Context: an optimization exercise on an open-source flow, tuned for small area, a short achievable clock period and few clock cycles per item. The choices shown serve that exercise and are no tape-out recipe.
RTL that was checked went through simulation tests only; none was proved equivalent to the original.
Not every run is shown, and edits may drop behaviour that the tests do not exercise.
No functional check of the RTL was part of runs 2 to 8.
In run 8 the design's own scripts or RTL, not TritonCTS, make the clock network.
The clock port is modelled as an ideal driver, which makes a skipped or thinned clock tree look cheaper than it is; a real chip needs a root buffer or a tree.

$ cat flow/config.mk
export PLATFORM = sky130hd
export DESIGN_NAME = Log2
export DESIGN_NICKNAME = Log2
export VERILOG_FILES = /design/flow/design.v
export SDC_FILE = /design/flow/constraint.sdc
export NUM_CORES = 4
export LEC_CHECK = 0
export CAP_MARGIN = 20
export CORE_MARGIN = 2
export CORE_UTILIZATION = 40
export SLEW_MARGIN = 20
$ cat flow/constraint.sdc
create_clock -name core_clock -period 10.0 [get_ports {clk}]
set_input_delay 2.0000 -clock core_clock [delete_from_list [all_inputs] [get_ports {clk}]]
set_output_delay 2.0000 -clock core_clock [all_outputs]
set_load 0.01 [all_outputs]
$ cat flow/run.sh
#!/bin/bash
# synth_recipe.tcl (not shown) runs the flow's synth.tcl, then flattens the netlist and writes it again
# the make line also repeats each setting of config.mk as NAME=value (left out here)
make -C /OpenROAD-flow-scripts/flow DESIGN_CONFIG=/design/flow/config.mk WORK_HOME=/design/flow/orfs CLKGATE_MAP_FILE= SYNTH_SCRIPT=/design/flow/synth_recipe.tcl finish
$ cat flow/design.v
module Log2(
  input clk,
  input reset,
  input h,
  output reg flag,
  input [7:0] in,
  output reg [7:0] out  
);
  reg [2:0] parteI;
  reg [3:0] estado;
  reg [4:0] z;
  reg [15:0] mantissa, aux;
  parameter idle = 0;
  parameter estado1 = 1;
  parameter estado2 = 2;
  parameter estado3 = 3;
  parameter estado4 = 4;
  parameter estado5 = 5;
  parameter estado6 = 6;
  parameter estado7 = 7;
  parameter estado8 = 8;
  parameter estado9 = 9;
  parameter estado10 = 10;
  parameter estado11 = 11;
	always_comb begin  
if (in[7])
  parteI <= 3'd7;
else if (in[6])
  parteI <= 3'd6;
else if (in[5])
  parteI <= 3'd5;
else if (in[4])
  parteI <= 3'd4;
else if (in[3])
  parteI <= 3'd3;
else if (in[2])
  parteI <= 3'd2;
else if (in[1])
  parteI <= 3'd1;
else if (in[0])
  parteI <= 3'd0;
      else parteI <= 3'd0;
    end
  always@(posedge clk or posedge reset) begin  
    if(reset)
      begin
        z <= 0;
        estado <= idle;
        flag <=0;
        out <= 0;
        mantissa <=0;
      end
    else begin
      if(estado == idle) begin  
        mantissa <= in;
        z <= 0;
        if (h) begin
          flag <=0;
          estado = estado1;
        end
      end
      else if (estado == estado1) begin
        {mantissa,aux} <= {mantissa << (3'd7 - parteI), 8'd0}*{mantissa << (3'd7 - parteI), 8'd0}; 
         estado <= estado2;
       end
      else if (estado == estado2) begin
        if(mantissa[15]) begin
          z++;
        end else  mantissa <= mantissa << 1;
         estado <= estado3;
      end
        else if(estado == estado3) begin
          {mantissa,aux} <= mantissa *mantissa;
          z = z << 1;
          estado <= estado4;
        end
      else if(estado == estado4) begin
  			if(mantissa[15]) begin
          z++;
        end else mantissa <= mantissa << 1; 
          estado <= estado5;
        end
      else if(estado == estado5) begin
  			{mantissa,aux} <= mantissa *mantissa;
          z = z << 1;  
          estado <= estado6;
        end
      else if(estado == estado6) begin
  			if(mantissa[15]) begin
          z++;  
        end else mantissa <= mantissa << 1; 
          estado <= estado7;
        end
      else if(estado == estado7) begin
  			{mantissa,aux} <= mantissa *mantissa;
          z = z << 1;  
          estado <= estado8;
        end
      else if(estado == estado8) begin
  			if(mantissa[15]) begin
          z++;  
        end else mantissa <= mantissa << 1; 
          estado <= estado9;
        end
      else if(estado == estado9) begin
  			{mantissa,aux} <= mantissa *mantissa;
          z = z << 1;  
          estado <= estado10;
        end
      else if(estado == estado10) begin
  			if(mantissa[15]) begin
          z++;  
        end else mantissa <= mantissa << 1; 
          estado <= estado11;
        end
      else if(estado == estado11) begin
        out <= {parteI,z};
        flag <= 1;  
        estado = idle;
        end
      end
    end
endmodule
**Run 1: power grid**

Pins as bars on the die edge. Tap cells in gray.
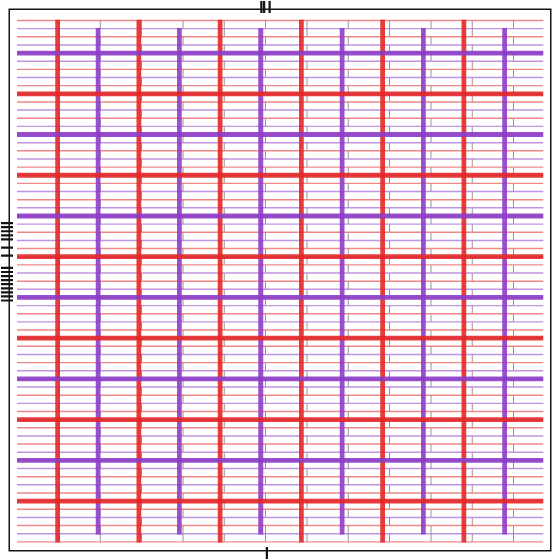
legend:
  purple:
    net: VDD
  red:
    net: VSS
rows: 64
met4 straps: 12
met5 straps: 12
signal pins: 20
tap cells: 396
core footprint: 30,590 µm²
die height: 180.3 µm

**Run 1: placement by cell class**

The bar under the picture is 50 µm long. Fill, decap, tap and diode cells in gray.
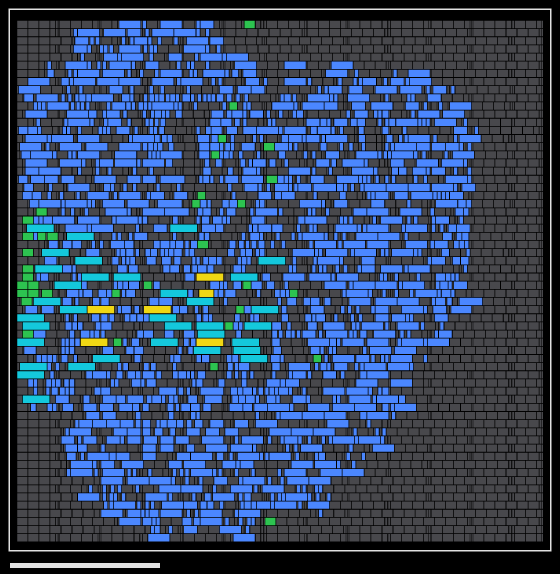
legend:
  yellow:
    class: clock drivers and dummy loads
    cells: 6
  cyan:
    class: flip-flops
    cells: 34
  blue:
    class: all other logic
    cells: 1,357
  green:
    class: other buffers and delay cells
    cells: 35
post-layout utilization of the core: 43.02%
fraction of standard cell area that is sequential: 6.466%

**Run 1: clock wires, drivers and flops**

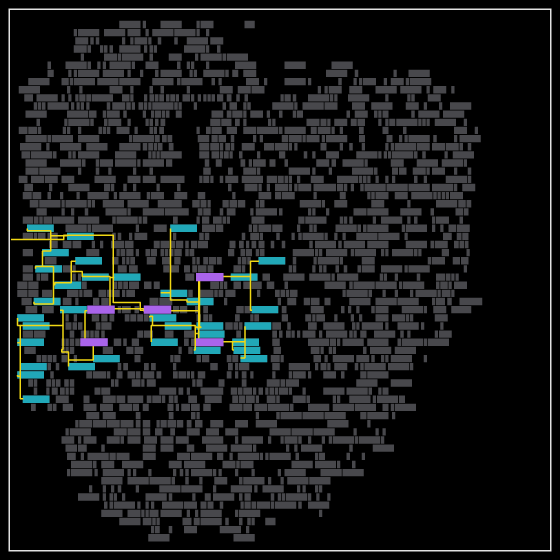
legend:
  yellow:
    item: clock wires
    length: 496 µm
  purple:
    item: cells driving clock nets
    count: 5
  cyan:
    item: flip-flops
    count: 34
flops lie: left middle
Layout Skew: 0.005411 ns

==> impl_metrics.ini, run 1 <==
[setup_path]
timing.critical_path.to = mantissa[14]$_DFFE_PP0P_
critPathMaxFanout = 11
worst_ep_required_time_ns = 10.15
critical_path_buf_inv_count = 6
timing.reg2reg.setup_slack_ns = 2.70
worst_path_largest_cell_delay_ns = 0.60
delay_heaviest_family_cp = adder cells
critical_path_s_slowest_cell = sky130_fd_sc_hd__or4_1
worst-r2r-cell-count = 22
reg2reg_from = mantissa[12]$_DFFE_PP0P_
critPathArrivalTime_ns = 9.38
critPathLaunch = in[2]
path_depth = 26
setup.worst_path.end_class = register
critical-path-top-cell-by-count = sky130_fd_sc_hd__fa_1
crit_path_start_kind = input pin
crit_type = input pin to register
critical_path.reg2reg.endpoint = mantissa[12]$_DFFE_PP0P_

[logic_synthesis]
ys.flop_type = sky130_fd_sc_hd__dfrtp_1
yosys_register_bits = 34
post-synth-top-count-cell = sky130_fd_sc_hd__inv_1
netlist_top_cells_area = sky130_fd_sc_hd__fa_1 (37%), sky130_fd_sc_hd__ha_1 (14%), sky130_fd_sc_hd__inv_1 (11%), sky130_fd_sc_hd__dfrtp_1 (6.8%), sky130_fd_sc_hd__nand2_1 (4.6%)
yosys_warnings = 1
synthesis.area_per_instance_um2 = 8.592
syn-cell-area_um2 = 12430
netlist_instances = 1447
netlist_top_cells_count = sky130_fd_sc_hd__inv_1 (367), sky130_fd_sc_hd__fa_1 (230), sky130_fd_sc_hd__nand2_1 (154), sky130_fd_sc_hd__ha_1 (142), sky130_fd_sc_hd__nor2_1 (85)
synth-edff-count = 0
top_area_cell_type_share_of_the_netlist_area_pct = 37.04
post-synth-top-area-cell = sky130_fd_sc_hd__fa_1
ys_async_sr_fraction_pct = 100.0
synth_cell_type_count = 70
synth.net_count = 1830
ys_seq_area_share_pct = 6.844

[flow_run]
timing.max_cap.violations = 0

[timing]
final_hold_viol_count = 0
relSlewSlack_pct = 28.63
timing.final.crit_period_ns = 9.228
timing_max_transition_violations_final = 0
final.setup.tns_ns = 0
max_clock_freq_mhz = 108.4
fin_crit_sh_pct = 92.28
grt_setup_unrepaired = no
timing.final.setup_violations = 0
max_slew.worst_pin.slew_ns = 1.071

[cts]
cts-hold-fix-buffers = 0
tritoncts = built
clockBufferDepth = 2
cts.htree.levels = 2
root_buffer = sky130_fd_sc_hd__clkbuf_16
clock-sinks = 34
worst_skew_pair.late_latency_ns = 0.28
clkSlewWorstSetupHoldPaths_ns = 0.05
postCtsSetupRepairBufs = 0
cts_made_buffers = 5
post_cts.resized_instances = 0

[detailed_routing]
viasPerCell = 5.067
vias = 9268
postRouteWirelength_um = 29450
route.antenna.remaining_nets = 0
drc = 0
drt-wirelength-per-cell_um = 16.10
detailedRoute.firstPassIterationCount = 7
drt_first_iter_violations = 631

[placement]
io_buffer_count = 19
place.detailed.hpwl_um = 24290
place.gp.congestion = 0.9200

[floorplan]
placementRows = 64
die-width_um = 180.3
floorplan.initialDensity_pct = 40.64
fp.dieArea_um2 = 32510
ios = 20

[global_routing]
via_count_of_the_first_global_routing_pass = 9919
grt_overflow = 0
grt.total_usage_pct = 19.13
grt_start_max_net_pins = 35
grt_pass1_wl_um = 50920
antenna_violations_before_repair = 1

[hold_path]
hold-path-endpoint = out[7]$_DFFE_PP0P_
holdCritStartpoint = out[7]$_DFFE_PP0P_
worst_hold_path.num_cells = 2
hold_class = register to register

[cells_and_area]
fraction_of_final_layout_cells_with_drive_strength_greater_than_1_pct = 4.050
final_common_cell = sky130_fd_sc_hd__inv_1
area_growth_pct = 5.848
design.final.nets = 1816
fillerInstances = 3089
layout.cells.most_common_list = sky130_fd_sc_hd__inv_1 (367), sky130_fd_sc_hd__fa_1 (230), sky130_fd_sc_hd__nand2_1 (154)

[status]
run_status = timing/DRC/antenna clean
Testbench counts for the RTL of run 1, summed over its fixed seeds: cycles 49,152, conversions 4,096.
run 1: metrics by stage:
step / cell area [µm²] / setup WS [ns] / hold WS [ns] / std cells
2_1_floorplan: 12430 / 1.889 / 0.4891 / 1447
3_3_place_gp: 13020 / 0.6678 / 0.4764 / 1822
3_5_place_dp: 13020 / 0.5839 / 0.4754 / 1822
4_1_cts: 13160 / 0.8342 / 0.4922 / 1828
5_1_grt: 13160 / 0.2487 / 0.5277 / 1828
6_report: 13160 / 0.7722 / 0.4893 / 1829
run 1: logic make-up (layout without fill, tap and decap cells):
kind of cell	Yosys count	after routing	share of synthesized area, %
buffers and inverters	427	412	13.04
adder cells (fa/ha/maj)	372	372	51.33
AND/OR/NAND/NOR	358	358	13.21
AO/OA/AOI/OAI	186	186	9.994
XOR/XNOR	46	46	3.241
flip-flops	34	34	6.844
multiplexers	24	24	2.335
other	0	1	0
run 1: layout make-up:
cell class / instances / area [µm²] / area share [%]
Antenna cell: 1 / 2.502 / 0.01902
Tap cell: 396 / 495.5 / 3.765
Inverter: 371 / 1393 / 10.58
Clock buffer: 6 / 138.9 / 1.055
Sequential cell: 34 / 850.8 / 6.466
Timing Repair Buffer: 35 / 310.3 / 2.358
Multi-Input combinational cell: 986 / 9968 / 75.75
run 1: registers in the layout, indices dropped and copies added (netlist names):
| register | flops |
|---|---|
| mantissa | 16 |
| z | 5 |
| out | 8 |
| flag | 1 |
| estado | 4 |
run 1: worst min-delay path, delay by kind of cell (launching register included):
family | cells | cell delay (ns)
and+or+nand+nor | 1 | 0.05
AOI/OAI and AO/OA | 1 | 0.06
DFF | 1 | 0.35
run 1: routing by layer:
metal | global-route usage (%) | wire length [µm] | vias to the layer above
met5 | 0 | 0 | -
met4 | 3.032 | 414 | 0
met3 | 1.455 | 1133 | 29
met2 | 33.56 | 14750 | 195
met1 | 26.37 | 13150 | 4625
li1 | - | - | 4419
--- run 2 (diff from run 1) ---
==> flow/design.v (replaced) <==
module Log2(
  input clk,
  input reset,
  input h,
  output reg flag,
  input [7:0] in,
  output reg [7:0] out  
);
  reg busy;
  always @(posedge clk or posedge reset) begin
    if (reset) begin
      busy <= 1'b0;
      flag <= 1'b0;
    end else begin
      busy <= h;
      flag <= busy | (flag & ~h);
    end
  end
  wire [2:0] p;
  assign p[2] = |out[7:4];
  wire [7:0] s1 = p[2] ? out : {out[3:0], 4'b0};
  assign p[1] = |s1[7:6];
  wire [7:0] s2 = p[1] ? s1 : {s1[5:0], 2'b0};
  assign p[0] = s2[7];
  wire [6:0] n = p[0] ? s2[6:0] : {s2[5:0], 1'b0};
  localparam [127:0] DTAB = 128'h0124456788899aaaabaaaaa997765321;
  wire [3:0] d = DTAB[{n[6:2], 2'b00} +: 4];
  wire [7:0] sum = {1'b0, n} + {4'b0, d};
  wire [7:0] lg = {p, sum[6:2]};
  always @(posedge clk) begin
    if (h)
      out <= in;
    else if (busy)
      out <= lg;
  end
endmodule
==> flow/flow/run.sh (new file) <==
#!/bin/bash
# Standard ORFS layout with these changes:
#  - synthesis maps the logic with the ABC script in flow/abc_area.script;
#  - port buffers are sky130_fd_sc_hd__buf_2 instead of the default delay buffer;
#  - extra make settings: SETUP_SLACK_MARGIN=7.1 SETUP_MOVE_SEQUENCE=sizeup,swap
set -euo pipefail
rm -rf myscripts
cp -r "$FLOW_HOME/scripts" myscripts
cp flow/abc_area.script myscripts/abc_area.script
bash standard.sh synth ABC_AREA=1 SCRIPTS_DIR="$PWD/myscripts" > synth.log 2>&1
bash standard.sh finish SETUP_SLACK_MARGIN=7.1 SETUP_MOVE_SEQUENCE=sizeup,swap "BUFFER_PORTS_ARGS=-buffer_cell sky130_fd_sc_hd__buf_2" > layout.log 2>&1
==> flow/flow/abc_area.script (new file) <==
strash
dch
map -D 2000
topo
==> flow/standard.sh (new file) <==
#!/bin/bash
# synth_recipe.tcl (not shown) runs the flow's synth.tcl, then flattens the netlist and writes it again
# the make line also repeats each setting of config.mk as NAME=value (left out here)
make -C /OpenROAD-flow-scripts/flow DESIGN_CONFIG=/design/flow/config.mk WORK_HOME=/design/flow/orfs CLKGATE_MAP_FILE= SYNTH_SCRIPT=/design/flow/synth_recipe.tcl "${@:-finish}"
removed: flow/run.sh
**Run 2: placement by cell class**

The bar under the picture is 20 µm long. Fill, decap, tap and diode cells in gray.
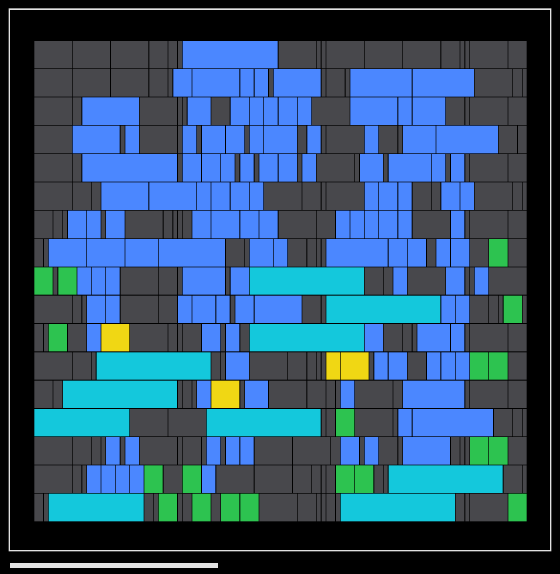
legend:
  blue:
    class: all other logic
    cells: 124
  green:
    class: other buffers and delay cells
    cells: 19
  cyan:
    class: flip-flops
    cells: 10
  yellow:
    class: clock drivers and dummy loads
    cells: 4
fraction of standard cell area that is sequential: 23.41%
core footprint: 2191 µm²

**Run 2: power grid**

Pins as bars on the die edge. Tap cells in gray.
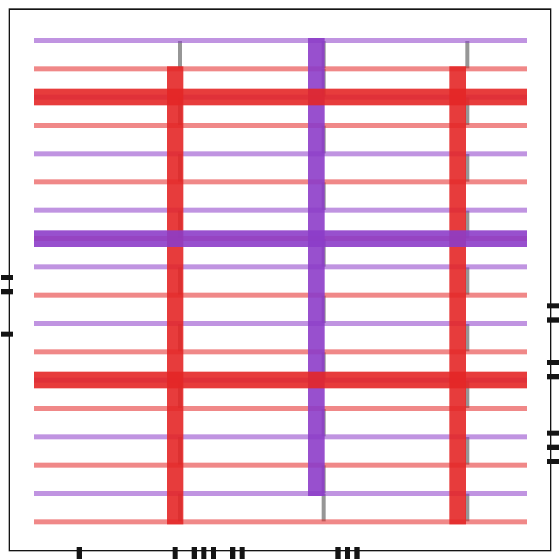
legend:
  red:
    net: VSS
  purple:
    net: VDD
rows: 17
signal pins: 20
met5 straps: 3
met1 rails: 18
die height: 51.89 µm
width of the die: 51.89 µm

**Run 2: signal wires by layer**

The bar under the picture is 20 µm long. Only two layers are drawn.
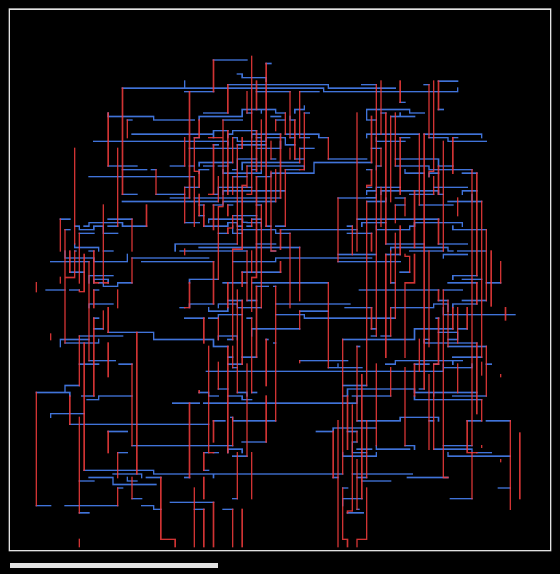
legend:
  blue:
    layer: met1
    wire_length: 999 µm
  red:
    layer: met2
    wire_length: 1,120 µm
total vias in the final route: 977
post-detailed-routing wire length: 2218 µm
overall track demand over capacity in global routing: 18.46%

**Run 2: clock wires, drivers and flops**

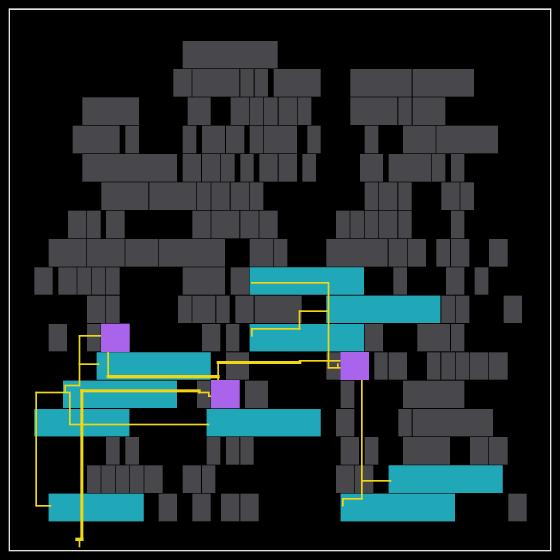
legend:
  purple:
    item: cells driving clock nets
    count: 3
  yellow:
    item: clock wires
    length: 149 µm
  cyan:
    item: flip-flops
    count: 10
routed clock nets: 4
Layout Skew: 0.008317 ns
clock latency reported for the late side of the worst-skew pair: 0.26 ns

==> impl_metrics.ini, run 2 <==
[detailed_routing]
routed-wl-met2_um = 1115
wl_met3_um = 90
drc = 0
top_layer = met4
viasPerCell = 5.281
detailedRoute.firstPassIterationCount = 4
wl_met1_um = 999
route.antenna.remaining_nets = 0
drt-wirelength-per-cell_um = 11.99
drt_first_iter_violations = 13

[hold_path]
hold_class = register to register
holdCritStartpoint = flag$_DFF_PP0_
worst_hold_path.num_cells = 2

[cells_and_area]
fraction_of_final_layout_cells_with_drive_strength_greater_than_1_pct = 31.21
final_common_cell = sky130_fd_sc_hd__nand2_1
register_name_with_the_most_flops = out
layout.cells.non_filler = 185
number_of_flip_flops_in_the_largest_register = 8
layout.cells.most_common_list = sky130_fd_sc_hd__nand2_1 (35), sky130_fd_sc_hd__buf_2 (19), sky130_fd_sc_hd__nor2_1 (12), sky130_fd_sc_hd__clkinv_1 (12), sky130_fd_sc_hd__o21ai_0 (12)
design.final.nets = 178
area_growth_pct = 35.20
n_antenna_cell = 0
finalInstanceArea_um2 = 1240
biggestRegsByFlops = out: 8 flops, busy: 1 flops, flag: 1 flops

[global_routing]
groute.layer.met3.usage_pct = 4.310
peak_usage_layer_in_the_global_routing_report = met2
antenna_violations_before_repair = 0
via_count_of_the_first_global_routing_pass = 899
grt_overflow = 0
grt_start_max_net_pins = 13
grtUsageMet1_pct = 22.70
globalRouteMet2Util_pct = 33.12
grt_pass1_wl_um = 3732

[placement]
place.gp.congestion = 0.8508
place.detailed.hpwl_um = 1732
io_buffer_count = 19
dpl-instance-area_um2 = 1122
placedCellCount = 181

[timing]
final.setup.tns_ns = 0
relSlewSlack_pct = 63.66
timing.final.crit_period_ns = 3.947
max_slew.worst_pin.slew_ns = 0.5394
final_hold_viol_count = 0
grt_setup_unrepaired = yes
fin_crit_sh_pct = 39.47
timing.final.setup_violations = 0
timing_max_transition_violations_final = 0
fin_worst_hold_slack_ns = 0.4644
max_clock_freq_mhz = 253.3

[floorplan]
placementRows = 17
ios = 20
fp.dieArea_um2 = 2692
floorplan.initialDensity_pct = 41.86

[setup_path]
critPathLaunch = out[5]$_DFFE_PP_
timing.critical_path.cells = nor4_4, a21oi_2, o21ai_4, clkinv_4, or2_4, o21ai_4, ha_4, o21ai_1, nor2_1, nor3_1, a211oi_1, ha_1, a31o_4, nand3_2, and2_4, nor2_4, inv_4, o21ai_1, a31oi_1
critPathMaxFanout = 9
worst-r2r-cell-count = 19
critical_path_s_slowest_cell = sky130_fd_sc_hd__nor4_4
critPathArrivalTime_ns = 3.96
setup.worst_path.end_class = register
reg2reg_from = out[5]$_DFFE_PP_
delay_heaviest_family_cp = simple AND/OR/NAND/NOR gates
crit_type = register to register
worst_ep_required_time_ns = 10.02
critical_path_buf_inv_count = 2
path_depth = 19
worst_path_largest_cell_delay_ns = 0.53
crit_path_start_kind = register

[cts]
cts-hold-fix-buffers = 0
tritoncts = built
root_buffer = sky130_fd_sc_hd__clkbuf_4
cts.htree.levels = 1
postCtsSetupRepairBufs = 0
clockBufferDepth = 2
clkSlewWorstSetupHoldPaths_ns = 0.07
clock-sinks = 10
cts_made_buffers = 3

[logic_synthesis]
post-synth-top-count-cell = sky130_fd_sc_hd__nand2_1
syn-cell-area_um2 = 917.1
top_area_cell_type_share_of_the_netlist_area_pct = 26.19
synth_cell_type_count = 19
synth.net_count = 154
ys.flop_type = sky130_fd_sc_hd__edfxtp_1
ys_async_sr_fraction_pct = 20.00
netlist_top_cells_count = sky130_fd_sc_hd__nand2_1 (37), sky130_fd_sc_hd__o21ai_0 (20), sky130_fd_sc_hd__clkinv_1 (18), sky130_fd_sc_hd__nor2_1 (15), sky130_fd_sc_hd__ha_1 (9)
yosys_warnings = 1
netlist_instances = 134
ys_seq_area_share_pct = 31.65
post-synth-top-area-cell = sky130_fd_sc_hd__edfxtp_1
synth-edff-count = 8
synthesis.area_per_instance_um2 = 6.844
netlist_top_cells_area = sky130_fd_sc_hd__edfxtp_1 (26%), sky130_fd_sc_hd__nand2_1 (15%), sky130_fd_sc_hd__ha_1 (12%), sky130_fd_sc_hd__o21ai_0 (11%), sky130_fd_sc_hd__clkinv_1 (7.4%)
yosys_register_bits = 10

[status]
run_status = timing/DRC/antenna clean

[flow_run]
timing.max_cap.violations = 0
==> run 2: changes by cell type after synthesis, moves of 47 or more <==
| cell | before | now |
|---|---|---|
| sky130_fd_sc_hd__nand2_1 | 154 | 37 |
| sky130_fd_sc_hd__ha_1 | 142 | 9 |
| sky130_fd_sc_hd__fa_1 | 230 | 0 |
| sky130_fd_sc_hd__inv_1 | 367 | 0 |
| sky130_fd_sc_hd__nor2_1 | 85 | 15 |
| sky130_fd_sc_hd__clkbuf_1 | 47 | 0 |
==> run 2: worst reg2reg max path: cells and delay by family (launching register included) <==
family | cells | cell delay [ns]
AOI/OAI and AO/OA | 8 | 1.12
DFF | 1 | 0.47
buffers and inverters | 2 | 0.19
adders and majority gates | 2 | 0.57
and+or+nand+nor | 7 | 1.31
==> run 2: cell families (layout without fill, tap and decap cells) <==
logic type               count (synthesis)  after routing  synth area share [%]
AND/OR/NAND/NOR                         61             61                 26.74
AO/OA/AOI/OAI                           36             36                 21.97
buffers and inverters                   18             41                 7.366
flip-flops                              10             10                 31.65
adder cells (fa/ha/maj)                  9              9                 12.28
==> run 2: path summary, 6_finish.rpt <==
check,to,slack (ns)
max in group asynchronous,busy$_DFF_PP0_,8.33
worst min register to register,flag$_DFF_PP0_,0.46
worst max-delay path,out[4]$_DFFE_PP_,6.05
min in group asynchronous,flag$_DFF_PP0_,1.57
worst max register to register,out[4]$_DFFE_PP_,6.05
worst min-delay path,flag$_DFF_PP0_,0.46
==> run 2: final cells by class <==
class	instances	area [µm²]
sequential	10	290.3
clock buffer	4	26.28
timing repair buffer	19	95.09
fill	201	950.9
tap	28	35.03
inverter	18	80.08
multi-input combinational	106	713.2
==> run 2: repair_timing <==
action,4_1_cts,5_1_grt
pin swaps,1,10
resized for setup,9,11
setup endpoints to repair,8,18
==> run 2: per-stage QoR <==
step / setup slack [ns] / util [%]
3_3_place_gp: 6.013 / 51.23
2_1_floorplan: 6.323 / -
5_1_grt: 5.801 / 56.60
6_report: 6.053 / 56.60
3_5_place_dp: 5.925 / 51.23
4_1_cts: 6.095 / 54.25
--- run 3 (diff from run 2) ---
==> flow/flow/run.sh (replaced) <==
#!/bin/bash
# Standard ORFS layout with these changes:
#  - synthesis maps the logic with the ABC script in flow/abc_area.script
#    (same synthesis script otherwise, so registers keep their names and types);
#  - port buffers are sky130_fd_sc_hd__buf_2 instead of the default delay buffer;
#  - extra make settings: 
set -euo pipefail
rm -rf myscripts
cp -r "$FLOW_HOME/scripts" myscripts
cp flow/abc_area.script myscripts/abc_area.script
bash standard.sh synth ABC_AREA=1 SCRIPTS_DIR="$PWD/myscripts" > synth.log 2>&1
bash standard.sh finish  "BUFFER_PORTS_ARGS=-buffer_cell sky130_fd_sc_hd__buf_2" > layout.log 2>&1
==> flow/flow/abc_area.script (replaced) <==
strash
dch
map -D 2000
topo
upsize -D 2000
dnsize -D 2000
**Run 3: placement by cell class**

The bar under the picture is 20 µm long. Fill, decap, tap and diode cells in gray.
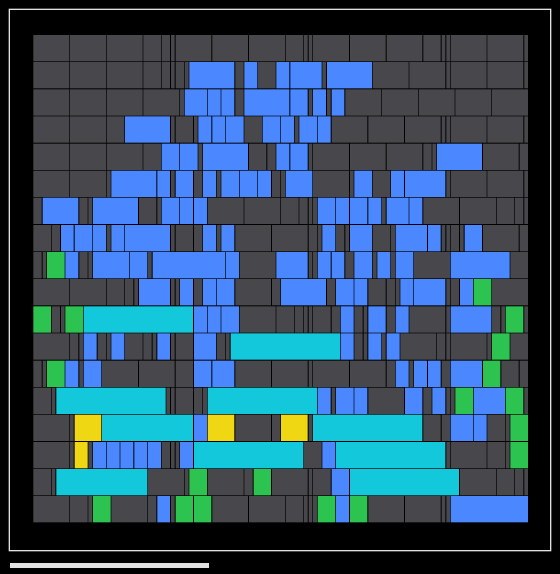
legend:
  green:
    class: other buffers and delay cells
    cells: 19
  blue:
    class: all other logic
    cells: 124
  cyan:
    class: flip-flops
    cells: 10
  yellow:
    class: clock drivers and dummy loads
    cells: 4
Core Rows: 18
fraction of standard cell area that is sequential: 24.92%

**Run 3: signal wires by layer**

The bar under the picture is 20 µm long. Only two layers are drawn.
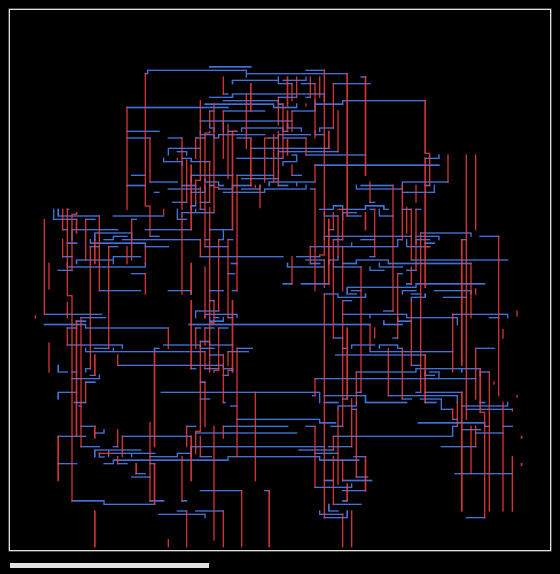
total vias in the final route: 957
post-detailed-routing wire length: 2100 µm

**Run 3: clock wires, drivers and flops**

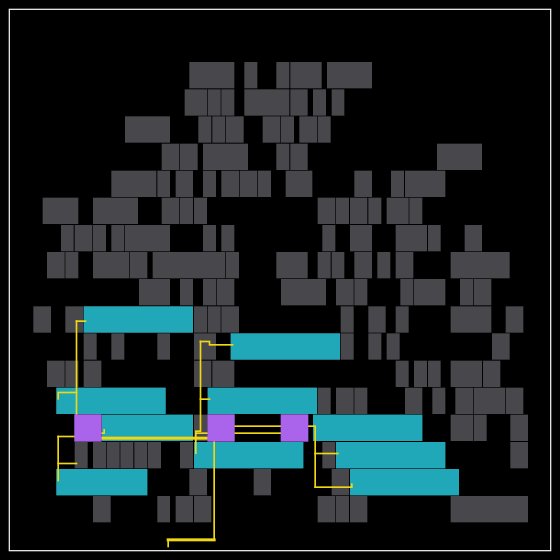
legend:
  purple:
    item: cells driving clock nets
    count: 3
  cyan:
    item: flip-flops
    count: 10
  yellow:
    item: clock wires
    length: 105 µm
routed clock nets: 4
Layout Skew: 0.004177 ns

**Run 3: power grid**

Pins as bars on the die edge. Tap cells in gray.
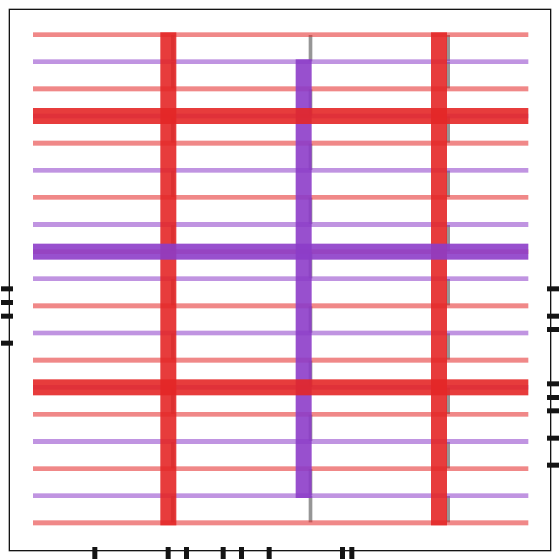
legend:
  red:
    net: VSS
  purple:
    net: VDD
met1 rails: 19
tap cells: 30
met5 straps: 3
width of the die: 54.15 µm

==> impl_metrics.ini, run 3 <==
[setup_path]
reg2reg_from = out[4]$_DFFE_PP_
timing.critical_path.cells = nor4_4, a21oi_2, o21ai_4, inv_4, o21ai_0, clkinv_1, ha_1, o21ai_0, nor2_1, nor3_1, a211oi_1, ha_1, a31o_2, nand3_2, and2_4, nor2_8, inv_2, o21ai_1, a31oi_1
setup.worst_path.end_class = register
critical_path_s_slowest_cell = sky130_fd_sc_hd__o21ai_0
critPathArrivalTime_ns = 4.40
worst_path_largest_cell_delay_ns = 0.53
critPathMaxFanout = 9
timing.reg2reg.setup_slack_ns = 5.61
crit_path_start_kind = register
worst_ep_required_time_ns = 10.01
critPathLaunch = out[4]$_DFFE_PP_

[cells_and_area]
layout.cells.non_filler = 187
register_name_with_the_most_flops = out
biggestRegsByFlops = out: 8 flops, busy: 1 flops, flag: 1 flops
final_util_pct = 47.89
number_of_flip_flops_in_the_largest_register = 8
final_common_cell = sky130_fd_sc_hd__nand2_1
n_antenna_cell = 0
fraction_of_final_layout_cells_with_drive_strength_greater_than_1_pct = 26.11
area_growth_pct = 15.80

[hold_path]
hold_class = register to register
holdCritStartpoint = flag$_DFF_PP0_

[cts]
root_buffer = sky130_fd_sc_hd__clkbuf_4
cts_made_buffers = 3
clockBufferDepth = 2
clkSlewWorstSetupHoldPaths_ns = 0.06
worst_skew_pair.late_latency_ns = 0.26
tritoncts = built
postCtsSetupRepairBufs = 0
cts.htree.levels = 1

[placement]
place.gp.congestion = 0.7479
io_buffer_count = 19
placedCellCount = 183
place.detailed.hpwl_um = 1776

[global_routing]
grt_overflow = 0
grt_start_max_net_pins = 13
grt_pass1_wl_um = 3588
antenna_violations_before_repair = 0
grt.total_usage_pct = 16.55

[logic_synthesis]
synthesis.area_per_instance_um2 = 7.507
synth_cell_type_count = 29
post-synth-top-count-cell = sky130_fd_sc_hd__nand2_1
synth-edff-count = 8
ys_seq_area_share_pct = 28.86
synth-compound-area-share_pct = 23.13
post-synth-top-area-cell = sky130_fd_sc_hd__edfxtp_1
synth_top_family_by_area = simple AND/OR/NAND/NOR gates
synth-adder-area-share_pct = 11.19
synth.net_count = 154
ys_async_sr_fraction_pct = 20.00
ys.flop_type = sky130_fd_sc_hd__edfxtp_1
post_synthesis_share_of_cell_area_spent_on_and_or_nand_and_nor_gates_pct = 29.60
synth_xor_xnor_area_share_pct = 0
syn-cell-area_um2 = 1006
netlist_top_cells_area = sky130_fd_sc_hd__edfxtp_1 (24%), sky130_fd_sc_hd__nand2_1 (13%), sky130_fd_sc_hd__ha_1 (11%), sky130_fd_sc_hd__o21ai_0 (7.0%), sky130_fd_sc_hd__nor2_1 (5.2%)
netlist_instances = 134
netlist_top_cells_count = sky130_fd_sc_hd__nand2_1 (35), sky130_fd_sc_hd__nor2_1 (14), sky130_fd_sc_hd__o21ai_0 (14), sky130_fd_sc_hd__clkinv_1 (11), sky130_fd_sc_hd__ha_1 (9)

[timing]
timing.final.setup_violations = 0
max_clock_freq_mhz = 227.7
final_hold_viol_count = 0
grt_setup_unrepaired = no
max_slew.worst_pin.slew_ns = 0.6655
fin_crit_sh_pct = 43.91
relSlewSlack_pct = 55.17
fin_worst_hold_slack_ns = 0.4757
timing.final.crit_period_ns = 4.391

[floorplan]
floorplan.initialDensity_pct = 41.36
ios = 20
core_area_um2 = 2432

[detailed_routing]
wl_met3_um = 114
route.antenna.remaining_nets = 0
drt_first_iter_violations = 16
top_layer = met4
drc = 0
routed-wl-met2_um = 1000
detailedRoute.firstPassIterationCount = 4

[status]
run_status = timing/DRC/antenna clean
run 3: path summary, 6_finish.rpt:
path / to / depth (start not counted)
setup / recovery: out[4]$_DFFE_PP_ / 19
hold / removal: flag$_DFF_PP0_ / 2
setup reg to reg: out[4]$_DFFE_PP_ / 19
hold reg to reg: flag$_DFF_PP0_ / 2
max in group asynchronous: flag$_DFF_PP0_ / 2
min in group asynchronous: busy$_DFF_PP0_ / 2
run 3: logic make-up after synthesis:
| group | after synthesis |
|---|---|
| simple gates | 61 |
| compound gates | 36 |
| buf+inv | 18 |
| flops | 10 |
| fa+ha+maj | 9 |
run 3: per-layer routing:
metal / track usage (%) / up-vias
met1: 21.77 / 413
met4: 4.167 / 0
met2: 27.51 / 30
li1: - / 512
met5: 0 / -
met3: 3.333 / 2
run 3: layout make-up:
cell class | count | area (µm²)
Fill cell | 251 | 1267
Multi-Input combinational cell | 106 | 643.1
Sequential cell | 10 | 290.3
Timing Repair Buffer | 19 | 95.09
Inverter | 18 | 72.57
Tap cell | 30 | 37.54
Clock buffer | 3 | 22.52
Clock inverter | 1 | 3.754
run 3: metrics by stage:
stage	instance area, µm²	setup slack [ns]
floorplan	1006	6.087
global placement	1139	5.690
detailed placement	1139	5.562
finish	1165	5.609
global route	1165	5.082
CTS	1165	5.551
run 3: worst max-delay path, delay by kind of cell, from the launching register on:
kind	cells	cell delay, ns
buffers and inverters	3	0.44
AO/OA/AOI/OAI	8	1.57
AND/OR/NAND/NOR	6	1.02
adder cells (fa/ha/maj)	2	0.65
flip-flops	1	0.46
--- run 4 (changed files replaced; the others as in run 3) ---
==> flow/design.v <==
module Log2(
  input clk,
  input reset,
  input h,
  output reg flag,
  input [7:0] in,
  output reg [7:0] out
);
  reg busy;
  wire [7:0] lut;
  always @(posedge clk or posedge reset) begin
    if (reset) begin
      busy <= 1'b0;
      flag <= 1'b0;
    end else begin
      busy <= h;
      flag <= busy | (flag & ~h);
    end
  end
  always @(posedge clk) begin
    if (busy)
      out <= lut;
    else if (h | ~flag)
      out <= in;
  end
  log2_lut u_lut (.x(out), .y(lut));
endmodule
module log2_lut(input [7:0] x, output [7:0] y);
  wire [7:0] oh;
  assign oh[7] = x[7];
  assign oh[6] = ~x[7] & x[6];
  assign oh[5] = ~|x[7:6] & x[5];
  assign oh[4] = ~|x[7:5] & x[4];
  assign oh[3] = ~|x[7:4] & x[3];
  assign oh[2] = ~|x[7:3] & x[2];
  assign oh[1] = ~|x[7:2] & x[1];
  assign oh[0] = ~|x[7:1];
  wire [2:0] p = {|oh[7:4], |{oh[7:6],oh[3:2]}, |{oh[7],oh[5],oh[3],oh[1]}};
  wire [13:0] xe = {x[6:0], 7'b0};
  wire [6:0] n = ({7{oh[7]}} & x[6:0]) | ({7{oh[6]}} & {x[5:0],1'b0}) | ({7{oh[5]}} & {x[4:0],2'b0})
               | ({7{oh[4]}} & {x[3:0],3'b0}) | ({7{oh[3]}} & {x[2:0],4'b0}) | ({7{oh[2]}} & {x[1:0],5'b0})
               | ({7{oh[1]}} & {x[0],6'b0});
  reg [4:0] g;
  always @* case (n)
    7'd0: g = 5'd0;
    7'd1: g = 5'd0;
    7'd2: g = 5'd0;
    7'd3: g = 5'd1;
    7'd4: g = 5'd1;
    7'd5: g = 5'd1;
    7'd6: g = 5'd2;
    7'd7: g = 5'd2;
    7'd8: g = 5'd2;
    7'd9: g = 5'd3;
    7'd10: g = 5'd3;
    7'd11: g = 5'd3;
    7'd12: g = 5'd4;
    7'd13: g = 5'd4;
    7'd14: g = 5'd4;
    7'd15: g = 5'd5;
    7'd16: g = 5'd5;
    7'd17: g = 5'd5;
    7'd18: g = 5'd6;
    7'd19: g = 5'd6;
    7'd20: g = 5'd6;
    7'd21: g = 5'd7;
    7'd22: g = 5'd7;
    7'd23: g = 5'd7;
    7'd24: g = 5'd7;
    7'd25: g = 5'd8;
    7'd26: g = 5'd8;
    7'd27: g = 5'd8;
    7'd28: g = 5'd9;
    7'd29: g = 5'd9;
    7'd30: g = 5'd9;
    7'd31: g = 5'd10;
    7'd32: g = 5'd10;
    7'd33: g = 5'd10;
    7'd34: g = 5'd10;
    7'd35: g = 5'd11;
    7'd36: g = 5'd11;
    7'd37: g = 5'd11;
    7'd38: g = 5'd12;
    7'd39: g = 5'd12;
    7'd40: g = 5'd12;
    7'd41: g = 5'd12;
    7'd42: g = 5'd13;
    7'd43: g = 5'd13;
    7'd44: g = 5'd13;
    7'd45: g = 5'd13;
    7'd46: g = 5'd14;
    7'd47: g = 5'd14;
    7'd48: g = 5'd14;
    7'd49: g = 5'd14;
    7'd50: g = 5'd15;
    7'd51: g = 5'd15;
    7'd52: g = 5'd15;
    7'd53: g = 5'd15;
    7'd54: g = 5'd16;
    7'd55: g = 5'd16;
    7'd56: g = 5'd16;
    7'd57: g = 5'd17;
    7'd58: g = 5'd17;
    7'd59: g = 5'd17;
    7'd60: g = 5'd17;
    7'd61: g = 5'd17;
    7'd62: g = 5'd18;
    7'd63: g = 5'd18;
    7'd64: g = 5'd18;
    7'd65: g = 5'd18;
    7'd66: g = 5'd19;
    7'd67: g = 5'd19;
    7'd68: g = 5'd19;
    7'd69: g = 5'd19;
    7'd70: g = 5'd20;
    7'd71: g = 5'd20;
    7'd72: g = 5'd20;
    7'd73: g = 5'd20;
    7'd74: g = 5'd21;
    7'd75: g = 5'd21;
    7'd76: g = 5'd21;
    7'd77: g = 5'd21;
    7'd78: g = 5'd21;
    7'd79: g = 5'd22;
    7'd80: g = 5'd22;
    7'd81: g = 5'd22;
    7'd82: g = 5'd22;
    7'd83: g = 5'd23;
    7'd84: g = 5'd23;
    7'd85: g = 5'd23;
    7'd86: g = 5'd23;
    7'd87: g = 5'd23;
    7'd88: g = 5'd24;
    7'd89: g = 5'd24;
    7'd90: g = 5'd24;
    7'd91: g = 5'd24;
    7'd92: g = 5'd25;
    7'd93: g = 5'd25;
    7'd94: g = 5'd25;
    7'd95: g = 5'd25;
    7'd96: g = 5'd25;
    7'd97: g = 5'd26;
    7'd98: g = 5'd26;
    7'd99: g = 5'd26;
    7'd100: g = 5'd26;
    7'd101: g = 5'd26;
    7'd102: g = 5'd27;
    7'd103: g = 5'd27;
    7'd104: g = 5'd27;
    7'd105: g = 5'd27;
    7'd106: g = 5'd27;
    7'd107: g = 5'd28;
    7'd108: g = 5'd28;
    7'd109: g = 5'd28;
    7'd110: g = 5'd28;
    7'd111: g = 5'd28;
    7'd112: g = 5'd29;
    7'd113: g = 5'd29;
    7'd114: g = 5'd29;
    7'd115: g = 5'd29;
    7'd116: g = 5'd29;
    7'd117: g = 5'd29;
    7'd118: g = 5'd30;
    7'd119: g = 5'd30;
    7'd120: g = 5'd30;
    7'd121: g = 5'd30;
    7'd122: g = 5'd30;
    7'd123: g = 5'd31;
    7'd124: g = 5'd31;
    7'd125: g = 5'd31;
    7'd126: g = 5'd31;
    7'd127: g = 5'd31;
    default: g = 0;
  endcase
  assign y = {p, g};
endmodule
==> flow/flow/run.sh <==
#!/bin/bash
# Standard ORFS layout with these changes:
#  - synthesis maps the logic with the ABC script in flow/abc_area.script
#    (same synthesis script otherwise, so registers keep their names and types);
#  - port buffers are sky130_fd_sc_hd__buf_1 instead of the default delay buffer;
#  - extra make settings: 
set -euo pipefail
rm -rf myscripts
cp -r "$FLOW_HOME/scripts" myscripts
cp flow/abc_area.script myscripts/abc_area.script
bash standard.sh synth ABC_AREA=1 SCRIPTS_DIR="$PWD/myscripts" > synth.log 2>&1
bash standard.sh finish "CTS_ARGS=-sink_clustering_enable -sink_clustering_size 20 -sink_clustering_max_diameter 200 -dont_use_dummy_load -repair_clock_nets"  "BUFFER_PORTS_ARGS=-buffer_cell sky130_fd_sc_hd__buf_1" > layout.log 2>&1
==> flow/flow/abc_area.script <==
strash
dch
map -D 1600
topo
upsize -D 1600
dnsize -D 1600
==> flow/config.mk <==
export PLATFORM = sky130hd
export DESIGN_NAME = Log2
export DESIGN_NICKNAME = Log2
export VERILOG_FILES = /design/flow/design.v
export SDC_FILE = /design/flow/constraint.sdc
export NUM_CORES = 4
export LEC_CHECK = 0
export CAP_MARGIN = 20
export CORE_AREA = 2.5 2.5 61.5 61.5
export DIE_AREA = 0 0 64 64
export SLEW_MARGIN = 20
**Run 4: power grid**

Pins as bars on the die edge. Tap cells in gray.
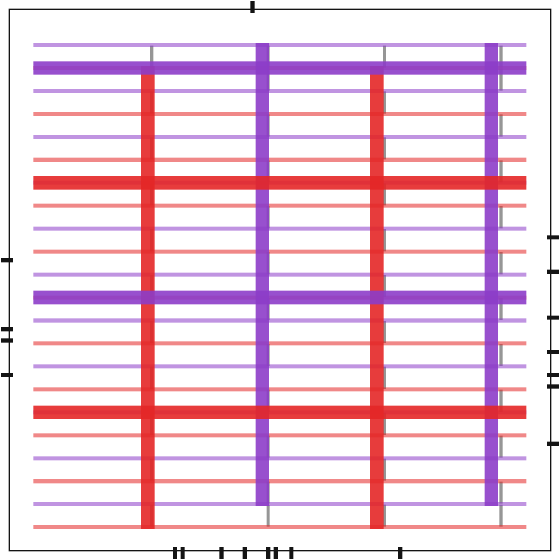
width of the die: 64 µm
core footprint: 3337 µm²
die height: 64 µm

**Run 4: clock wires, drivers and flops**

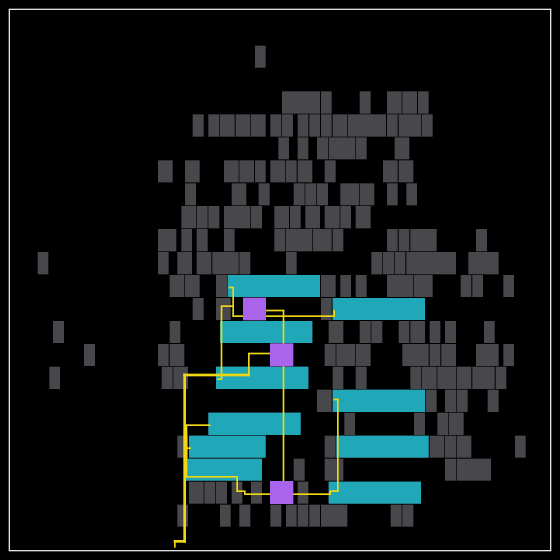
legend:
  yellow:
    item: clock wires
    length: 130 µm
  cyan:
    item: flip-flops
    count: 10
  purple:
    item: cells driving clock nets
    count: 3
routed clock nets: 4
Layout Skew: 0.01430 ns

**Run 4: placement by cell class**

The bar under the picture is 20 µm long. Fill, decap, tap and diode cells in gray.
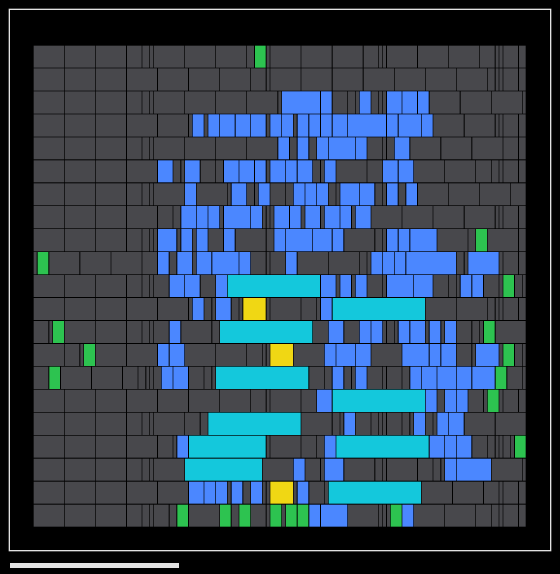
Core Rows: 21
fraction of standard cell area that is sequential: 25.16%
post-layout utilization of the core: 34.57%
final cell area excluding filler cells: 1154 µm²

**Run 4: signal wires by layer**

The bar under the picture is 20 µm long. Only two layers are drawn.
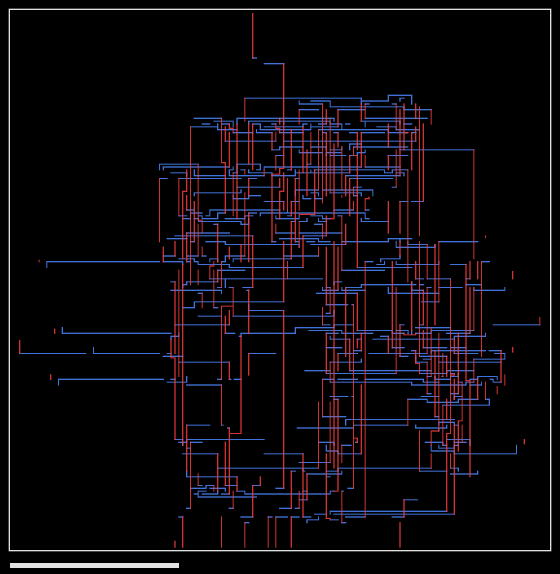
legend:
  blue:
    layer: met1
    wire_length: 1,190 µm
  red:
    layer: met2
    wire_length: 1,130 µm
post-detailed-routing wire length: 2431 µm
per-cell routed wire length: 10.85 µm
overall track demand over capacity in global routing: 13.08%
total vias in the final route: 1,095

==> impl_metrics.ini, run 4 <==
[status]
run_status = timing/DRC/antenna clean

[cts]
root_buffer = sky130_fd_sc_hd__clkbuf_4
worst_skew_pair.late_latency_ns = 0.26
postCtsSetupRepairBufs = 0
clockBufferDepth = 2

[detailed_routing]
route.antenna.remaining_nets = 0
drc = 0
top_layer = met4
wl_met3_um = 87
detailedRoute.firstPassIterationCount = 4

[placement]
io_buffer_count = 19
dpl-instance-area_um2 = 1131
place.detailed.hpwl_um = 2018
dpl_worst_slack_ns = 7.222
place.gp.congestion = 0.8145

[logic_synthesis]
netlist_top_cells_count = sky130_fd_sc_hd__nand2_1 (28), sky130_fd_sc_hd__nor2_1 (26), sky130_fd_sc_hd__a21oi_1 (18), sky130_fd_sc_hd__clkinv_1 (18), sky130_fd_sc_hd__o21ai_0 (14)
netlist_instances = 156
netlist_top_cells_area = sky130_fd_sc_hd__edfxtp_1 (24%), sky130_fd_sc_hd__nand2_1 (10%), sky130_fd_sc_hd__nor2_1 (9.7%), sky130_fd_sc_hd__a21oi_1 (9.0%), sky130_fd_sc_hd__o21ai_0 (7.0%)
synth.net_count = 169
post-synth-top-area-cell = sky130_fd_sc_hd__edfxtp_1
ys_seq_area_share_pct = 28.96
synth_cell_type_count = 27
post-synth-top-count-cell = sky130_fd_sc_hd__nand2_1

[setup_path]
critical_path_buf_inv_count = 1
reg2reg_from = out[7]$_DFFE_PP_
critPathArrivalTime_ns = 0.93
worst_ep_required_time_ns = 8.00
timing.critical_path.cells = buf_1
timing.reg2reg.setup_slack_ns = 7.57
delay_heaviest_family_cp = flip-flops
critical_path_s_slowest_cell = sky130_fd_sc_hd__edfxtp_1
worst_path_largest_cell_delay_ns = 0.50
critPathLaunch = out[7]$_DFFE_PP_
worst-r2r-cell-count = 12
setup.worst_path.end_class = primary output
timing.critical_path.to = out[7]
critical_path.reg2reg.endpoint = out[2]$_DFFE_PP_

[cells_and_area]
biggestRegsByFlops = out: 8 flops, busy: 1 flops, flag: 1 flops
final_common_cell = sky130_fd_sc_hd__nand2_1
register_name_with_the_most_flops = out
area_growth_pct = 15.11
number_of_flip_flops_in_the_largest_register = 8
n_antenna_cell = 0
fraction_of_final_layout_cells_with_drive_strength_greater_than_1_pct = 10.67

[hold_path]
worst_hold_path.num_cells = 2
hold_class = register to register

[global_routing]
grtUsageMet1_pct = 18.33
antenna_violations_before_repair = 0
grt_start_max_net_pins = 13
peak_usage_layer_in_the_global_routing_report = met2
groute.layer.met3.usage_pct = 1.056

[floorplan]
ios = 20

[timing]
relSlewSlack_pct = 71.39
timing.final.setup_violations = 0
final_hold_viol_count = 0
max_slew.worst_pin.slew_ns = 0.4276
max_clock_freq_mhz = 341.2
timing.final.crit_period_ns = 2.931
layout_setup_ws_ns = 7.069
-- run 4: kinds of logic (layout without fill, tap and decap cells) --
kind of cell    count (synthesis)  in the layout  share of synthesized area, %
simple gates                   62             62                         25.47
compound gates                 54             54                         32.59
buf+inv                        28             50                         10.49
flops                          10             10                         28.96
fa+ha+maj                       2              2                         2.496
-- run 4: worst min-delay path by stage --
| stage | slack (ns) | end | start |
|---|---|---|---|
| 6_report | 0.53 | flag$_DFF_PP0_ | flag$_DFF_PP0_ |
| 5_1_grt | 0.61 | flag$_DFF_PP0_ | flag$_DFF_PP0_ |
| 4_1_cts | 0.54 | flag$_DFF_PP0_ | flag$_DFF_PP0_ |
| 3_5_place_dp | 0.53 | flag$_DFF_PP0_ | flag$_DFF_PP0_ |
| 3_3_place_gp | 0.54 | flag$_DFF_PP0_ | flag$_DFF_PP0_ |
| 2_1_floorplan | 0.56 | flag$_DFF_PP0_ | flag$_DFF_PP0_ |
-- run 4: cell type report --
cell class / instances / area (µm²) / area share [%]
Tap cell: 46 / 57.56 / 4.989
Inverter: 28 / 105.1 / 9.111
Timing Repair Buffer: 19 / 71.32 / 6.182
Multi-Input combinational cell: 118 / 606.8 / 52.60
Sequential cell: 10 / 290.3 / 25.16
Clock buffer: 3 / 22.52 / 1.952
-- run 4: worst reg2reg max path: stages, from the launching register on --
cell and delay [ns]:
sky130_fd_sc_hd__edfxtp_1 0.50, sky130_fd_sc_hd__inv_2 0.17, sky130_fd_sc_hd__nand3_1 0.12, sky130_fd_sc_hd__nor2_1 0.16
sky130_fd_sc_hd__inv_2 0.06, sky130_fd_sc_hd__nor2_1 0.27, sky130_fd_sc_hd__nand2_1 0.09, sky130_fd_sc_hd__o2111ai_1 0.10
sky130_fd_sc_hd__nor2_1 0.15, sky130_fd_sc_hd__inv_2 0.13, sky130_fd_sc_hd__a21oi_2 0.06, sky130_fd_sc_hd__a221oi_1 0.25
sky130_fd_sc_hd__o21ai_1 0.10
--- run 5 (diff from run 4) ---
==> flow/flow/abc_area.script (replaced) <==
strash
dch
map -D 1800
topo
upsize -D 1800
dnsize -D 1800
**Run 5: placement by cell class**

The bar under the picture is 20 µm long. Fill, decap, tap and diode cells in gray.
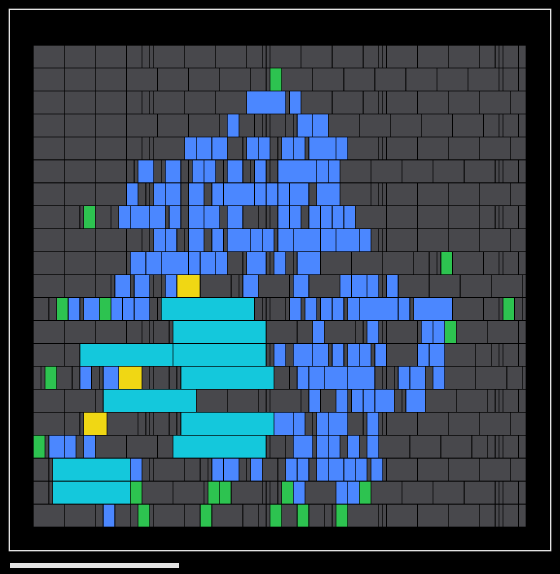
legend:
  cyan:
    class: flip-flops
    cells: 10
  yellow:
    class: cells driving clock nets
    cells: 3
  blue:
    class: all other logic
    cells: 146
  green:
    class: other buffers and delay cells
    cells: 19
post-layout utilization of the core: 34.01%
final cell area excluding filler cells: 1135 µm²
fraction of standard cell area that is sequential: 25.58%

**Run 5: signal wires by layer**

The bar under the picture is 20 µm long. Only two layers are drawn.
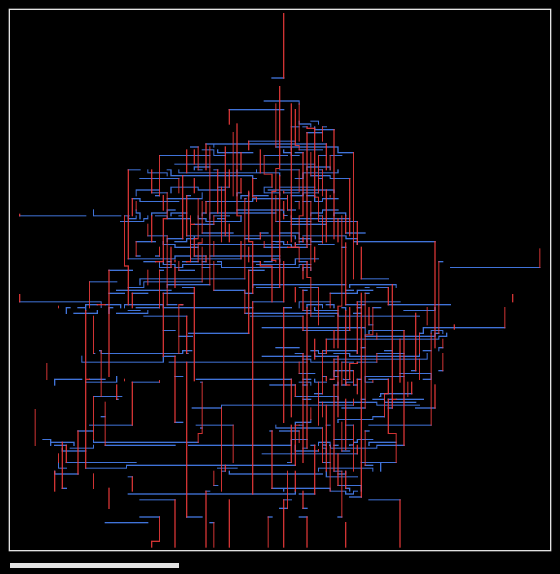
legend:
  red:
    layer: met2
    wire_length: 1,100 µm
  blue:
    layer: met1
    wire_length: 1,230 µm
total vias in the final route: 1,107
per-cell routed wire length: 10.89 µm
post-detailed-routing wire length: 2440 µm

**Run 5: power grid**

Pins as bars on the die edge. Tap cells in gray.
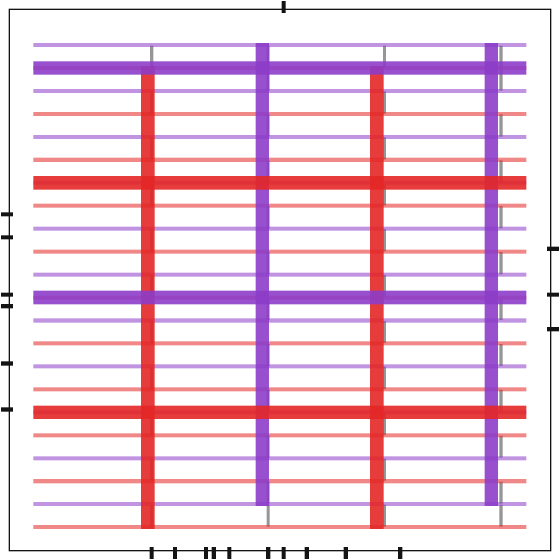

**Run 5: clock wires, drivers and flops**

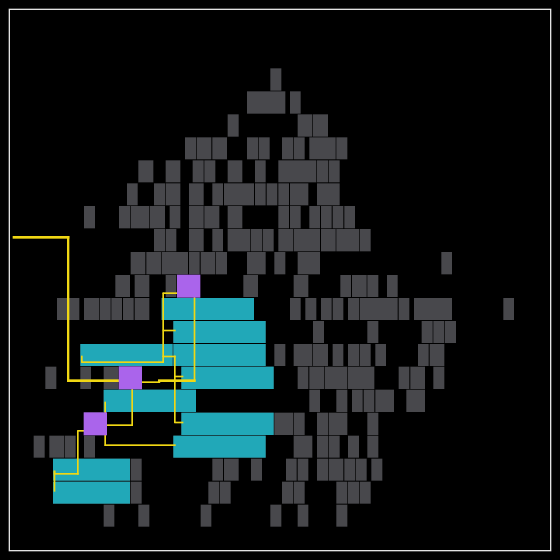
Layout Skew: 0.01263 ns

==> impl_metrics.ini, run 5 <==
[floorplan]
placementRows = 21
fp.dieArea_um2 = 4096
die-width_um = 64
ios = 20
chipHeight_um = 64
core_area_um2 = 3337
floorplan.initialDensity_pct = 29.47

[timing]
fin_crit_sh_pct = 29.65
max_slew.worst_pin.slew_ns = 0.4849
relSlewSlack_pct = 67.58
timing_max_transition_violations_final = 0
final.setup.tns_ns = 0
grt_setup_unrepaired = no
max_clock_freq_mhz = 337.3
timing.final.crit_period_ns = 2.965
fin_worst_hold_slack_ns = 0.5322
layout_setup_ws_ns = 7.035
timing.final.setup_violations = 0
final_hold_viol_count = 0

[hold_path]
holdCritStartpoint = flag$_DFF_PP0_
hold-path-endpoint = flag$_DFF_PP0_
hold_class = register to register
worst_hold_path.num_cells = 2

[logic_synthesis]
yosys_register_bits = 10
post-synth-top-area-cell = sky130_fd_sc_hd__edfxtp_1
synth-edff-count = 8
post-synth-top-count-cell = sky130_fd_sc_hd__nor2_1
netlist_top_cells_area = sky130_fd_sc_hd__edfxtp_1 (24%), sky130_fd_sc_hd__nor2_1 (13%), sky130_fd_sc_hd__clkinv_1 (11%), sky130_fd_sc_hd__nand2_1 (9.2%), sky130_fd_sc_hd__o21ai_0 (8.1%)
netlist_top_cells_count = sky130_fd_sc_hd__nor2_1 (35), sky130_fd_sc_hd__clkinv_1 (28), sky130_fd_sc_hd__nand2_1 (24), sky130_fd_sc_hd__o21ai_0 (16), sky130_fd_sc_hd__a21oi_1 (14)
yosys_warnings = 2
synth.net_count = 169
synth_cell_type_count = 22
ys_seq_area_share_pct = 29.52
syn-cell-area_um2 = 983.4
ys.flop_type = sky130_fd_sc_hd__edfxtp_1
top_area_cell_type_share_of_the_netlist_area_pct = 24.43
netlist_instances = 156

[detailed_routing]
viasPerCell = 4.942
drc = 0
detailedRoute.firstPassIterationCount = 5
route.antenna.remaining_nets = 0

[placement]
placedCellCount = 221
dpl_worst_slack_ns = 7.249
dpl-instance-area_um2 = 1112
io_buffer_count = 19
place.detailed.hpwl_um = 1987
place.gp.congestion = 0.8230

[cells_and_area]
fraction_of_final_layout_cells_with_drive_strength_greater_than_1_pct = 3.933
number_of_flip_flops_in_the_largest_register = 8
biggestRegsByFlops = out: 8 flops, busy: 1 flops, flag: 1 flops
final_common_cell = sky130_fd_sc_hd__nor2_1
n_antenna_cell = 0
register_name_with_the_most_flops = out
layout.cells.most_common_list = sky130_fd_sc_hd__nor2_1 (35), sky130_fd_sc_hd__clkinv_1 (28), sky130_fd_sc_hd__nand2_1 (24)
design.final.nets = 193
area_growth_pct = 15.39
layout.cells.non_filler = 224

[global_routing]
antenna_violations_before_repair = 0
grt.total_usage_pct = 12.21
via_count_of_the_first_global_routing_pass = 958
grt_pass1_wl_um = 4077
grt_start_max_net_pins = 13
grt_overflow = 0

[setup_path]
delay_heaviest_family_cp = flip-flops
critical_path_s_slowest_cell = sky130_fd_sc_hd__edfxtp_1
worst_path_largest_cell_delay_ns = 0.52
critPathArrivalTime_ns = 0.97
critical_path.reg2reg.endpoint = out[1]$_DFFE_PP_
critical_path_buf_inv_count = 1
setup.worst_path.end_class = primary output
timing.reg2reg.setup_slack_ns = 7.27
timing.critical_path.cells = buf_1
worst_ep_required_time_ns = 8.00
reg2reg_from = out[7]$_DFFE_PP_
worst-r2r-cell-count = 14

[cts]
tritoncts = built
root_buffer = sky130_fd_sc_hd__clkbuf_4
postCtsSetupRepairBufs = 0
clockBufferDepth = 2
post_cts.resized_instances = 0
worst_skew_pair.late_latency_ns = 0.26

[status]
run_status = timing/DRC/antenna clean
run 5: cell count changes after synthesis, sizes merged, moves of 4 or more:
cell | before | now
clkinv | 18 | 28
inv | 10 | 2
nor2 | 27 | 35
a21oi | 21 | 14
nand2 | 28 | 24
run 5: area by class of cell:
type                            count  area, µm²
Clock buffer                        3      22.52
Inverter                           30      112.6
Fill cell                         390       2202
Tap cell                           46      57.56
Timing Repair Buffer               19      71.32
Sequential cell                    10      290.3
Multi-Input combinational cell    116      580.6
run 5: per-layer routing:
layer	vias to the layer above	wire length, µm	track usage (%)
met2	32	1103	19.40
met4	0	17	4.076
met1	487	1226	17.21
met5	-	0	0
li1	586	-	-
met3	2	92	1.232
run 5: how the worst max path moves through the flow:
stage          slack [ns]              from          endpoint  cells past startpoint
2_1_floorplan        7.45                 h  out[0]$_DFFE_PP_                      2
3_3_place_gp         7.24  out[7]$_DFFE_PP_  out[1]$_DFFE_PP_                     14
5_1_grt              6.88  out[7]$_DFFE_PP_  out[1]$_DFFE_PP_                     14
3_5_place_dp         7.25                 h  out[1]$_DFFE_PP_                      3
6_report             7.03  out[7]$_DFFE_PP_            out[7]                      1
4_1_cts              7.03  out[7]$_DFFE_PP_            out[7]                      1
run 5: kinds of logic after synthesis:
kind of cell / count (synthesis) / synth area share (%)
AND/OR/NAND/NOR: 64 / 25.19
AO/OA/AOI/OAI: 50 / 31.30
buffers and inverters: 30 / 11.45
flip-flops: 10 / 29.52
adder cells (fa/ha/maj): 2 / 2.544
--- run 6 (diff from run 5) ---
==> flow/flow/abc_area.script (replaced) <==
strash
dch
map -D 2000
topo
**Run 6: power grid**

Pins as bars on the die edge. Tap cells in gray.
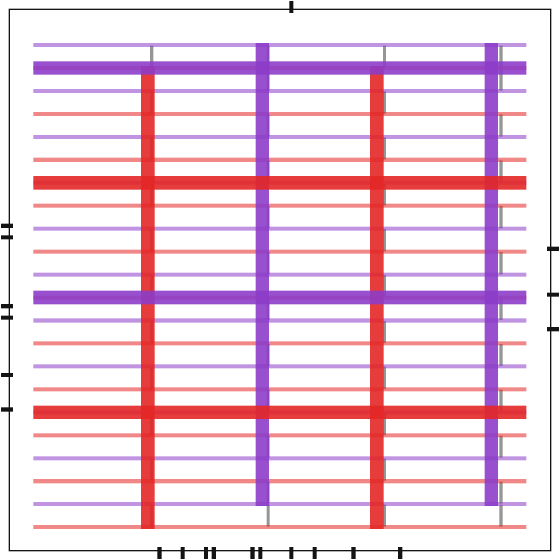
legend:
  red:
    net: VSS
  purple:
    net: VDD
met4 straps: 4
signal pins: 20
tap cells: 46

**Run 6: placement by cell class**

The bar under the picture is 20 µm long. Fill, decap, tap and diode cells in gray.
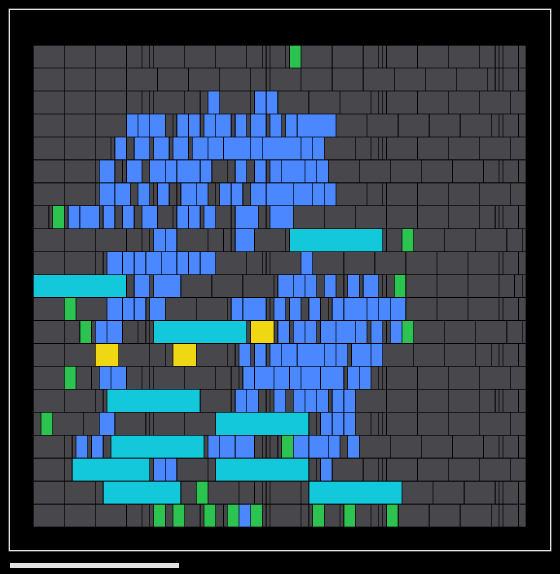
legend:
  green:
    class: other buffers and delay cells
    cells: 19
  cyan:
    class: flip-flops
    cells: 10
  yellow:
    class: cells driving clock nets
    cells: 3
  blue:
    class: all other logic
    cells: 149
final cell area excluding filler cells: 1130 µm²
fraction of standard cell area that is sequential: 25.69%
post-layout utilization of the core: 33.86%

**Run 6: clock wires, drivers and flops**

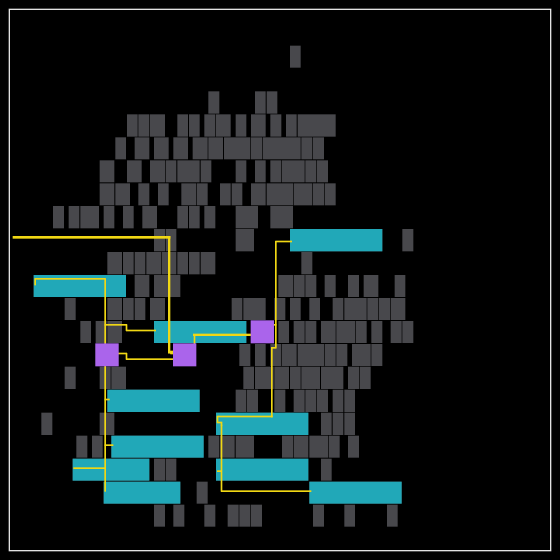
Layout Skew: 0.005559 ns

**Run 6: signal wires by layer**

The bar under the picture is 20 µm long. Only two layers are drawn.
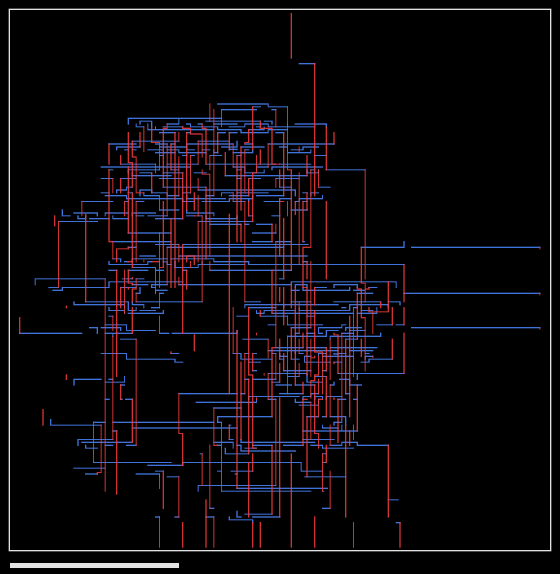
per-cell routed wire length: 11.04 µm
total vias in the final route: 1,125
overall track demand over capacity in global routing: 12.64%
post-detailed-routing wire length: 2506 µm

==> impl_metrics.ini, run 6 <==
[placement]
place.gp.congestion = 0.8629
placedCellCount = 224
place.detailed.hpwl_um = 2007
io_buffer_count = 19

[setup_path]
critPathLaunch = out[7]$_DFFE_PP_
worst-r2r-cell-count = 14
critical_path.reg2reg.endpoint = out[1]$_DFFE_PP_
critPathArrivalTime_ns = 3.04
reg2reg_from = out[7]$_DFFE_PP_
worst_ep_required_time_ns = 10.00
timing.reg2reg.setup_slack_ns = 6.96
timing.critical_path.to = out[1]$_DFFE_PP_

[global_routing]
grt_pass1_wl_um = 4222
antenna_violations_before_repair = 0
via_count_of_the_first_global_routing_pass = 968

[cts]
worst_skew_pair.late_latency_ns = 0.26
tritoncts = built
post_cts.resized_instances = 0
postCtsSetupRepairBufs = 0

[cells_and_area]
layout.cells.non_filler = 227
sequential_cell_total = 10
fillerInstances = 377
bufAreaShareNonClock_pct = 6.312
design.final.nets = 196
clockBufferCount = 3
number_of_flip_flops_in_the_largest_register = 8
multi_input_area_share_pct = 50.94
largest_class = multi-input combinational cells
final_common_cell = sky130_fd_sc_hd__nor2_1
area_growth_pct = 15.47
area.sequential_um2 = 290.3
nMultiInputCombCells = 119
fraction_of_final_layout_cells_with_drive_strength_greater_than_1_pct = 1.657

[timing]
grt_setup_unrepaired = no
final_hold_viol_count = 0
max_clock_freq_mhz = 328.7
timing_max_transition_violations_final = 0
relSlewSlack_pct = 58.98
max_slew.worst_pin.slew_ns = 0.6126
final.setup.tns_ns = 0
timing.final.crit_period_ns = 3.042
timing.final.setup_violations = 0

[logic_synthesis]
yosys_warnings = 2
top_area_cell_type_share_of_the_netlist_area_pct = 24.55
post_synthesis_share_of_cell_area_spent_on_and_or_nand_and_nor_gates_pct = 26.85
post-synth-top-area-cell = sky130_fd_sc_hd__edfxtp_1
synth-compound-area-share_pct = 29.41
netlist_instances = 159
synth_top_family_by_area = compound AO/OA/AOI/OAI gates
syn-cell-area_um2 = 978.4
post-synth-top-count-cell = sky130_fd_sc_hd__nor2_1
synth.net_count = 172
yosys_register_bits = 10
synth-edff-count = 8
netlist_top_cells_area = sky130_fd_sc_hd__edfxtp_1 (25%), sky130_fd_sc_hd__nor2_1 (14%), sky130_fd_sc_hd__clkinv_1 (12%), sky130_fd_sc_hd__nand2_1 (10%), sky130_fd_sc_hd__o21ai_0 (8.7%)

[detailed_routing]
drc = 0
route.antenna.remaining_nets = 0
detailedRoute.firstPassIterationCount = 4

[floorplan]
fp.dieArea_um2 = 4096
core_area_um2 = 3337
chipHeight_um = 64
ios = 20
floorplan.initialDensity_pct = 29.32

[hold_path]
worst_hold_path.num_cells = 2
hold-path-endpoint = flag$_DFF_PP0_
holdCritStartpoint = flag$_DFF_PP0_

[status]
run_status = timing/DRC/antenna clean
==> run 6: cell count changes in the layout (fill, tap and decap cells not counted) <==
cell / previous run / this run
sky130_fd_sc_hd__nor2_1: 35 / 36
sky130_fd_sc_hd__a32o_1: 1 / 0
sky130_fd_sc_hd__o21ai_0: 16 / 17
sky130_fd_sc_hd__nand3_1: 2 / 1
sky130_fd_sc_hd__o211ai_2: 2 / 0
sky130_fd_sc_hd__inv_2: 2 / 0
sky130_fd_sc_hd__a21oi_1: 14 / 13
sky130_fd_sc_hd__o211ai_1: 2 / 4
sky130_fd_sc_hd__nand2_1: 24 / 27
sky130_fd_sc_hd__nor3_1: 2 / 3
sky130_fd_sc_hd__clkinv_1: 28 / 30
==> run 6: kinds of logic (layout without fill, tap and decap cells) <==
group | Yosys count | in the layout
flops | 10 | 10
simple gates | 68 | 68
compound gates | 49 | 49
buf+inv | 30 | 52
fa+ha+maj | 2 | 2
==> run 6: metal layers <==
layer	track usage [%]	vias up	wire length [µm]
met5	0	-	0
met4	1.902	0	13
met3	2.641	2	148
met2	21.35	37	1147
met1	16.83	498	1196
li1	-	588	-
==> run 6: through the flow <==
stage               setup WS (ns)  hold slack, ns
floorplan                   7.367          0.5609
global placement            7.090          0.5354
detailed placement          7.004          0.5469
CTS                         6.994          0.5586
global route                6.507          0.6066
finish                      6.958          0.5491
==> run 6: critical path, stage by stage, from the launching register on <==
cell	delay (ns)
sky130_fd_sc_hd__edfxtp_1	0.50
sky130_fd_sc_hd__nor2_1	0.16
sky130_fd_sc_hd__nand2_1	0.09
sky130_fd_sc_hd__nor2_1	0.14
sky130_fd_sc_hd__clkinv_1	0.11
sky130_fd_sc_hd__nor2_1	0.22
sky130_fd_sc_hd__clkinv_1	0.09
sky130_fd_sc_hd__o211ai_1	0.43
sky130_fd_sc_hd__clkinv_1	0.34
sky130_fd_sc_hd__o21ai_0	0.25
sky130_fd_sc_hd__a21oi_1	0.08
sky130_fd_sc_hd__o21ai_0	0.16
sky130_fd_sc_hd__nand2_1	0.06
sky130_fd_sc_hd__nand2_1	0.05
sky130_fd_sc_hd__a31oi_1	0.08
--- run 7 (diff from run 6) ---
==> flow/flow/abc_area.script (replaced) <==
strash
dch
map -D 2200
topo
upsize -D 2200
dnsize -D 2200
==> impl_metrics.ini, run 7 <==
[timing]
max_slew.worst_pin.slew_ns = 0.6126
relSlewSlack_pct = 58.98
final_hold_viol_count = 0
timing.clock.skew_ns = 0.005559
timing_max_transition_violations_final = 0
max_clock_freq_mhz = 328.7
layout_setup_ws_ns = 6.958
grt_setup_unrepaired = no
timing.final.crit_period_ns = 3.042
final.setup.tns_ns = 0
timing.final.setup_violations = 0

[floorplan]
floorplan.initialDensity_pct = 29.32
chipHeight_um = 64
ios = 20
fp.dieArea_um2 = 4096

[placement]
dpl_worst_slack_ns = 7.004
place.detailed.hpwl_um = 2007
io_buffer_count = 19
place.gp.congestion = 0.8629
placedCellCount = 224

[logic_synthesis]
syn-cell-area_um2 = 978.4
yosys_register_bits = 10
netlist_top_cells_area = sky130_fd_sc_hd__edfxtp_1 (25%), sky130_fd_sc_hd__nor2_1 (14%), sky130_fd_sc_hd__clkinv_1 (12%), sky130_fd_sc_hd__nand2_1 (10%), sky130_fd_sc_hd__o21ai_0 (8.7%)
synth-edff-count = 8
post-synth-top-area-cell = sky130_fd_sc_hd__edfxtp_1
top_area_cell_type_share_of_the_netlist_area_pct = 24.55
ys_async_sr_fraction_pct = 20.00
post-synth-top-count-cell = sky130_fd_sc_hd__nor2_1
yosys_warnings = 2

[hold_path]
hold-path-endpoint = flag$_DFF_PP0_
holdCritStartpoint = flag$_DFF_PP0_
worst_hold_path.num_cells = 2

[cts]
post_cts.resized_instances = 0
worst_skew_pair.late_latency_ns = 0.26

[detailed_routing]
drc = 0
detailedRoute.firstPassIterationCount = 4
vias = 1125
postRouteWirelength_um = 2506

[cells_and_area]
fillerInstances = 377
number_of_flip_flops_in_the_largest_register = 8
design.final.nets = 196
fraction_of_final_layout_cells_with_drive_strength_greater_than_1_pct = 1.657
final_common_cell = sky130_fd_sc_hd__nor2_1
area_growth_pct = 15.47
layout.cells.non_filler = 227

[global_routing]
grt_pass1_wl_um = 4222
via_count_of_the_first_global_routing_pass = 968
grt.total_usage_pct = 12.64
antenna_violations_before_repair = 0

[setup_path]
critical_path_buf_inv_count = 3
path_depth = 14
timing.reg2reg.setup_slack_ns = 6.96
timing.critical_path.cells = nor2_1, nand2_1, nor2_1, clkinv_1, nor2_1, clkinv_1, o211ai_1, clkinv_1, o21ai_0, a21oi_1, o21ai_0, nand2_1, nand2_1, a31oi_1
delay_heaviest_family_cp = compound AO/OA/AOI/OAI gates
critical_path.reg2reg.endpoint = out[1]$_DFFE_PP_
critical_path_s_slowest_cell = sky130_fd_sc_hd__edfxtp_1
worst_path_largest_cell_delay_ns = 0.50
critPathArrivalTime_ns = 3.04

[status]
run_status = timing/DRC/antenna clean
==> run 7: layer usage <==
metal	track usage (%)	part of all wire (%)
met5	0	0
met4	1.902	0.52
met3	2.641	5.9
met2	21.35	46
met1	16.83	48
==> run 7: how the worst max path moves through the flow <==
| stage | start | end | slack, ns |
|---|---|---|---|
| 6_report | out[7]$_DFFE_PP_ | out[1]$_DFFE_PP_ | 6.96 |
| 3_3_place_gp | out[7]$_DFFE_PP_ | out[1]$_DFFE_PP_ | 7.09 |
| 4_1_cts | out[7]$_DFFE_PP_ | out[1]$_DFFE_PP_ | 6.99 |
| 2_1_floorplan | out[7]$_DFFE_PP_ | out[1]$_DFFE_PP_ | 7.37 |
| 3_5_place_dp | out[7]$_DFFE_PP_ | out[1]$_DFFE_PP_ | 7.00 |
| 5_1_grt | out[7]$_DFFE_PP_ | out[1]$_DFFE_PP_ | 6.51 |
==> run 7: cells by family after synthesis <==
| group | share of synthesized area (%) |
|---|---|
| AND/OR/NAND/NOR | 26.85 |
| buffers and inverters | 11.51 |
| flip-flops | 29.67 |
| adder cells (fa/ha/maj) | 2.557 |
| AO/OA/AOI/OAI | 29.41 |
==> run 7: per-stage QoR <==
stage	instance area [µm²]	hold WS [ns]	utilization, %
final	1130	0.5491	33.86
after global routing	1130	0.6066	33.86
after CTS	1130	0.5586	33.86
after detailed placement	1107	0.5469	33.18
after global placement	1107	0.5354	33.18
after floorplan	978.4	0.5609	-
==> run 7: layout make-up <==
type	count	area, µm²	area share (%)
clock buffer	3	22.52	1.993
inverter	30	112.6	9.967
multi-input combinational	119	575.6	50.94
sequential	10	290.3	25.69
tap	46	57.56	5.094
timing repair buffer	19	71.32	6.312
--- run 8 (diff from run 7) ---
==> flow/flow/run.sh (replaced) <==
#!/bin/bash
# Standard ORFS layout with these changes:
#  - synthesis maps the logic with the ABC script in flow/abc_area.script
#    (same synthesis script otherwise, so registers keep their names and types);
#  - port buffers are sky130_fd_sc_hd__buf_1 instead of the default delay buffer;
#  - the clock tree is a single clkbuf_8 between the clock port and the ten
#    registers (all registers get the same clock arrival), instead of an H-tree.
set -euo pipefail
rm -rf myscripts
cp -r "$FLOW_HOME/scripts" myscripts
cp flow/abc_area.script myscripts/abc_area.script
python3 - <<'PY'
p = 'myscripts/cts.tcl'
s = open(p).read()
old = 'log_cmd clock_tree_synthesis {*}$cts_args'
assert old in s
new = '''# place the one clock buffer at the centre of the registers it drives
set clk_net [[ord::get_db_block] findNet clk]
set sx 0
set sy 0
set sn 0
foreach iterm [$clk_net getITerms] {
  lassign [[$iterm getInst] getLocation] ix iy
  set sx [expr {$sx + $ix}]
  set sy [expr {$sy + $iy}]
  incr sn
}
set cx [ord::dbu_to_microns [expr {$sx / $sn}]]
set cy [ord::dbu_to_microns [expr {$sy / $sn}]]
puts "clock buffer at $cx $cy for $sn registers"
log_cmd insert_buffer -buffer_cell sky130_fd_sc_hd__clkbuf_8 -net [get_nets clk] -location [list $cx $cy] -buffer_name clkbuf_root -net_name clk_root
set_propagated_clock [all_clocks]'''
open(p, 'w').write(s.replace(old, new))
PY
bash standard.sh synth ABC_AREA=1 SCRIPTS_DIR="$PWD/myscripts" > synth.log 2>&1
bash standard.sh finish SCRIPTS_DIR="$PWD/myscripts" "BUFFER_PORTS_ARGS=-buffer_cell sky130_fd_sc_hd__buf_1" > layout.log 2>&1
==> flow/flow/abc_area.script (replaced) <==
strash
dch
map -D 1800
topo
upsize -D 1800
dnsize -D 1800
**Run 8: placement by cell class**

The bar under the picture is 20 µm long. Fill, decap, tap and diode cells in gray.
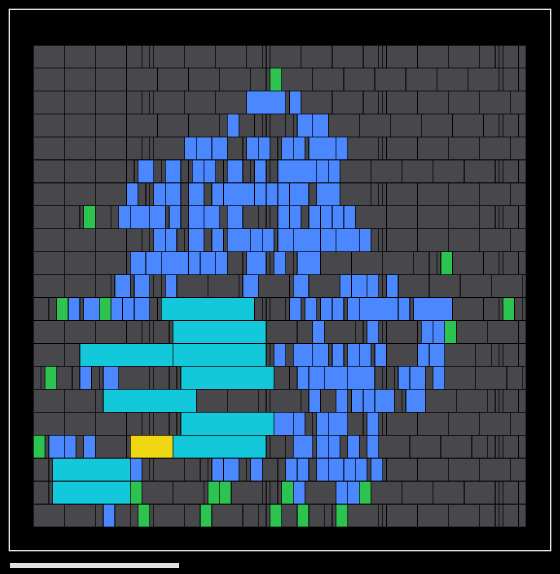
legend:
  cyan:
    class: flip-flops
    cells: 10
  blue:
    class: all other logic
    cells: 146
  yellow:
    class: cells driving clock nets
    cells: 1
  green:
    class: other buffers and delay cells
    cells: 19
final cell area excluding filler cells: 1126 µm²
fraction of standard cell area that is sequential: 25.78%
post-layout utilization of the core: 33.75%

**Run 8: signal wires by layer**

The bar under the picture is 20 µm long. Only two layers are drawn.
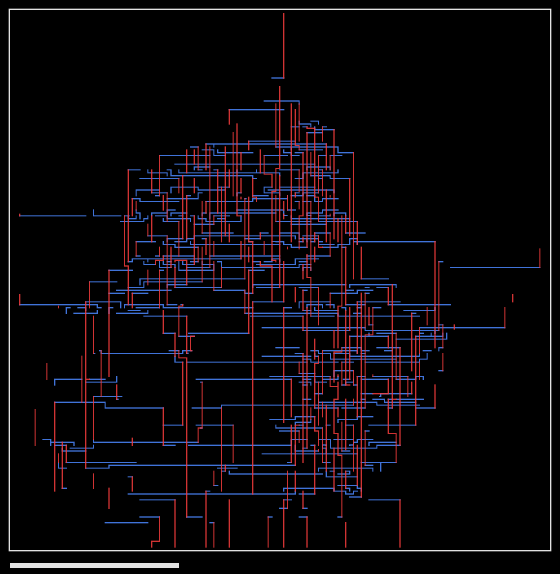
legend:
  blue:
    layer: met1
    wire_length: 1,220 µm
  red:
    layer: met2
    wire_length: 1,100 µm
post-detailed-routing wire length: 2428 µm
overall track demand over capacity in global routing: 11.66%
total vias in the final route: 1,100

**Run 8: clock wires, drivers and flops**

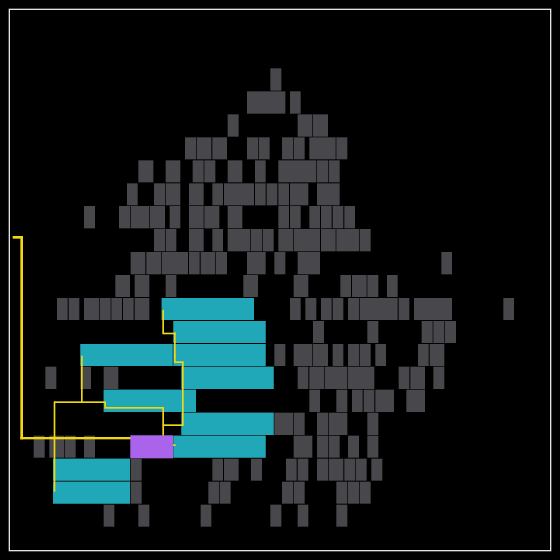
Layout Skew: 0.0005107 ns
clock latency reported for the late side of the worst-skew pair: 0.12 ns

==> impl_metrics.ini, run 8 <==
[cells_and_area]
design.final.nets = 191
biggestRegsByFlops = out: 8 flops, busy: 1 flops, flag: 1 flops
area_growth_pct = 14.50
final_common_cell = sky130_fd_sc_hd__nor2_1
fraction_of_final_layout_cells_with_drive_strength_greater_than_1_pct = 2.841
number_of_flip_flops_in_the_largest_register = 8
n_antenna_cell = 0
layout.cells.most_common_list = sky130_fd_sc_hd__nor2_1 (35), sky130_fd_sc_hd__clkinv_1 (28), sky130_fd_sc_hd__nand2_1 (24)
register_name_with_the_most_flops = out

[timing]
grt_setup_unrepaired = no
fin_crit_sh_pct = 28.30
relSlewSlack_pct = 67.60
max_slew.worst_pin.slew_ns = 0.4847
timing_max_transition_violations_final = 0
timing.final.crit_period_ns = 2.830
final.setup.tns_ns = 0
final_hold_viol_count = 0
max_clock_freq_mhz = 353.4
timing.final.setup_violations = 0

[global_routing]
grt_overflow = 0
antenna_violations_before_repair = 0
grt_start_max_net_pins = 13
grt_pass1_wl_um = 4050
via_count_of_the_first_global_routing_pass = 936

[cts]
post_cts.resized_instances = 0
postCtsSetupRepairBufs = 0
cts-hold-fix-buffers = 0
clkSlewWorstSetupHoldPaths_ns = 0.06

[logic_synthesis]
top_area_cell_type_share_of_the_netlist_area_pct = 24.43
ys_seq_area_share_pct = 29.52
netlist_top_cells_count = sky130_fd_sc_hd__nor2_1 (35), sky130_fd_sc_hd__clkinv_1 (28), sky130_fd_sc_hd__nand2_1 (24), sky130_fd_sc_hd__o21ai_0 (16), sky130_fd_sc_hd__a21oi_1 (14)
synthesis.area_per_instance_um2 = 6.304
synth_cell_type_count = 22
post-synth-top-count-cell = sky130_fd_sc_hd__nor2_1
ys_async_sr_fraction_pct = 20.00
synth.net_count = 169
netlist_instances = 156
synth-edff-count = 8
yosys_register_bits = 10
yosys_warnings = 2
ys.flop_type = sky130_fd_sc_hd__edfxtp_1
syn-cell-area_um2 = 983.4
post-synth-top-area-cell = sky130_fd_sc_hd__edfxtp_1
netlist_top_cells_area = sky130_fd_sc_hd__edfxtp_1 (24%), sky130_fd_sc_hd__nor2_1 (13%), sky130_fd_sc_hd__clkinv_1 (11%), sky130_fd_sc_hd__nand2_1 (9.2%), sky130_fd_sc_hd__o21ai_0 (8.1%)

[setup_path]
timing.critical_path.cells = buf_1
worst-r2r-cell-count = 14
critical_path_buf_inv_count = 1
crit_path_start_kind = register
path_depth = 1
critPathMaxFanout = 9
setup.worst_path.end_class = primary output
worst_path_largest_cell_delay_ns = 0.51
worst_ep_required_time_ns = 8.00
delay_heaviest_family_cp = flip-flops
critPathArrivalTime_ns = 0.83
crit_type = register to primary output
critical_path_s_slowest_cell = sky130_fd_sc_hd__edfxtp_1

[placement]
place.gp.congestion = 0.8230
place.detailed.hpwl_um = 1987
io_buffer_count = 19

[floorplan]
core_area_um2 = 3337
floorplan.initialDensity_pct = 29.47
chipHeight_um = 64
die-width_um = 64
ios = 20
placementRows = 21
fp.dieArea_um2 = 4096

[hold_path]
worst_hold_path.num_cells = 2
hold_class = register to register

[detailed_routing]
detailedRoute.firstPassIterationCount = 4
viasPerCell = 4.955
route.antenna.remaining_nets = 0
drt-wirelength-per-cell_um = 10.94
drt_first_iter_violations = 88
drc = 0

[status]
run_status = timing/DRC/antenna clean

[flow_run]
timing.max_cap.violations = 0
-- run 8: cell families (layout without fill, tap and decap cells) --
kind of cell               after synthesis  count (layout)  synth area share, %
and+or+nand+nor                         64              64                25.19
DFF                                     10              10                29.52
adders and majority gates                2               2                2.544
buffers and inverters                   30              50                11.45
AOI/OAI and AO/OA                       50              50                31.30
-- run 8: area by class of cell, without the clock buffers --
type / count / area, µm²
Inverter: 30 / 112.6
Timing Repair Buffer: 19 / 71.32
Tap cell: 46 / 57.56
Sequential cell: 10 / 290.3
Multi-Input combinational cell: 116 / 580.6
Fill cell: 388 / 2211
-- run 8: metal layers --
metal  vias to the layer above  part of all wire, %  routed length (µm)  GRT usage [%]
met5                         -                    0                   0              0
met4                         0                 0.95                  23          1.087
met3                         2                  3.8                  92         0.5282
met2                        32                   45                1096          19.40
met1                       485                   50                1215          17.21
li1                        581                    -                   -              -
-- run 8: final timing paths --
kind                       slack (ns)          endpoint             start
setup / recovery                 7.17            out[7]  out[7]$_DFFE_PP_
hold / removal                   0.53    flag$_DFF_PP0_    flag$_DFF_PP0_
setup reg to reg                 7.26  out[1]$_DFFE_PP_  out[7]$_DFFE_PP_
hold reg to reg                  0.53    flag$_DFF_PP0_    flag$_DFF_PP0_
max in group asynchronous        8.23    flag$_DFF_PP0_             reset
min in group asynchronous        1.68    busy$_DFF_PP0_             reset
-- run 8: metrics by stage --
stage | hold WS, ns | cells | area [µm²] | utilization (%) | setup WS (ns)
floorplan | 0.5609 | 156 | 983.4 | - | 7.453
global placement | 0.5358 | 221 | 1112 | 33.33 | 7.237
detailed placement | 0.5287 | 221 | 1112 | 33.33 | 7.249
CTS | 0.5374 | 222 | 1126 | 33.75 | 7.175
global route | 0.5826 | 222 | 1126 | 33.75 | 6.877
finish | 0.5345 | 222 | 1126 | 33.75 | 7.170
==> run 9: a larger rewrite; changed files in full <==
==> flow/design.v <==
module Log2(
  input clk,
  input reset,
  input h,
  output reg flag,
  input [7:0] in,
  output reg [7:0] out
);
  reg busy;
  wire [7:0] lut;
  always @(posedge clk or posedge reset) begin
    if (reset) begin
      busy <= 1'b0;
      flag <= 1'b0;
    end else begin
      busy <= h;
      flag <= busy | (flag & ~h);
    end
  end
  always @(posedge clk) begin
    if (h)
      out <= in;
    else if (busy)
      out <= lut;
  end
  wire new_n17, new_n18, new_n19, new_n20, new_n21, new_n22, new_n23,     new_n24, new_n25, new_n26, new_n27, new_n28, new_n29, new_n30, new_n31,     new_n32, new_n33, new_n34, new_n35, new_n36, new_n37, new_n38, new_n39,     new_n40, new_n41, new_n43, new_n44, new_n45, new_n46, new_n47, new_n48,     new_n49, new_n50, new_n51, new_n52, new_n53, new_n55, new_n56, new_n57,     new_n58, new_n59, new_n60, new_n61, new_n62, new_n63, new_n64, new_n65,     new_n66, new_n67, new_n68, new_n69, new_n70, new_n71, new_n72, new_n73,     new_n74, new_n75, new_n76, new_n77, new_n78, new_n79, new_n80, new_n81,     new_n82, new_n83, new_n84, new_n85, new_n86, new_n87, new_n88, new_n89,     new_n90, new_n91, new_n92, new_n93, new_n94, new_n95, new_n96, new_n97,     new_n98, new_n99, new_n100, new_n101, new_n102, new_n103, new_n104,     new_n105, new_n106, new_n107, new_n108, new_n109, new_n110, new_n111,     new_n112, new_n113, new_n114, new_n115, new_n116, new_n117, new_n119,     new_n120, new_n121, new_n122, new_n123, new_n124, new_n125, new_n126,     new_n127, new_n128, new_n129, new_n130, new_n132, new_n133, new_n134,     new_n135, new_n136, new_n138, new_n139;
  assign new_n17 = ~out[5] & ~out[7];
  assign new_n18 = out[1] & ~out[4];
  assign new_n19 = ~out[3] & ~new_n18;
  assign new_n20 = ~out[6] & ~new_n19;
  assign new_n21 = new_n17 & ~new_n20;
  assign new_n22 = out[4] & ~out[7];
  assign new_n23 = ~out[6] & ~new_n22;
  assign new_n24 = out[0] & ~out[3];
  assign new_n25 = ~out[2] & ~new_n24;
  assign new_n26 = new_n17 & ~new_n25;
  assign new_n27 = new_n23 & ~new_n26;
  assign new_n28 = ~new_n21 & ~new_n27;
  assign new_n29 = out[6] & ~out[7];
  assign new_n30 = ~new_n17 & ~new_n29;
  assign new_n31 = ~out[6] & ~out[7];
  assign new_n32 = out[0] & new_n31;
  assign new_n33 = out[2] & ~new_n31;
  assign new_n34 = ~new_n32 & ~new_n33;
  assign new_n35 = new_n30 & ~new_n34;
  assign new_n36 = out[1] & ~out[7];
  assign new_n37 = out[6] & new_n36;
  assign new_n38 = ~new_n35 & ~new_n37;
  assign new_n39 = ~out[2] & ~out[3];
  assign new_n40 = ~out[4] & ~out[5];
  assign new_n41 = ~new_n39 & new_n40;
  assign lut[6] = ~new_n31 | new_n41;
  assign new_n43 = out[3] & lut[6];
  assign new_n44 = out[1] & ~lut[6];
  assign new_n45 = ~new_n43 & ~new_n44;
  assign new_n46 = ~new_n30 & new_n45;
  assign new_n47 = ~new_n23 & ~new_n30;
  assign new_n48 = ~out[2] & ~lut[6];
  assign new_n49 = ~out[4] & ~new_n32;
  assign new_n50 = lut[6] & new_n49;
  assign new_n51 = ~new_n48 & ~new_n50;
  assign new_n52 = ~new_n47 & ~new_n51;
  assign new_n53 = ~new_n46 & ~new_n52;
  assign lut[5] = ~new_n46 & ~new_n47;
  assign new_n55 = ~new_n51 & ~lut[5];
  assign new_n56 = ~out[3] & ~out[7];
  assign new_n57 = ~out[5] & ~new_n36;
  assign new_n58 = ~new_n56 & ~new_n57;
  assign new_n59 = lut[5] & ~new_n58;
  assign new_n60 = ~new_n55 & ~new_n59;
  assign new_n61 = new_n30 & ~new_n45;
  assign new_n62 = ~new_n34 & new_n47;
  assign new_n63 = ~new_n61 & ~new_n62;
  assign new_n64 = out[0] & out[7];
  assign new_n65 = new_n63 & new_n64;
  assign new_n66 = ~new_n60 & ~new_n65;
  assign new_n67 = ~new_n63 & ~new_n64;
  assign new_n68 = ~new_n66 & ~new_n67;
  assign new_n69 = new_n53 & ~new_n68;
  assign new_n70 = out[1] & out[7];
  assign new_n71 = out[0] & new_n29;
  assign new_n72 = ~new_n70 & ~new_n71;
  assign new_n73 = ~new_n60 & new_n72;
  assign new_n74 = ~new_n69 & ~new_n73;
  assign new_n75 = new_n38 & ~new_n74;
  assign new_n76 = ~new_n38 & ~new_n72;
  assign new_n77 = new_n63 & ~new_n76;
  assign new_n78 = new_n60 & ~new_n77;
  assign new_n79 = new_n53 & new_n78;
  assign new_n80 = ~new_n38 & ~new_n63;
  assign new_n81 = new_n38 & ~new_n72;
  assign new_n82 = ~new_n80 & ~new_n81;
  assign new_n83 = new_n79 & new_n82;
  assign new_n84 = ~new_n75 & ~new_n83;
  assign new_n85 = new_n28 & ~new_n84;
  assign new_n86 = ~new_n38 & new_n72;
  assign new_n87 = new_n64 & ~new_n86;
  assign new_n88 = ~new_n63 & new_n87;
  assign new_n89 = ~new_n81 & ~new_n86;
  assign new_n90 = ~new_n80 & ~new_n89;
  assign new_n91 = ~new_n88 & ~new_n90;
  assign new_n92 = new_n53 & ~new_n91;
  assign new_n93 = ~new_n28 & ~new_n60;
  assign new_n94 = ~new_n92 & new_n93;
  assign new_n95 = new_n38 & new_n60;
  assign new_n96 = ~new_n91 & new_n95;
  assign new_n97 = ~new_n94 & ~new_n96;
  assign new_n98 = new_n38 & ~new_n65;
  assign new_n99 = new_n63 & new_n98;
  assign new_n100 = new_n90 & ~new_n99;
  assign new_n101 = ~out[5] & new_n88;
  assign new_n102 = ~new_n53 & ~new_n101;
  assign new_n103 = ~new_n100 & new_n102;
  assign new_n104 = ~new_n97 & ~new_n103;
  assign new_n105 = ~new_n66 & new_n86;
  assign new_n106 = ~new_n28 & ~new_n105;
  assign new_n107 = ~new_n104 & new_n106;
  assign new_n108 = new_n60 & ~new_n98;
  assign new_n109 = new_n38 & ~new_n60;
  assign new_n110 = ~new_n67 & ~new_n72;
  assign new_n111 = ~new_n109 & new_n110;
  assign new_n112 = ~new_n108 & ~new_n111;
  assign new_n113 = new_n63 & new_n78;
  assign new_n114 = new_n28 & ~new_n53;
  assign new_n115 = ~new_n113 & new_n114;
  assign new_n116 = ~new_n112 & new_n115;
  assign new_n117 = ~new_n107 & ~new_n116;
  assign lut[0] = ~new_n85 & new_n117;
  assign new_n119 = ~new_n94 & ~new_n116;
  assign new_n120 = ~new_n28 & new_n80;
  assign new_n121 = ~new_n63 & new_n76;
  assign new_n122 = ~new_n28 & ~new_n77;
  assign new_n123 = ~new_n121 & new_n122;
  assign new_n124 = ~new_n60 & new_n63;
  assign new_n125 = new_n28 & ~new_n78;
  assign new_n126 = ~new_n124 & new_n125;
  assign new_n127 = ~new_n123 & ~new_n126;
  assign new_n128 = ~new_n120 & ~new_n127;
  assign new_n129 = ~new_n119 & ~new_n128;
  assign new_n130 = new_n119 & ~new_n127;
  assign lut[1] = ~new_n129 & ~new_n130;
  assign new_n132 = ~new_n77 & ~lut[1];
  assign new_n133 = ~new_n120 & ~new_n132;
  assign new_n134 = new_n53 & ~new_n133;
  assign new_n135 = ~new_n53 & ~new_n80;
  assign new_n136 = ~new_n132 & new_n135;
  assign lut[2] = ~new_n134 & ~new_n136;
  assign new_n138 = ~new_n60 & new_n134;
  assign new_n139 = new_n60 & ~new_n134;
  assign lut[3] = new_n138 | new_n139;
  assign lut[4] = new_n28 | new_n79;
  assign lut[7] = ~new_n31 | ~new_n40;
endmodule
==> flow/flow/run.sh <==
#!/bin/bash
# Standard ORFS layout with two changes:
#  - synthesis maps the logic with an area-oriented ABC script (flow/abc_area.script);
#  - port buffers are sky130_fd_sc_hd__buf_2 instead of the default delay buffer.
set -euo pipefail
rm -rf myscripts
cp -r "$FLOW_HOME/scripts" myscripts
cp flow/abc_area.script myscripts/abc_area.script
bash standard.sh synth ABC_AREA=1 SCRIPTS_DIR="$PWD/myscripts" > synth.log 2>&1
bash standard.sh finish "BUFFER_PORTS_ARGS=-buffer_cell sky130_fd_sc_hd__buf_2" > layout.log 2>&1
==> flow/flow/abc_area.script <==
strash
dch
amap
topo
==> flow/config.mk <==
export PLATFORM = sky130hd
export DESIGN_NAME = Log2
export DESIGN_NICKNAME = Log2
export VERILOG_FILES = /design/flow/design.v
export SDC_FILE = /design/flow/constraint.sdc
export NUM_CORES = 4
export LEC_CHECK = 0
export CAP_MARGIN = 20
export CORE_MARGIN = 2
export CORE_UTILIZATION = 40
export SLEW_MARGIN = 20
**Run 9: power grid**

Pins as bars on the die edge. Tap cells in gray.
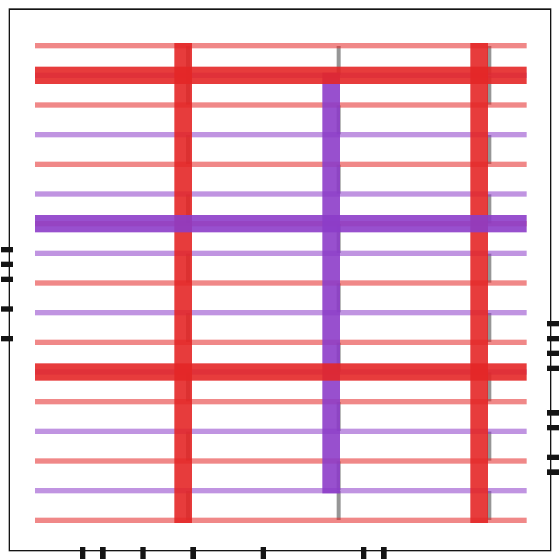
legend:
  red:
    net: VSS
  purple:
    net: VDD
met4 straps: 3
tap cells: 27
rows: 16
met5 straps: 3
met1 rails: 17
core footprint: 1962 µm²

**Run 9: signal wires by layer**

The bar under the picture is 10 µm long. Only two layers are drawn.
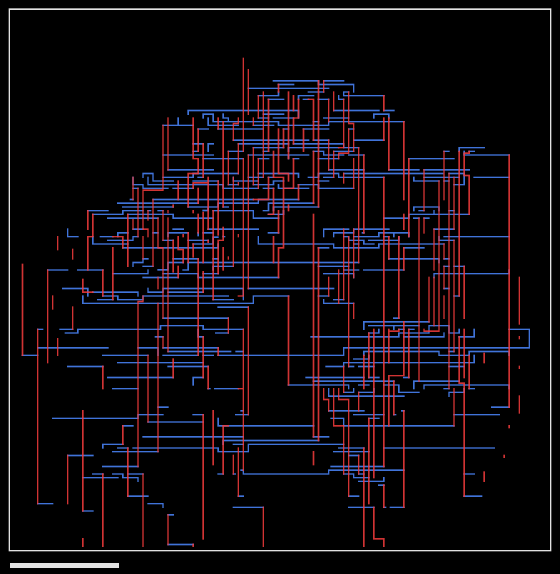
post-detailed-routing wire length: 2092 µm
overall track demand over capacity in global routing: 18.50%
total vias in the final route: 916
per-cell routed wire length: 12.76 µm

**Run 9: placement by cell class**

The bar under the picture is 10 µm long. Fill, decap, tap and diode cells in gray.
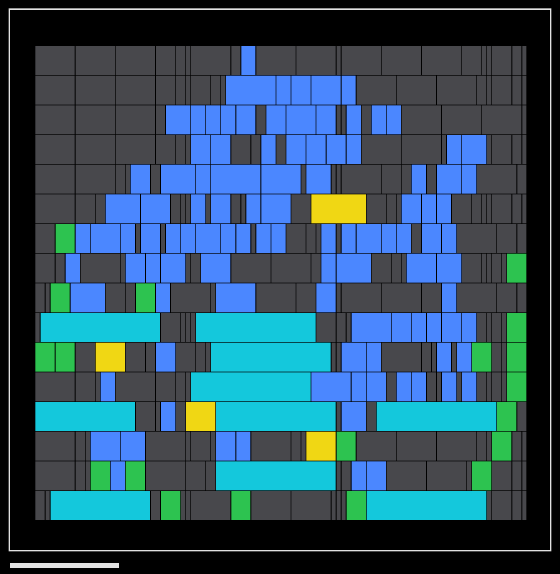
legend:
  green:
    class: other buffers and delay cells
    cells: 19
  cyan:
    class: flip-flops
    cells: 10
  blue:
    class: all other logic
    cells: 104
  yellow:
    class: clock drivers and dummy loads
    cells: 4
post-layout utilization of the core: 50.64%
Core Rows: 16
fraction of standard cell area that is sequential: 29.22%
final cell area excluding filler cells: 993.5 µm²

**Run 9: clock wires, drivers and flops**

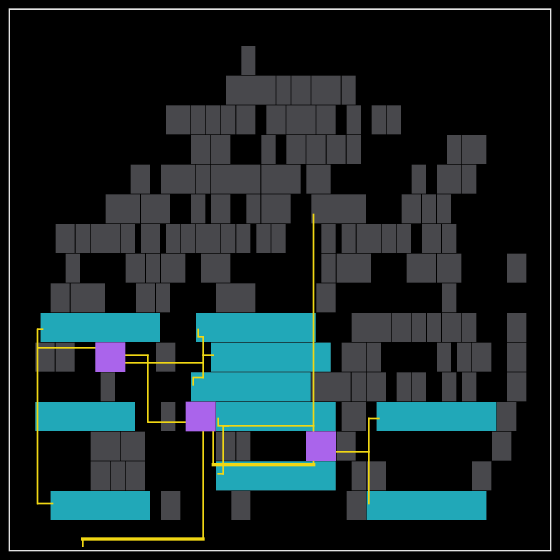
legend:
  yellow:
    item: clock wires
    length: 143 µm
  cyan:
    item: flip-flops
    count: 10
  purple:
    item: cells driving clock nets
    count: 3
routed clock nets: 4
Layout Skew: 0.005437 ns

==> impl_metrics.ini, run 9 <==
[timing]
max_slew.worst_pin.slew_ns = 0.6896
relSlewSlack_pct = 54.02
fin_crit_sh_pct = 42.72
final.setup.tns_ns = 0
final_hold_viol_count = 0
timing_max_transition_violations_final = 0
timing.final.crit_period_ns = 4.272
grt_setup_unrepaired = no
max_clock_freq_mhz = 234.1
timing.final.setup_violations = 0

[flow_run]
timing.max_cap.violations = 0

[floorplan]
die-width_um = 49.51
tapcell.inserted = 27
chipHeight_um = 49.51
ios = 20
fp.dieArea_um2 = 2451
floorplan.initialDensity_pct = 42.22

[hold_path]
holdCritStartpoint = busy$_DFF_PP0_
hold_class = register to register

[cells_and_area]
area.sequential_um2 = 290.3
area_growth_pct = 19.94
final_common_cell = sky130_fd_sc_hd__nor2_1
sequential_cell_total = 10
bufAreaShareNonClock_pct = 9.572
biggestRegsByFlops = out: 8 flops, busy: 1 flops, flag: 1 flops
area_taken_by_multi_input_logic_gates_um2 = 466.7
design.final.nets = 151
largest_class = multi-input combinational cells
layout.cells.most_common_list = sky130_fd_sc_hd__nor2_1 (22), sky130_fd_sc_hd__clkinv_1 (19), sky130_fd_sc_hd__buf_2 (19)
layout.cells.non_filler = 164
clockBufferCount = 4
fillerInstances = 209
nonClockBufferCount = 19
register_name_with_the_most_flops = out
number_of_flip_flops_in_the_largest_register = 8
fraction_of_final_layout_cells_with_drive_strength_greater_than_1_pct = 16.79
multi_input_area_share_pct = 46.98
final.signal_inverter_count = 19
n_antenna_cell = 0
nMultiInputCombCells = 85
clock_buffer_and_inverter_area_fraction_after_layout_pct = 3.652

[setup_path]
critPathMaxFanout = 8
setup.worst_path.end_class = register
worst_ep_required_time_ns = 10.00
worst_path_largest_cell_delay_ns = 0.61
delay_heaviest_family_cp = compound AO/OA/AOI/OAI gates
crit_type = register to register
critical-path-top-cell-by-count = sky130_fd_sc_hd__o21ai_0
critPathLaunch = out[5]$_DFFE_PP_
timing.critical_path.cells = or2_0, o21ai_0, clkinv_1, o22ai_1, nand2_1, a32oi_1, nor2_1, a2111oi_0, a21oi_1, o31ai_1, nor2_1, o21ai_0, clkinv_1, o22ai_1, o21ai_0
critical_path_s_slowest_cell = sky130_fd_sc_hd__a32oi_1
crit_path_start_kind = register
reg2reg_from = out[5]$_DFFE_PP_
critical_path_buf_inv_count = 2
critPathArrivalTime_ns = 4.28

[global_routing]
grt_pass1_wl_um = 3532
via_count_of_the_first_global_routing_pass = 821
grt_overflow = 0
groute.layer.met3.usage_pct = 5.455
grtUsageMet1_pct = 24.38
antenna_violations_before_repair = 0
peak_usage_layer_in_the_global_routing_report = met2
globalRouteMet2Util_pct = 29.95
grt_start_max_net_pins = 17

[cts]
post_cts.resized_instances = 0
clock-sinks = 10
clkSlewWorstSetupHoldPaths_ns = 0.07
tritoncts = built
cts.htree.levels = 1
cts_made_buffers = 3
root_buffer = sky130_fd_sc_hd__clkbuf_4
clockBufferDepth = 2
postCtsSetupRepairBufs = 0
cts-hold-fix-buffers = 0
worst_skew_pair.late_latency_ns = 0.26

[placement]
place.gp.congestion = 0.9715
place.detailed.hpwl_um = 1675
placedCellCount = 160
io_buffer_count = 19

[logic_synthesis]
yosys_register_bits = 10
ys.flop_type = sky130_fd_sc_hd__edfxtp_1
synth.net_count = 127
synthesis.area_per_instance_um2 = 7.266
top_area_cell_type_share_of_the_netlist_area_pct = 29.00
netlist_top_cells_count = sky130_fd_sc_hd__nor2_1 (22), sky130_fd_sc_hd__clkinv_1 (19), sky130_fd_sc_hd__nand2_1 (12), sky130_fd_sc_hd__a21oi_1 (11)
netlist_instances = 114
netlist_top_cells_area = sky130_fd_sc_hd__edfxtp_1 (29%), sky130_fd_sc_hd__nor2_1 (10%), sky130_fd_sc_hd__clkinv_1 (8.6%), sky130_fd_sc_hd__a21oi_1 (6.6%), sky130_fd_sc_hd__dfrtp_1 (6.0%)
yosys_warnings = 1
post-synth-top-count-cell = sky130_fd_sc_hd__nor2_1
synth_cell_type_count = 23
syn-cell-area_um2 = 828.3
ys_seq_area_share_pct = 35.05
synth-edff-count = 8
post-synth-top-area-cell = sky130_fd_sc_hd__edfxtp_1
ys_async_sr_fraction_pct = 20.00

[status]
run_status = timing/DRC/antenna clean

[detailed_routing]
viasPerCell = 5.585
route.antenna.remaining_nets = 0
detailedRoute.firstPassIterationCount = 4
drt_first_iter_violations = 44
drc = 0
Testbench counts for the RTL of run 9, summed over its fixed seeds: cycles 8,192, conversions 4,096.
-- run 9: cell count changes after synthesis, sizes merged, moves of 3 or more --
cell | before | now
nand2 | 24 | 12
or2 | 0 | 3
nor2 | 35 | 22
a31oi | 5 | 1
o32a | 0 | 4
a21oi | 14 | 11
o21ai | 16 | 8
clkinv | 28 | 19
o211ai | 4 | 0
-- run 9: worst register-to-register path, cell delays in order, from the launching register on --
cell and delay, ns:
sky130_fd_sc_hd__edfxtp_1 0.47, sky130_fd_sc_hd__or2_0 0.27, sky130_fd_sc_hd__o21ai_0 0.29, sky130_fd_sc_hd__clkinv_1 0.17, sky130_fd_sc_hd__o22ai_1 0.24, sky130_fd_sc_hd__nand2_1 0.12, sky130_fd_sc_hd__a32oi_1 0.61, sky130_fd_sc_hd__nor2_1 0.14
sky130_fd_sc_hd__a2111oi_0 0.58, sky130_fd_sc_hd__a21oi_1 0.12, sky130_fd_sc_hd__o31ai_1 0.30, sky130_fd_sc_hd__nor2_1 0.09, sky130_fd_sc_hd__o21ai_0 0.23, sky130_fd_sc_hd__clkinv_1 0.14, sky130_fd_sc_hd__o22ai_1 0.14, sky130_fd_sc_hd__o21ai_0 0.10
-- run 9: per-stage QoR --
step           hold slack, ns  worst slack, ns  cell area (µm²)
6_report               0.4474            5.728            993.5
5_1_grt                0.4711            5.307            993.5
4_1_cts                0.4539            5.816            993.5
3_5_place_dp           0.4388            5.833            957.2
3_3_place_gp           0.4275            5.958            957.2
2_1_floorplan          0.4205            6.385            828.3
-- run 9: layer usage --
metal	vias up	wire length, µm
li1	461	-
met1	416	1008
met2	39	951
met3	0	131
met4	0	0
met5	-	0
-- run 9: final timing paths --
path | end | slack (ns) | depth (start not counted)
max | out[3]$_DFFE_PP_ | 5.73 | 15
min | flag$_DFF_PP0_ | 0.45 | 1
max reg2reg | out[3]$_DFFE_PP_ | 5.73 | 15
min reg2reg | flag$_DFF_PP0_ | 0.45 | 1
max in group asynchronous | busy$_DFF_PP0_ | 8.34 | 2
min in group asynchronous | flag$_DFF_PP0_ | 1.57 | 2
-- run 9: kinds of logic (layout without fill, tap and decap cells) --
group	count (synthesis)	count (layout)	synth area share, %
simple gates	42	42	21.00
compound gates	41	41	32.33
buf+inv	19	42	8.610
flops	10	10	35.05
fa+ha+maj	2	2	3.021
--- run 10 (diff from run 9) ---
==> flow/flow/abc_area.script (replaced) <==
strash
dch
map -D 2000
topo
buffer -p
upsize -D 2000
dnsize -D 2000
**Run 10: power grid**

Pins as bars on the die edge. Tap cells in gray.
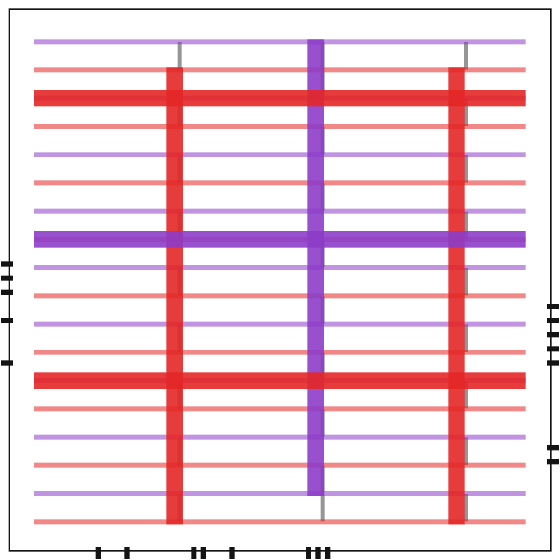
legend:
  purple:
    net: VDD
  red:
    net: VSS
met1 rails: 18
tap cells: 28
met4 straps: 3
rows: 17
met5 straps: 3
width of the die: 52.02 µm
core footprint: 2191 µm²

**Run 10: placement by cell class**

The bar under the picture is 20 µm long. Fill, decap, tap and diode cells in gray.
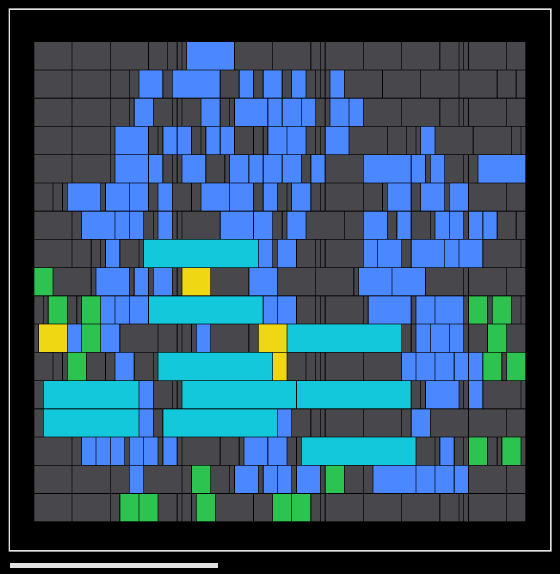
Core Rows: 17
final cell area excluding filler cells: 1075 µm²
post-layout utilization of the core: 49.06%
fraction of standard cell area that is sequential: 27.01%

**Run 10: clock wires, drivers and flops**

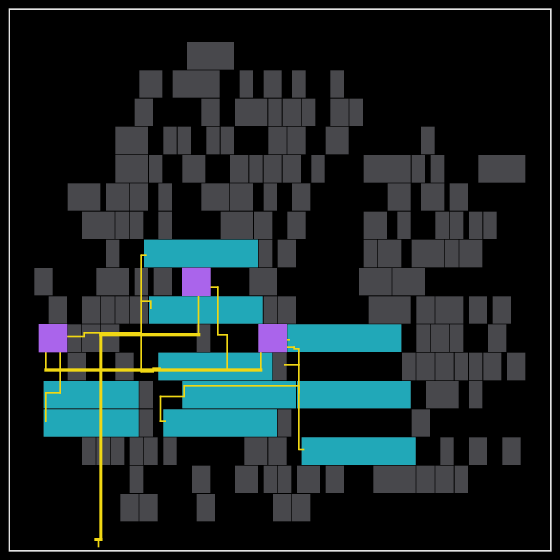
legend:
  purple:
    item: cells driving clock nets
    count: 3
  yellow:
    item: clock wires
    length: 137 µm
  cyan:
    item: flip-flops
    count: 10
routed clock nets: 4
Layout Skew: 0.004721 ns
clock latency reported for the late side of the worst-skew pair: 0.26 ns

**Run 10: signal wires by layer**

The bar under the picture is 20 µm long. Only two layers are drawn.
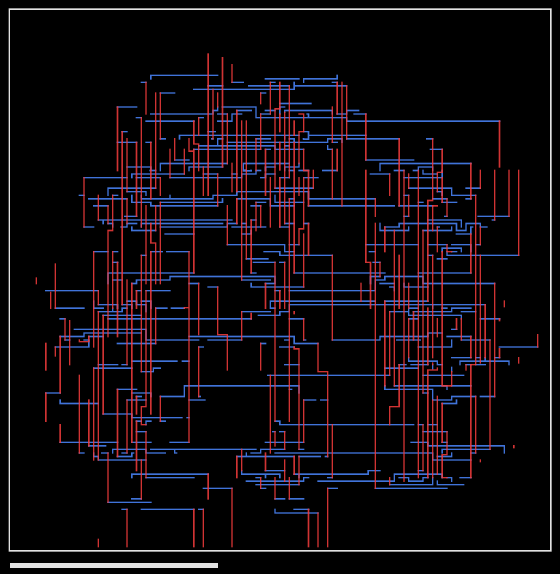
legend:
  blue:
    layer: met1
    wire_length: 1,040 µm
  red:
    layer: met2
    wire_length: 1,170 µm
post-detailed-routing wire length: 2316 µm
per-cell routed wire length: 12.94 µm
total vias in the final route: 976
overall track demand over capacity in global routing: 20.78%

==> impl_metrics.ini, run 10 <==
[cts]
clock-sinks = 10
tritoncts = built
cts_made_buffers = 3
cts.htree.levels = 1

[setup_path]
crit_path_start_kind = register
critical_path_s_slowest_cell = sky130_fd_sc_hd__edfxtp_1
critPathArrivalTime_ns = 3.11
critPathMaxFanout = 9
setup.worst_path.end_class = register
crit_type = register to register

[global_routing]
antenna_violations_before_repair = 0
peak_usage_layer_in_the_global_routing_report = met2
groute.layer.met3.usage_pct = 3.448
via_count_of_the_first_global_routing_pass = 1000
grtUsageMet1_pct = 24.87
grt_start_max_net_pins = 11

[timing]
timing_max_transition_violations_final = 0
grt_setup_unrepaired = no
max_clock_freq_mhz = 322.3
fin_crit_sh_pct = 31.03
relSlewSlack_pct = 62.06

[cells_and_area]
design.final.nets = 165
number_of_flip_flops_in_the_largest_register = 8
area_taken_by_multi_input_logic_gates_um2 = 549.3
fraction_of_final_layout_cells_with_drive_strength_greater_than_1_pct = 28.48

[detailed_routing]
viasPerCell = 5.453
route.antenna.remaining_nets = 0
drc = 0

[logic_synthesis]
post_synth_mux_area_share_pct = 0
netlist_instances = 129
netlist_top_cells_count = sky130_fd_sc_hd__nand2_1 (23), sky130_fd_sc_hd__inv_1 (17), sky130_fd_sc_hd__nor2_1 (12), sky130_fd_sc_hd__a21oi_1 (10), sky130_fd_sc_hd__o21ai_0 (10)
synth_cell_type_count = 32
post_synthesis_share_of_cell_area_spent_on_and_or_nand_and_nor_gates_pct = 24.83
ys_seq_area_share_pct = 31.48

[placement]
place.detailed.hpwl_um = 1909
dpl-instance-area_um2 = 1049
place.gp.congestion = 0.7645
placedCellCount = 175

[floorplan]
floorplan.initialDensity_pct = 42.09

[flow_run]
timing.max_cap.violations = 0

[status]
run_status = timing/DRC/antenna clean
==> run 10: area by class of cell <==
type | instances | share of cell area [%]
Tap cell | 28 | 3.260
Inverter | 21 | 7.334
Sequential cell | 10 | 27.01
Multi-Input combinational cell | 97 | 51.11
Clock buffer | 4 | 2.445
Timing Repair Buffer | 19 | 8.848
==> run 10: worst paths after layout <==
kind	end	from	cells past startpoint	slack [ns]
max in group asynchronous	busy$_DFF_PP0_	reset	2	8.31
setup / recovery	out[3]$_DFFE_PP_	out[7]$_DFFE_PP_	15	6.90
hold / removal	flag$_DFF_PP0_	busy$_DFF_PP0_	2	0.47
hold reg to reg	flag$_DFF_PP0_	busy$_DFF_PP0_	2	0.47
min in group asynchronous	flag$_DFF_PP0_	reset	2	1.58
setup reg to reg	out[3]$_DFFE_PP_	out[7]$_DFFE_PP_	15	6.90
==> run 10: layer usage <==
layer	wire, µm	part of all wire [%]
met1	1042	45
met2	1167	50
met3	86	3.7
met4	19	0.82
met5	0	0
==> run 10: logic make-up (layout without fill, tap and decap cells) <==
group,count (synthesis),after routing
xor+xnor,1,1
simple gates,50,50
fa+ha+maj,2,2
flops,10,10
buf+inv,22,44
compound gates,44,44
==> run 10: worst max-delay path, delay by kind of cell (launching register included) <==
family | cells | cell delay, ns
xor+xnor | 1 | 0.17
compound gates | 9 | 1.47
simple gates | 3 | 0.45
flops | 1 | 0.55
buf+inv | 2 | 0.21
--- run 11 (diff from run 10) ---
--- a/flow/flow/run.sh
+++ b/flow/flow/run.sh
@@ -7,4 +7,4 @@
 cp -r "$FLOW_HOME/scripts" myscripts
 cp flow/abc_area.script myscripts/abc_area.script
 bash standard.sh synth ABC_AREA=1 SCRIPTS_DIR="$PWD/myscripts" > synth.log 2>&1
-bash standard.sh finish "BUFFER_PORTS_ARGS=-buffer_cell sky130_fd_sc_hd__buf_2" > layout.log 2>&1
+bash standard.sh finish SETUP_SLACK_MARGIN=7.3 "BUFFER_PORTS_ARGS=-buffer_cell sky130_fd_sc_hd__buf_2" > layout.log 2>&1
==> flow/flow/abc_area.script (replaced) <==
strash
dch
amap
topo
**Run 11: clock wires, drivers and flops**

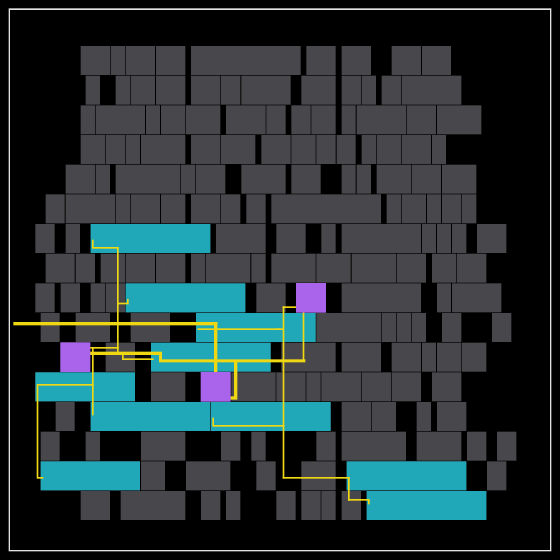
Layout Skew: 0.002892 ns
clock latency reported for the late side of the worst-skew pair: 0.27 ns

**Run 11: placement by cell class**

The bar under the picture is 10 µm long. Fill, decap, tap and diode cells in gray.
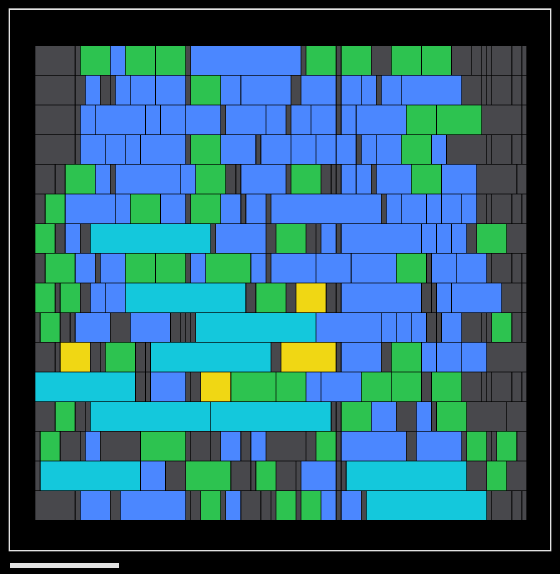
legend:
  blue:
    class: all other logic
    cells: 104
  yellow:
    class: clock drivers and dummy loads
    cells: 4
  cyan:
    class: flip-flops
    cells: 10
  green:
    class: other buffers and delay cells
    cells: 53
post-layout utilization of the core: 76.40%
final cell area excluding filler cells: 1499 µm²

**Run 11: power grid**

Pins as bars on the die edge. Tap cells in gray.
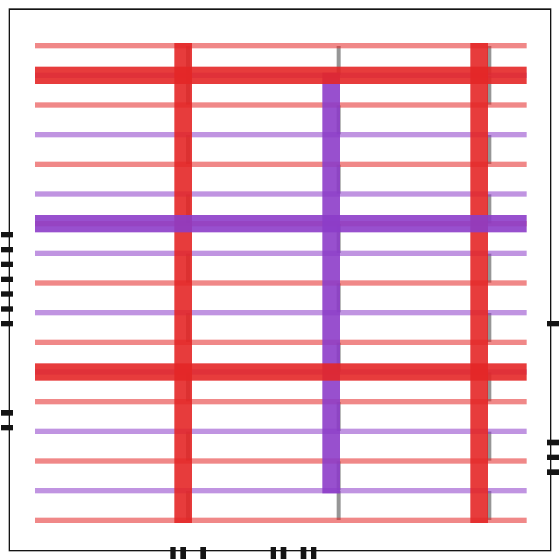
legend:
  red:
    net: VSS
  purple:
    net: VDD
met1 rails: 17
met4 straps: 3
width of the die: 49.51 µm
core footprint: 1962 µm²
die height: 49.51 µm

**Run 11: signal wires by layer**

The bar under the picture is 10 µm long. Only two layers are drawn.
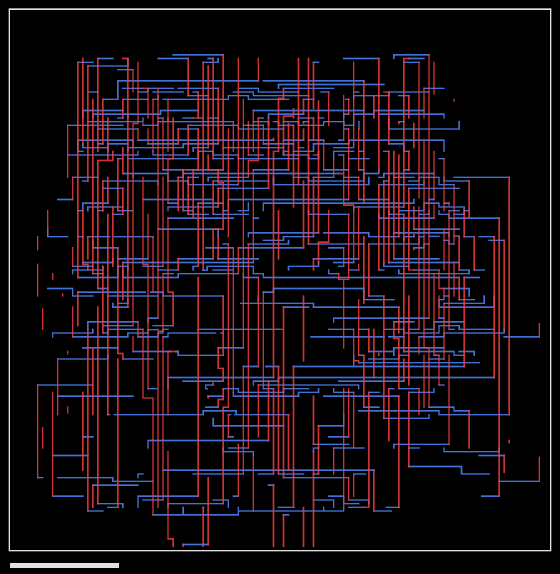
post-detailed-routing wire length: 3087 µm
total vias in the final route: 1,078

==> impl_metrics.ini, run 11 <==
[global_routing]
grt_pass1_wl_um = 4733
grt_overflow = 0
grt_start_max_net_pins = 17
antenna_violations_before_repair = 0
via_count_of_the_first_global_routing_pass = 1054
grt.total_usage_pct = 25.21

[cells_and_area]
biggestRegsByFlops = out: 8 flops, busy: 1 flops, flag: 1 flops
layout.cells.non_filler = 198
layout.cells.most_common_list = sky130_fd_sc_hd__buf_4 (31), sky130_fd_sc_hd__buf_2 (16), sky130_fd_sc_hd__nor2_1 (14)
number_of_flip_flops_in_the_largest_register = 8
design.final.nets = 185
n_antenna_cell = 0
fraction_of_final_layout_cells_with_drive_strength_greater_than_1_pct = 57.31
final_common_cell = sky130_fd_sc_hd__buf_4

[floorplan]
placementRows = 16
floorplan.initialDensity_pct = 42.22

[hold_path]
hold_class = register to register
holdCritStartpoint = busy$_DFF_PP0_
hold-path-endpoint = flag$_DFF_PP0_
worst_hold_path.num_cells = 1

[cts]
cts.htree.levels = 1
tritoncts = built
cts_made_buffers = 3
clock-sinks = 10
cts-hold-fix-buffers = 0

[placement]
dpl_worst_slack_ns = 6.252
place.detailed.hpwl_um = 1774
placedCellCount = 160
place.gp.congestion = 1.035
dpl-instance-area_um2 = 1022

[status]
run_status = timing/DRC/antenna clean

[logic_synthesis]
top_area_cell_type_share_of_the_netlist_area_pct = 29.00
ys_async_sr_fraction_pct = 20.00
ys_seq_area_share_pct = 35.05
netlist_top_cells_count = sky130_fd_sc_hd__nor2_1 (22), sky130_fd_sc_hd__clkinv_1 (19), sky130_fd_sc_hd__nand2_1 (12), sky130_fd_sc_hd__a21oi_1 (11)
yosys_register_bits = 10
ys.flop_type = sky130_fd_sc_hd__edfxtp_1
synth_cell_type_count = 23
synth.net_count = 127
yosys_warnings = 1
netlist_instances = 114

[timing]
timing_max_transition_violations_final = 0
fin_crit_sh_pct = 32.76
grt_setup_unrepaired = yes
relSlewSlack_pct = 75.37
max_slew.worst_pin.slew_ns = 0.3695
timing.final.crit_period_ns = 3.276
layout_setup_ws_ns = 6.724
timing.final.setup_violations = 0
max_clock_freq_mhz = 305.2

[setup_path]
setup.worst_path.end_class = register
timing.reg2reg.setup_slack_ns = 6.72
timing.critical_path.to = out[0]$_DFFE_PP_
critical_path.reg2reg.endpoint = out[0]$_DFFE_PP_
crit_path_start_kind = register
critPathArrivalTime_ns = 3.29
worst-r2r-cell-count = 18
critPathMaxFanout = 3
reg2reg_from = out[5]$_DFFE_PP_
crit_type = register to register
critPathLaunch = out[5]$_DFFE_PP_

[detailed_routing]
drt-wirelength-per-cell_um = 15.59
drc = 0
viasPerCell = 5.444
route.antenna.remaining_nets = 0
drt_first_iter_violations = 38

[flow_run]
timing.max_cap.violations = 0
==> run 11: metal layers <==
| metal | vias up | track usage, % | part of all wire (%) |
|---|---|---|---|
| met5 | - | 0 | 0 |
| met4 | 0 | 4.167 | 0.68 |
| met3 | 4 | 4.848 | 5.1 |
| met2 | 42 | 45.72 | 51 |
| met1 | 510 | 31.36 | 43 |
| li1 | 522 | - | - |
==> run 11: final cells by class <==
| type | instances | area [µm²] | area share (%) |
|---|---|---|---|
| Multi-Input combinational cell | 85 | 683.2 | 45.58 |
| Timing Repair Buffer | 53 | 376.6 | 25.13 |
| Sequential cell | 10 | 290.3 | 19.37 |
| Inverter | 19 | 78.83 | 5.259 |
| Clock buffer | 4 | 36.28 | 2.421 |
| Tap cell | 27 | 33.78 | 2.254 |
==> run 11: repair_timing <==
action	in CTS	in global routing
setup buffers	30	4
setup endpoints to repair	21	23
pin swaps	16	10
endpoints found under the hold margin	0	0
gates resized for setup	26	24
==> run 11: critical path, stage by stage, from the launching register on <==
cell	delay, ns
sky130_fd_sc_hd__edfxtp_1	0.39
sky130_fd_sc_hd__buf_4	0.16
sky130_fd_sc_hd__or2_4	0.26
sky130_fd_sc_hd__nand2_2	0.10
sky130_fd_sc_hd__nor2_1	0.07
sky130_fd_sc_hd__a21oi_2	0.15
sky130_fd_sc_hd__clkinv_2	0.08
sky130_fd_sc_hd__ha_1	0.30
sky130_fd_sc_hd__nor2b_2	0.22
sky130_fd_sc_hd__a21oi_2	0.07
sky130_fd_sc_hd__nor2_2	0.12
sky130_fd_sc_hd__nor2_2	0.05
sky130_fd_sc_hd__buf_4	0.12
sky130_fd_sc_hd__buf_4	0.12
sky130_fd_sc_hd__buf_4	0.12
sky130_fd_sc_hd__buf_4	0.12
sky130_fd_sc_hd__o32a_1	0.18
sky130_fd_sc_hd__a211oi_2	0.26
sky130_fd_sc_hd__o41ai_2	0.13
==> run 11: kinds of logic (layout without fill, tap and decap cells) <==
family	Yosys count	count (layout)	share of synthesized area (%)
compound gates	41	41	32.33
flops	10	10	35.05
buf+inv	19	76	8.610
fa+ha+maj	2	2	3.021
simple gates	42	42	21.00

==> port drivers added, routing unchanged <==
The results above use ideal ports. As a check the final layouts listed here were re-extracted and re-timed, cells and wires unchanged.
Step 1, drivers: a clkbuf_16 drives clk and a buf_2 each remaining input, both assumed.
Step 2 moves the port delays by t, midway between the first and last clock arrival at a register: inputs arrive t later, outputs are due t later. That takes back most of the time a late clock gives input paths.
a / b / c = ideal ports / drivers / drivers and shift; a / b = the first two.
run | shift t [ns] | setup slack, ns | worst hold slack (ns) | worst setup path after step 2 | pins driven straight from the clock port
run 1 | 0.309 | 0.772 / 0.785 / 0.476 | 0.489 / 0.489 / 0.489 | input to register | 1
run 2 | 0.278 | 6.053 / 6.053 / 6.053 | 0.464 / 0.464 / 0.464 | register to register | 1
run 3 | 0.272 | 5.609 / 5.609 / 5.609 | 0.476 / 0.476 / 0.476 | register to register | 1
run 4 | 0.270 | 7.069 / 7.049 / 7.217 | 0.534 / 0.534 / 0.534 | input to register | 1
run 5 | 0.270 | 7.035 / 7.017 / 7.233 | 0.532 / 0.532 / 0.532 | input to register | 1
run 6 | 0.275 | 6.958 / 6.958 / 6.958 | 0.549 / 0.549 / 0.549 | register to register | 1
run 7 | 0.275 | 6.958 / 6.958 / 6.958 | 0.549 / 0.549 / 0.549 | register to register | 1
run 8 | 0.145 | 7.170 / 7.149 / 7.244 | 0.534 / 0.534 / 0.534 | input to register | 1
run 9 | 0.278 | 5.728 / 5.728 / 5.728 | 0.447 / 0.447 / 0.447 | register to register | 1
run 10 | 0.279 | 6.897 / 6.897 / 6.893 | 0.465 / 0.465 / 0.465 | input to register | 1
run 11 | 0.285 | 6.724 / 6.724 / 6.724 | 0.460 / 0.460 / 0.460 | register to register | 1
After both steps setup and hold are still met in every run listed. For run 1, which loses most, drivers alone change the setup slack by +0.013 ns; drivers and shift together by -0.296 ns.
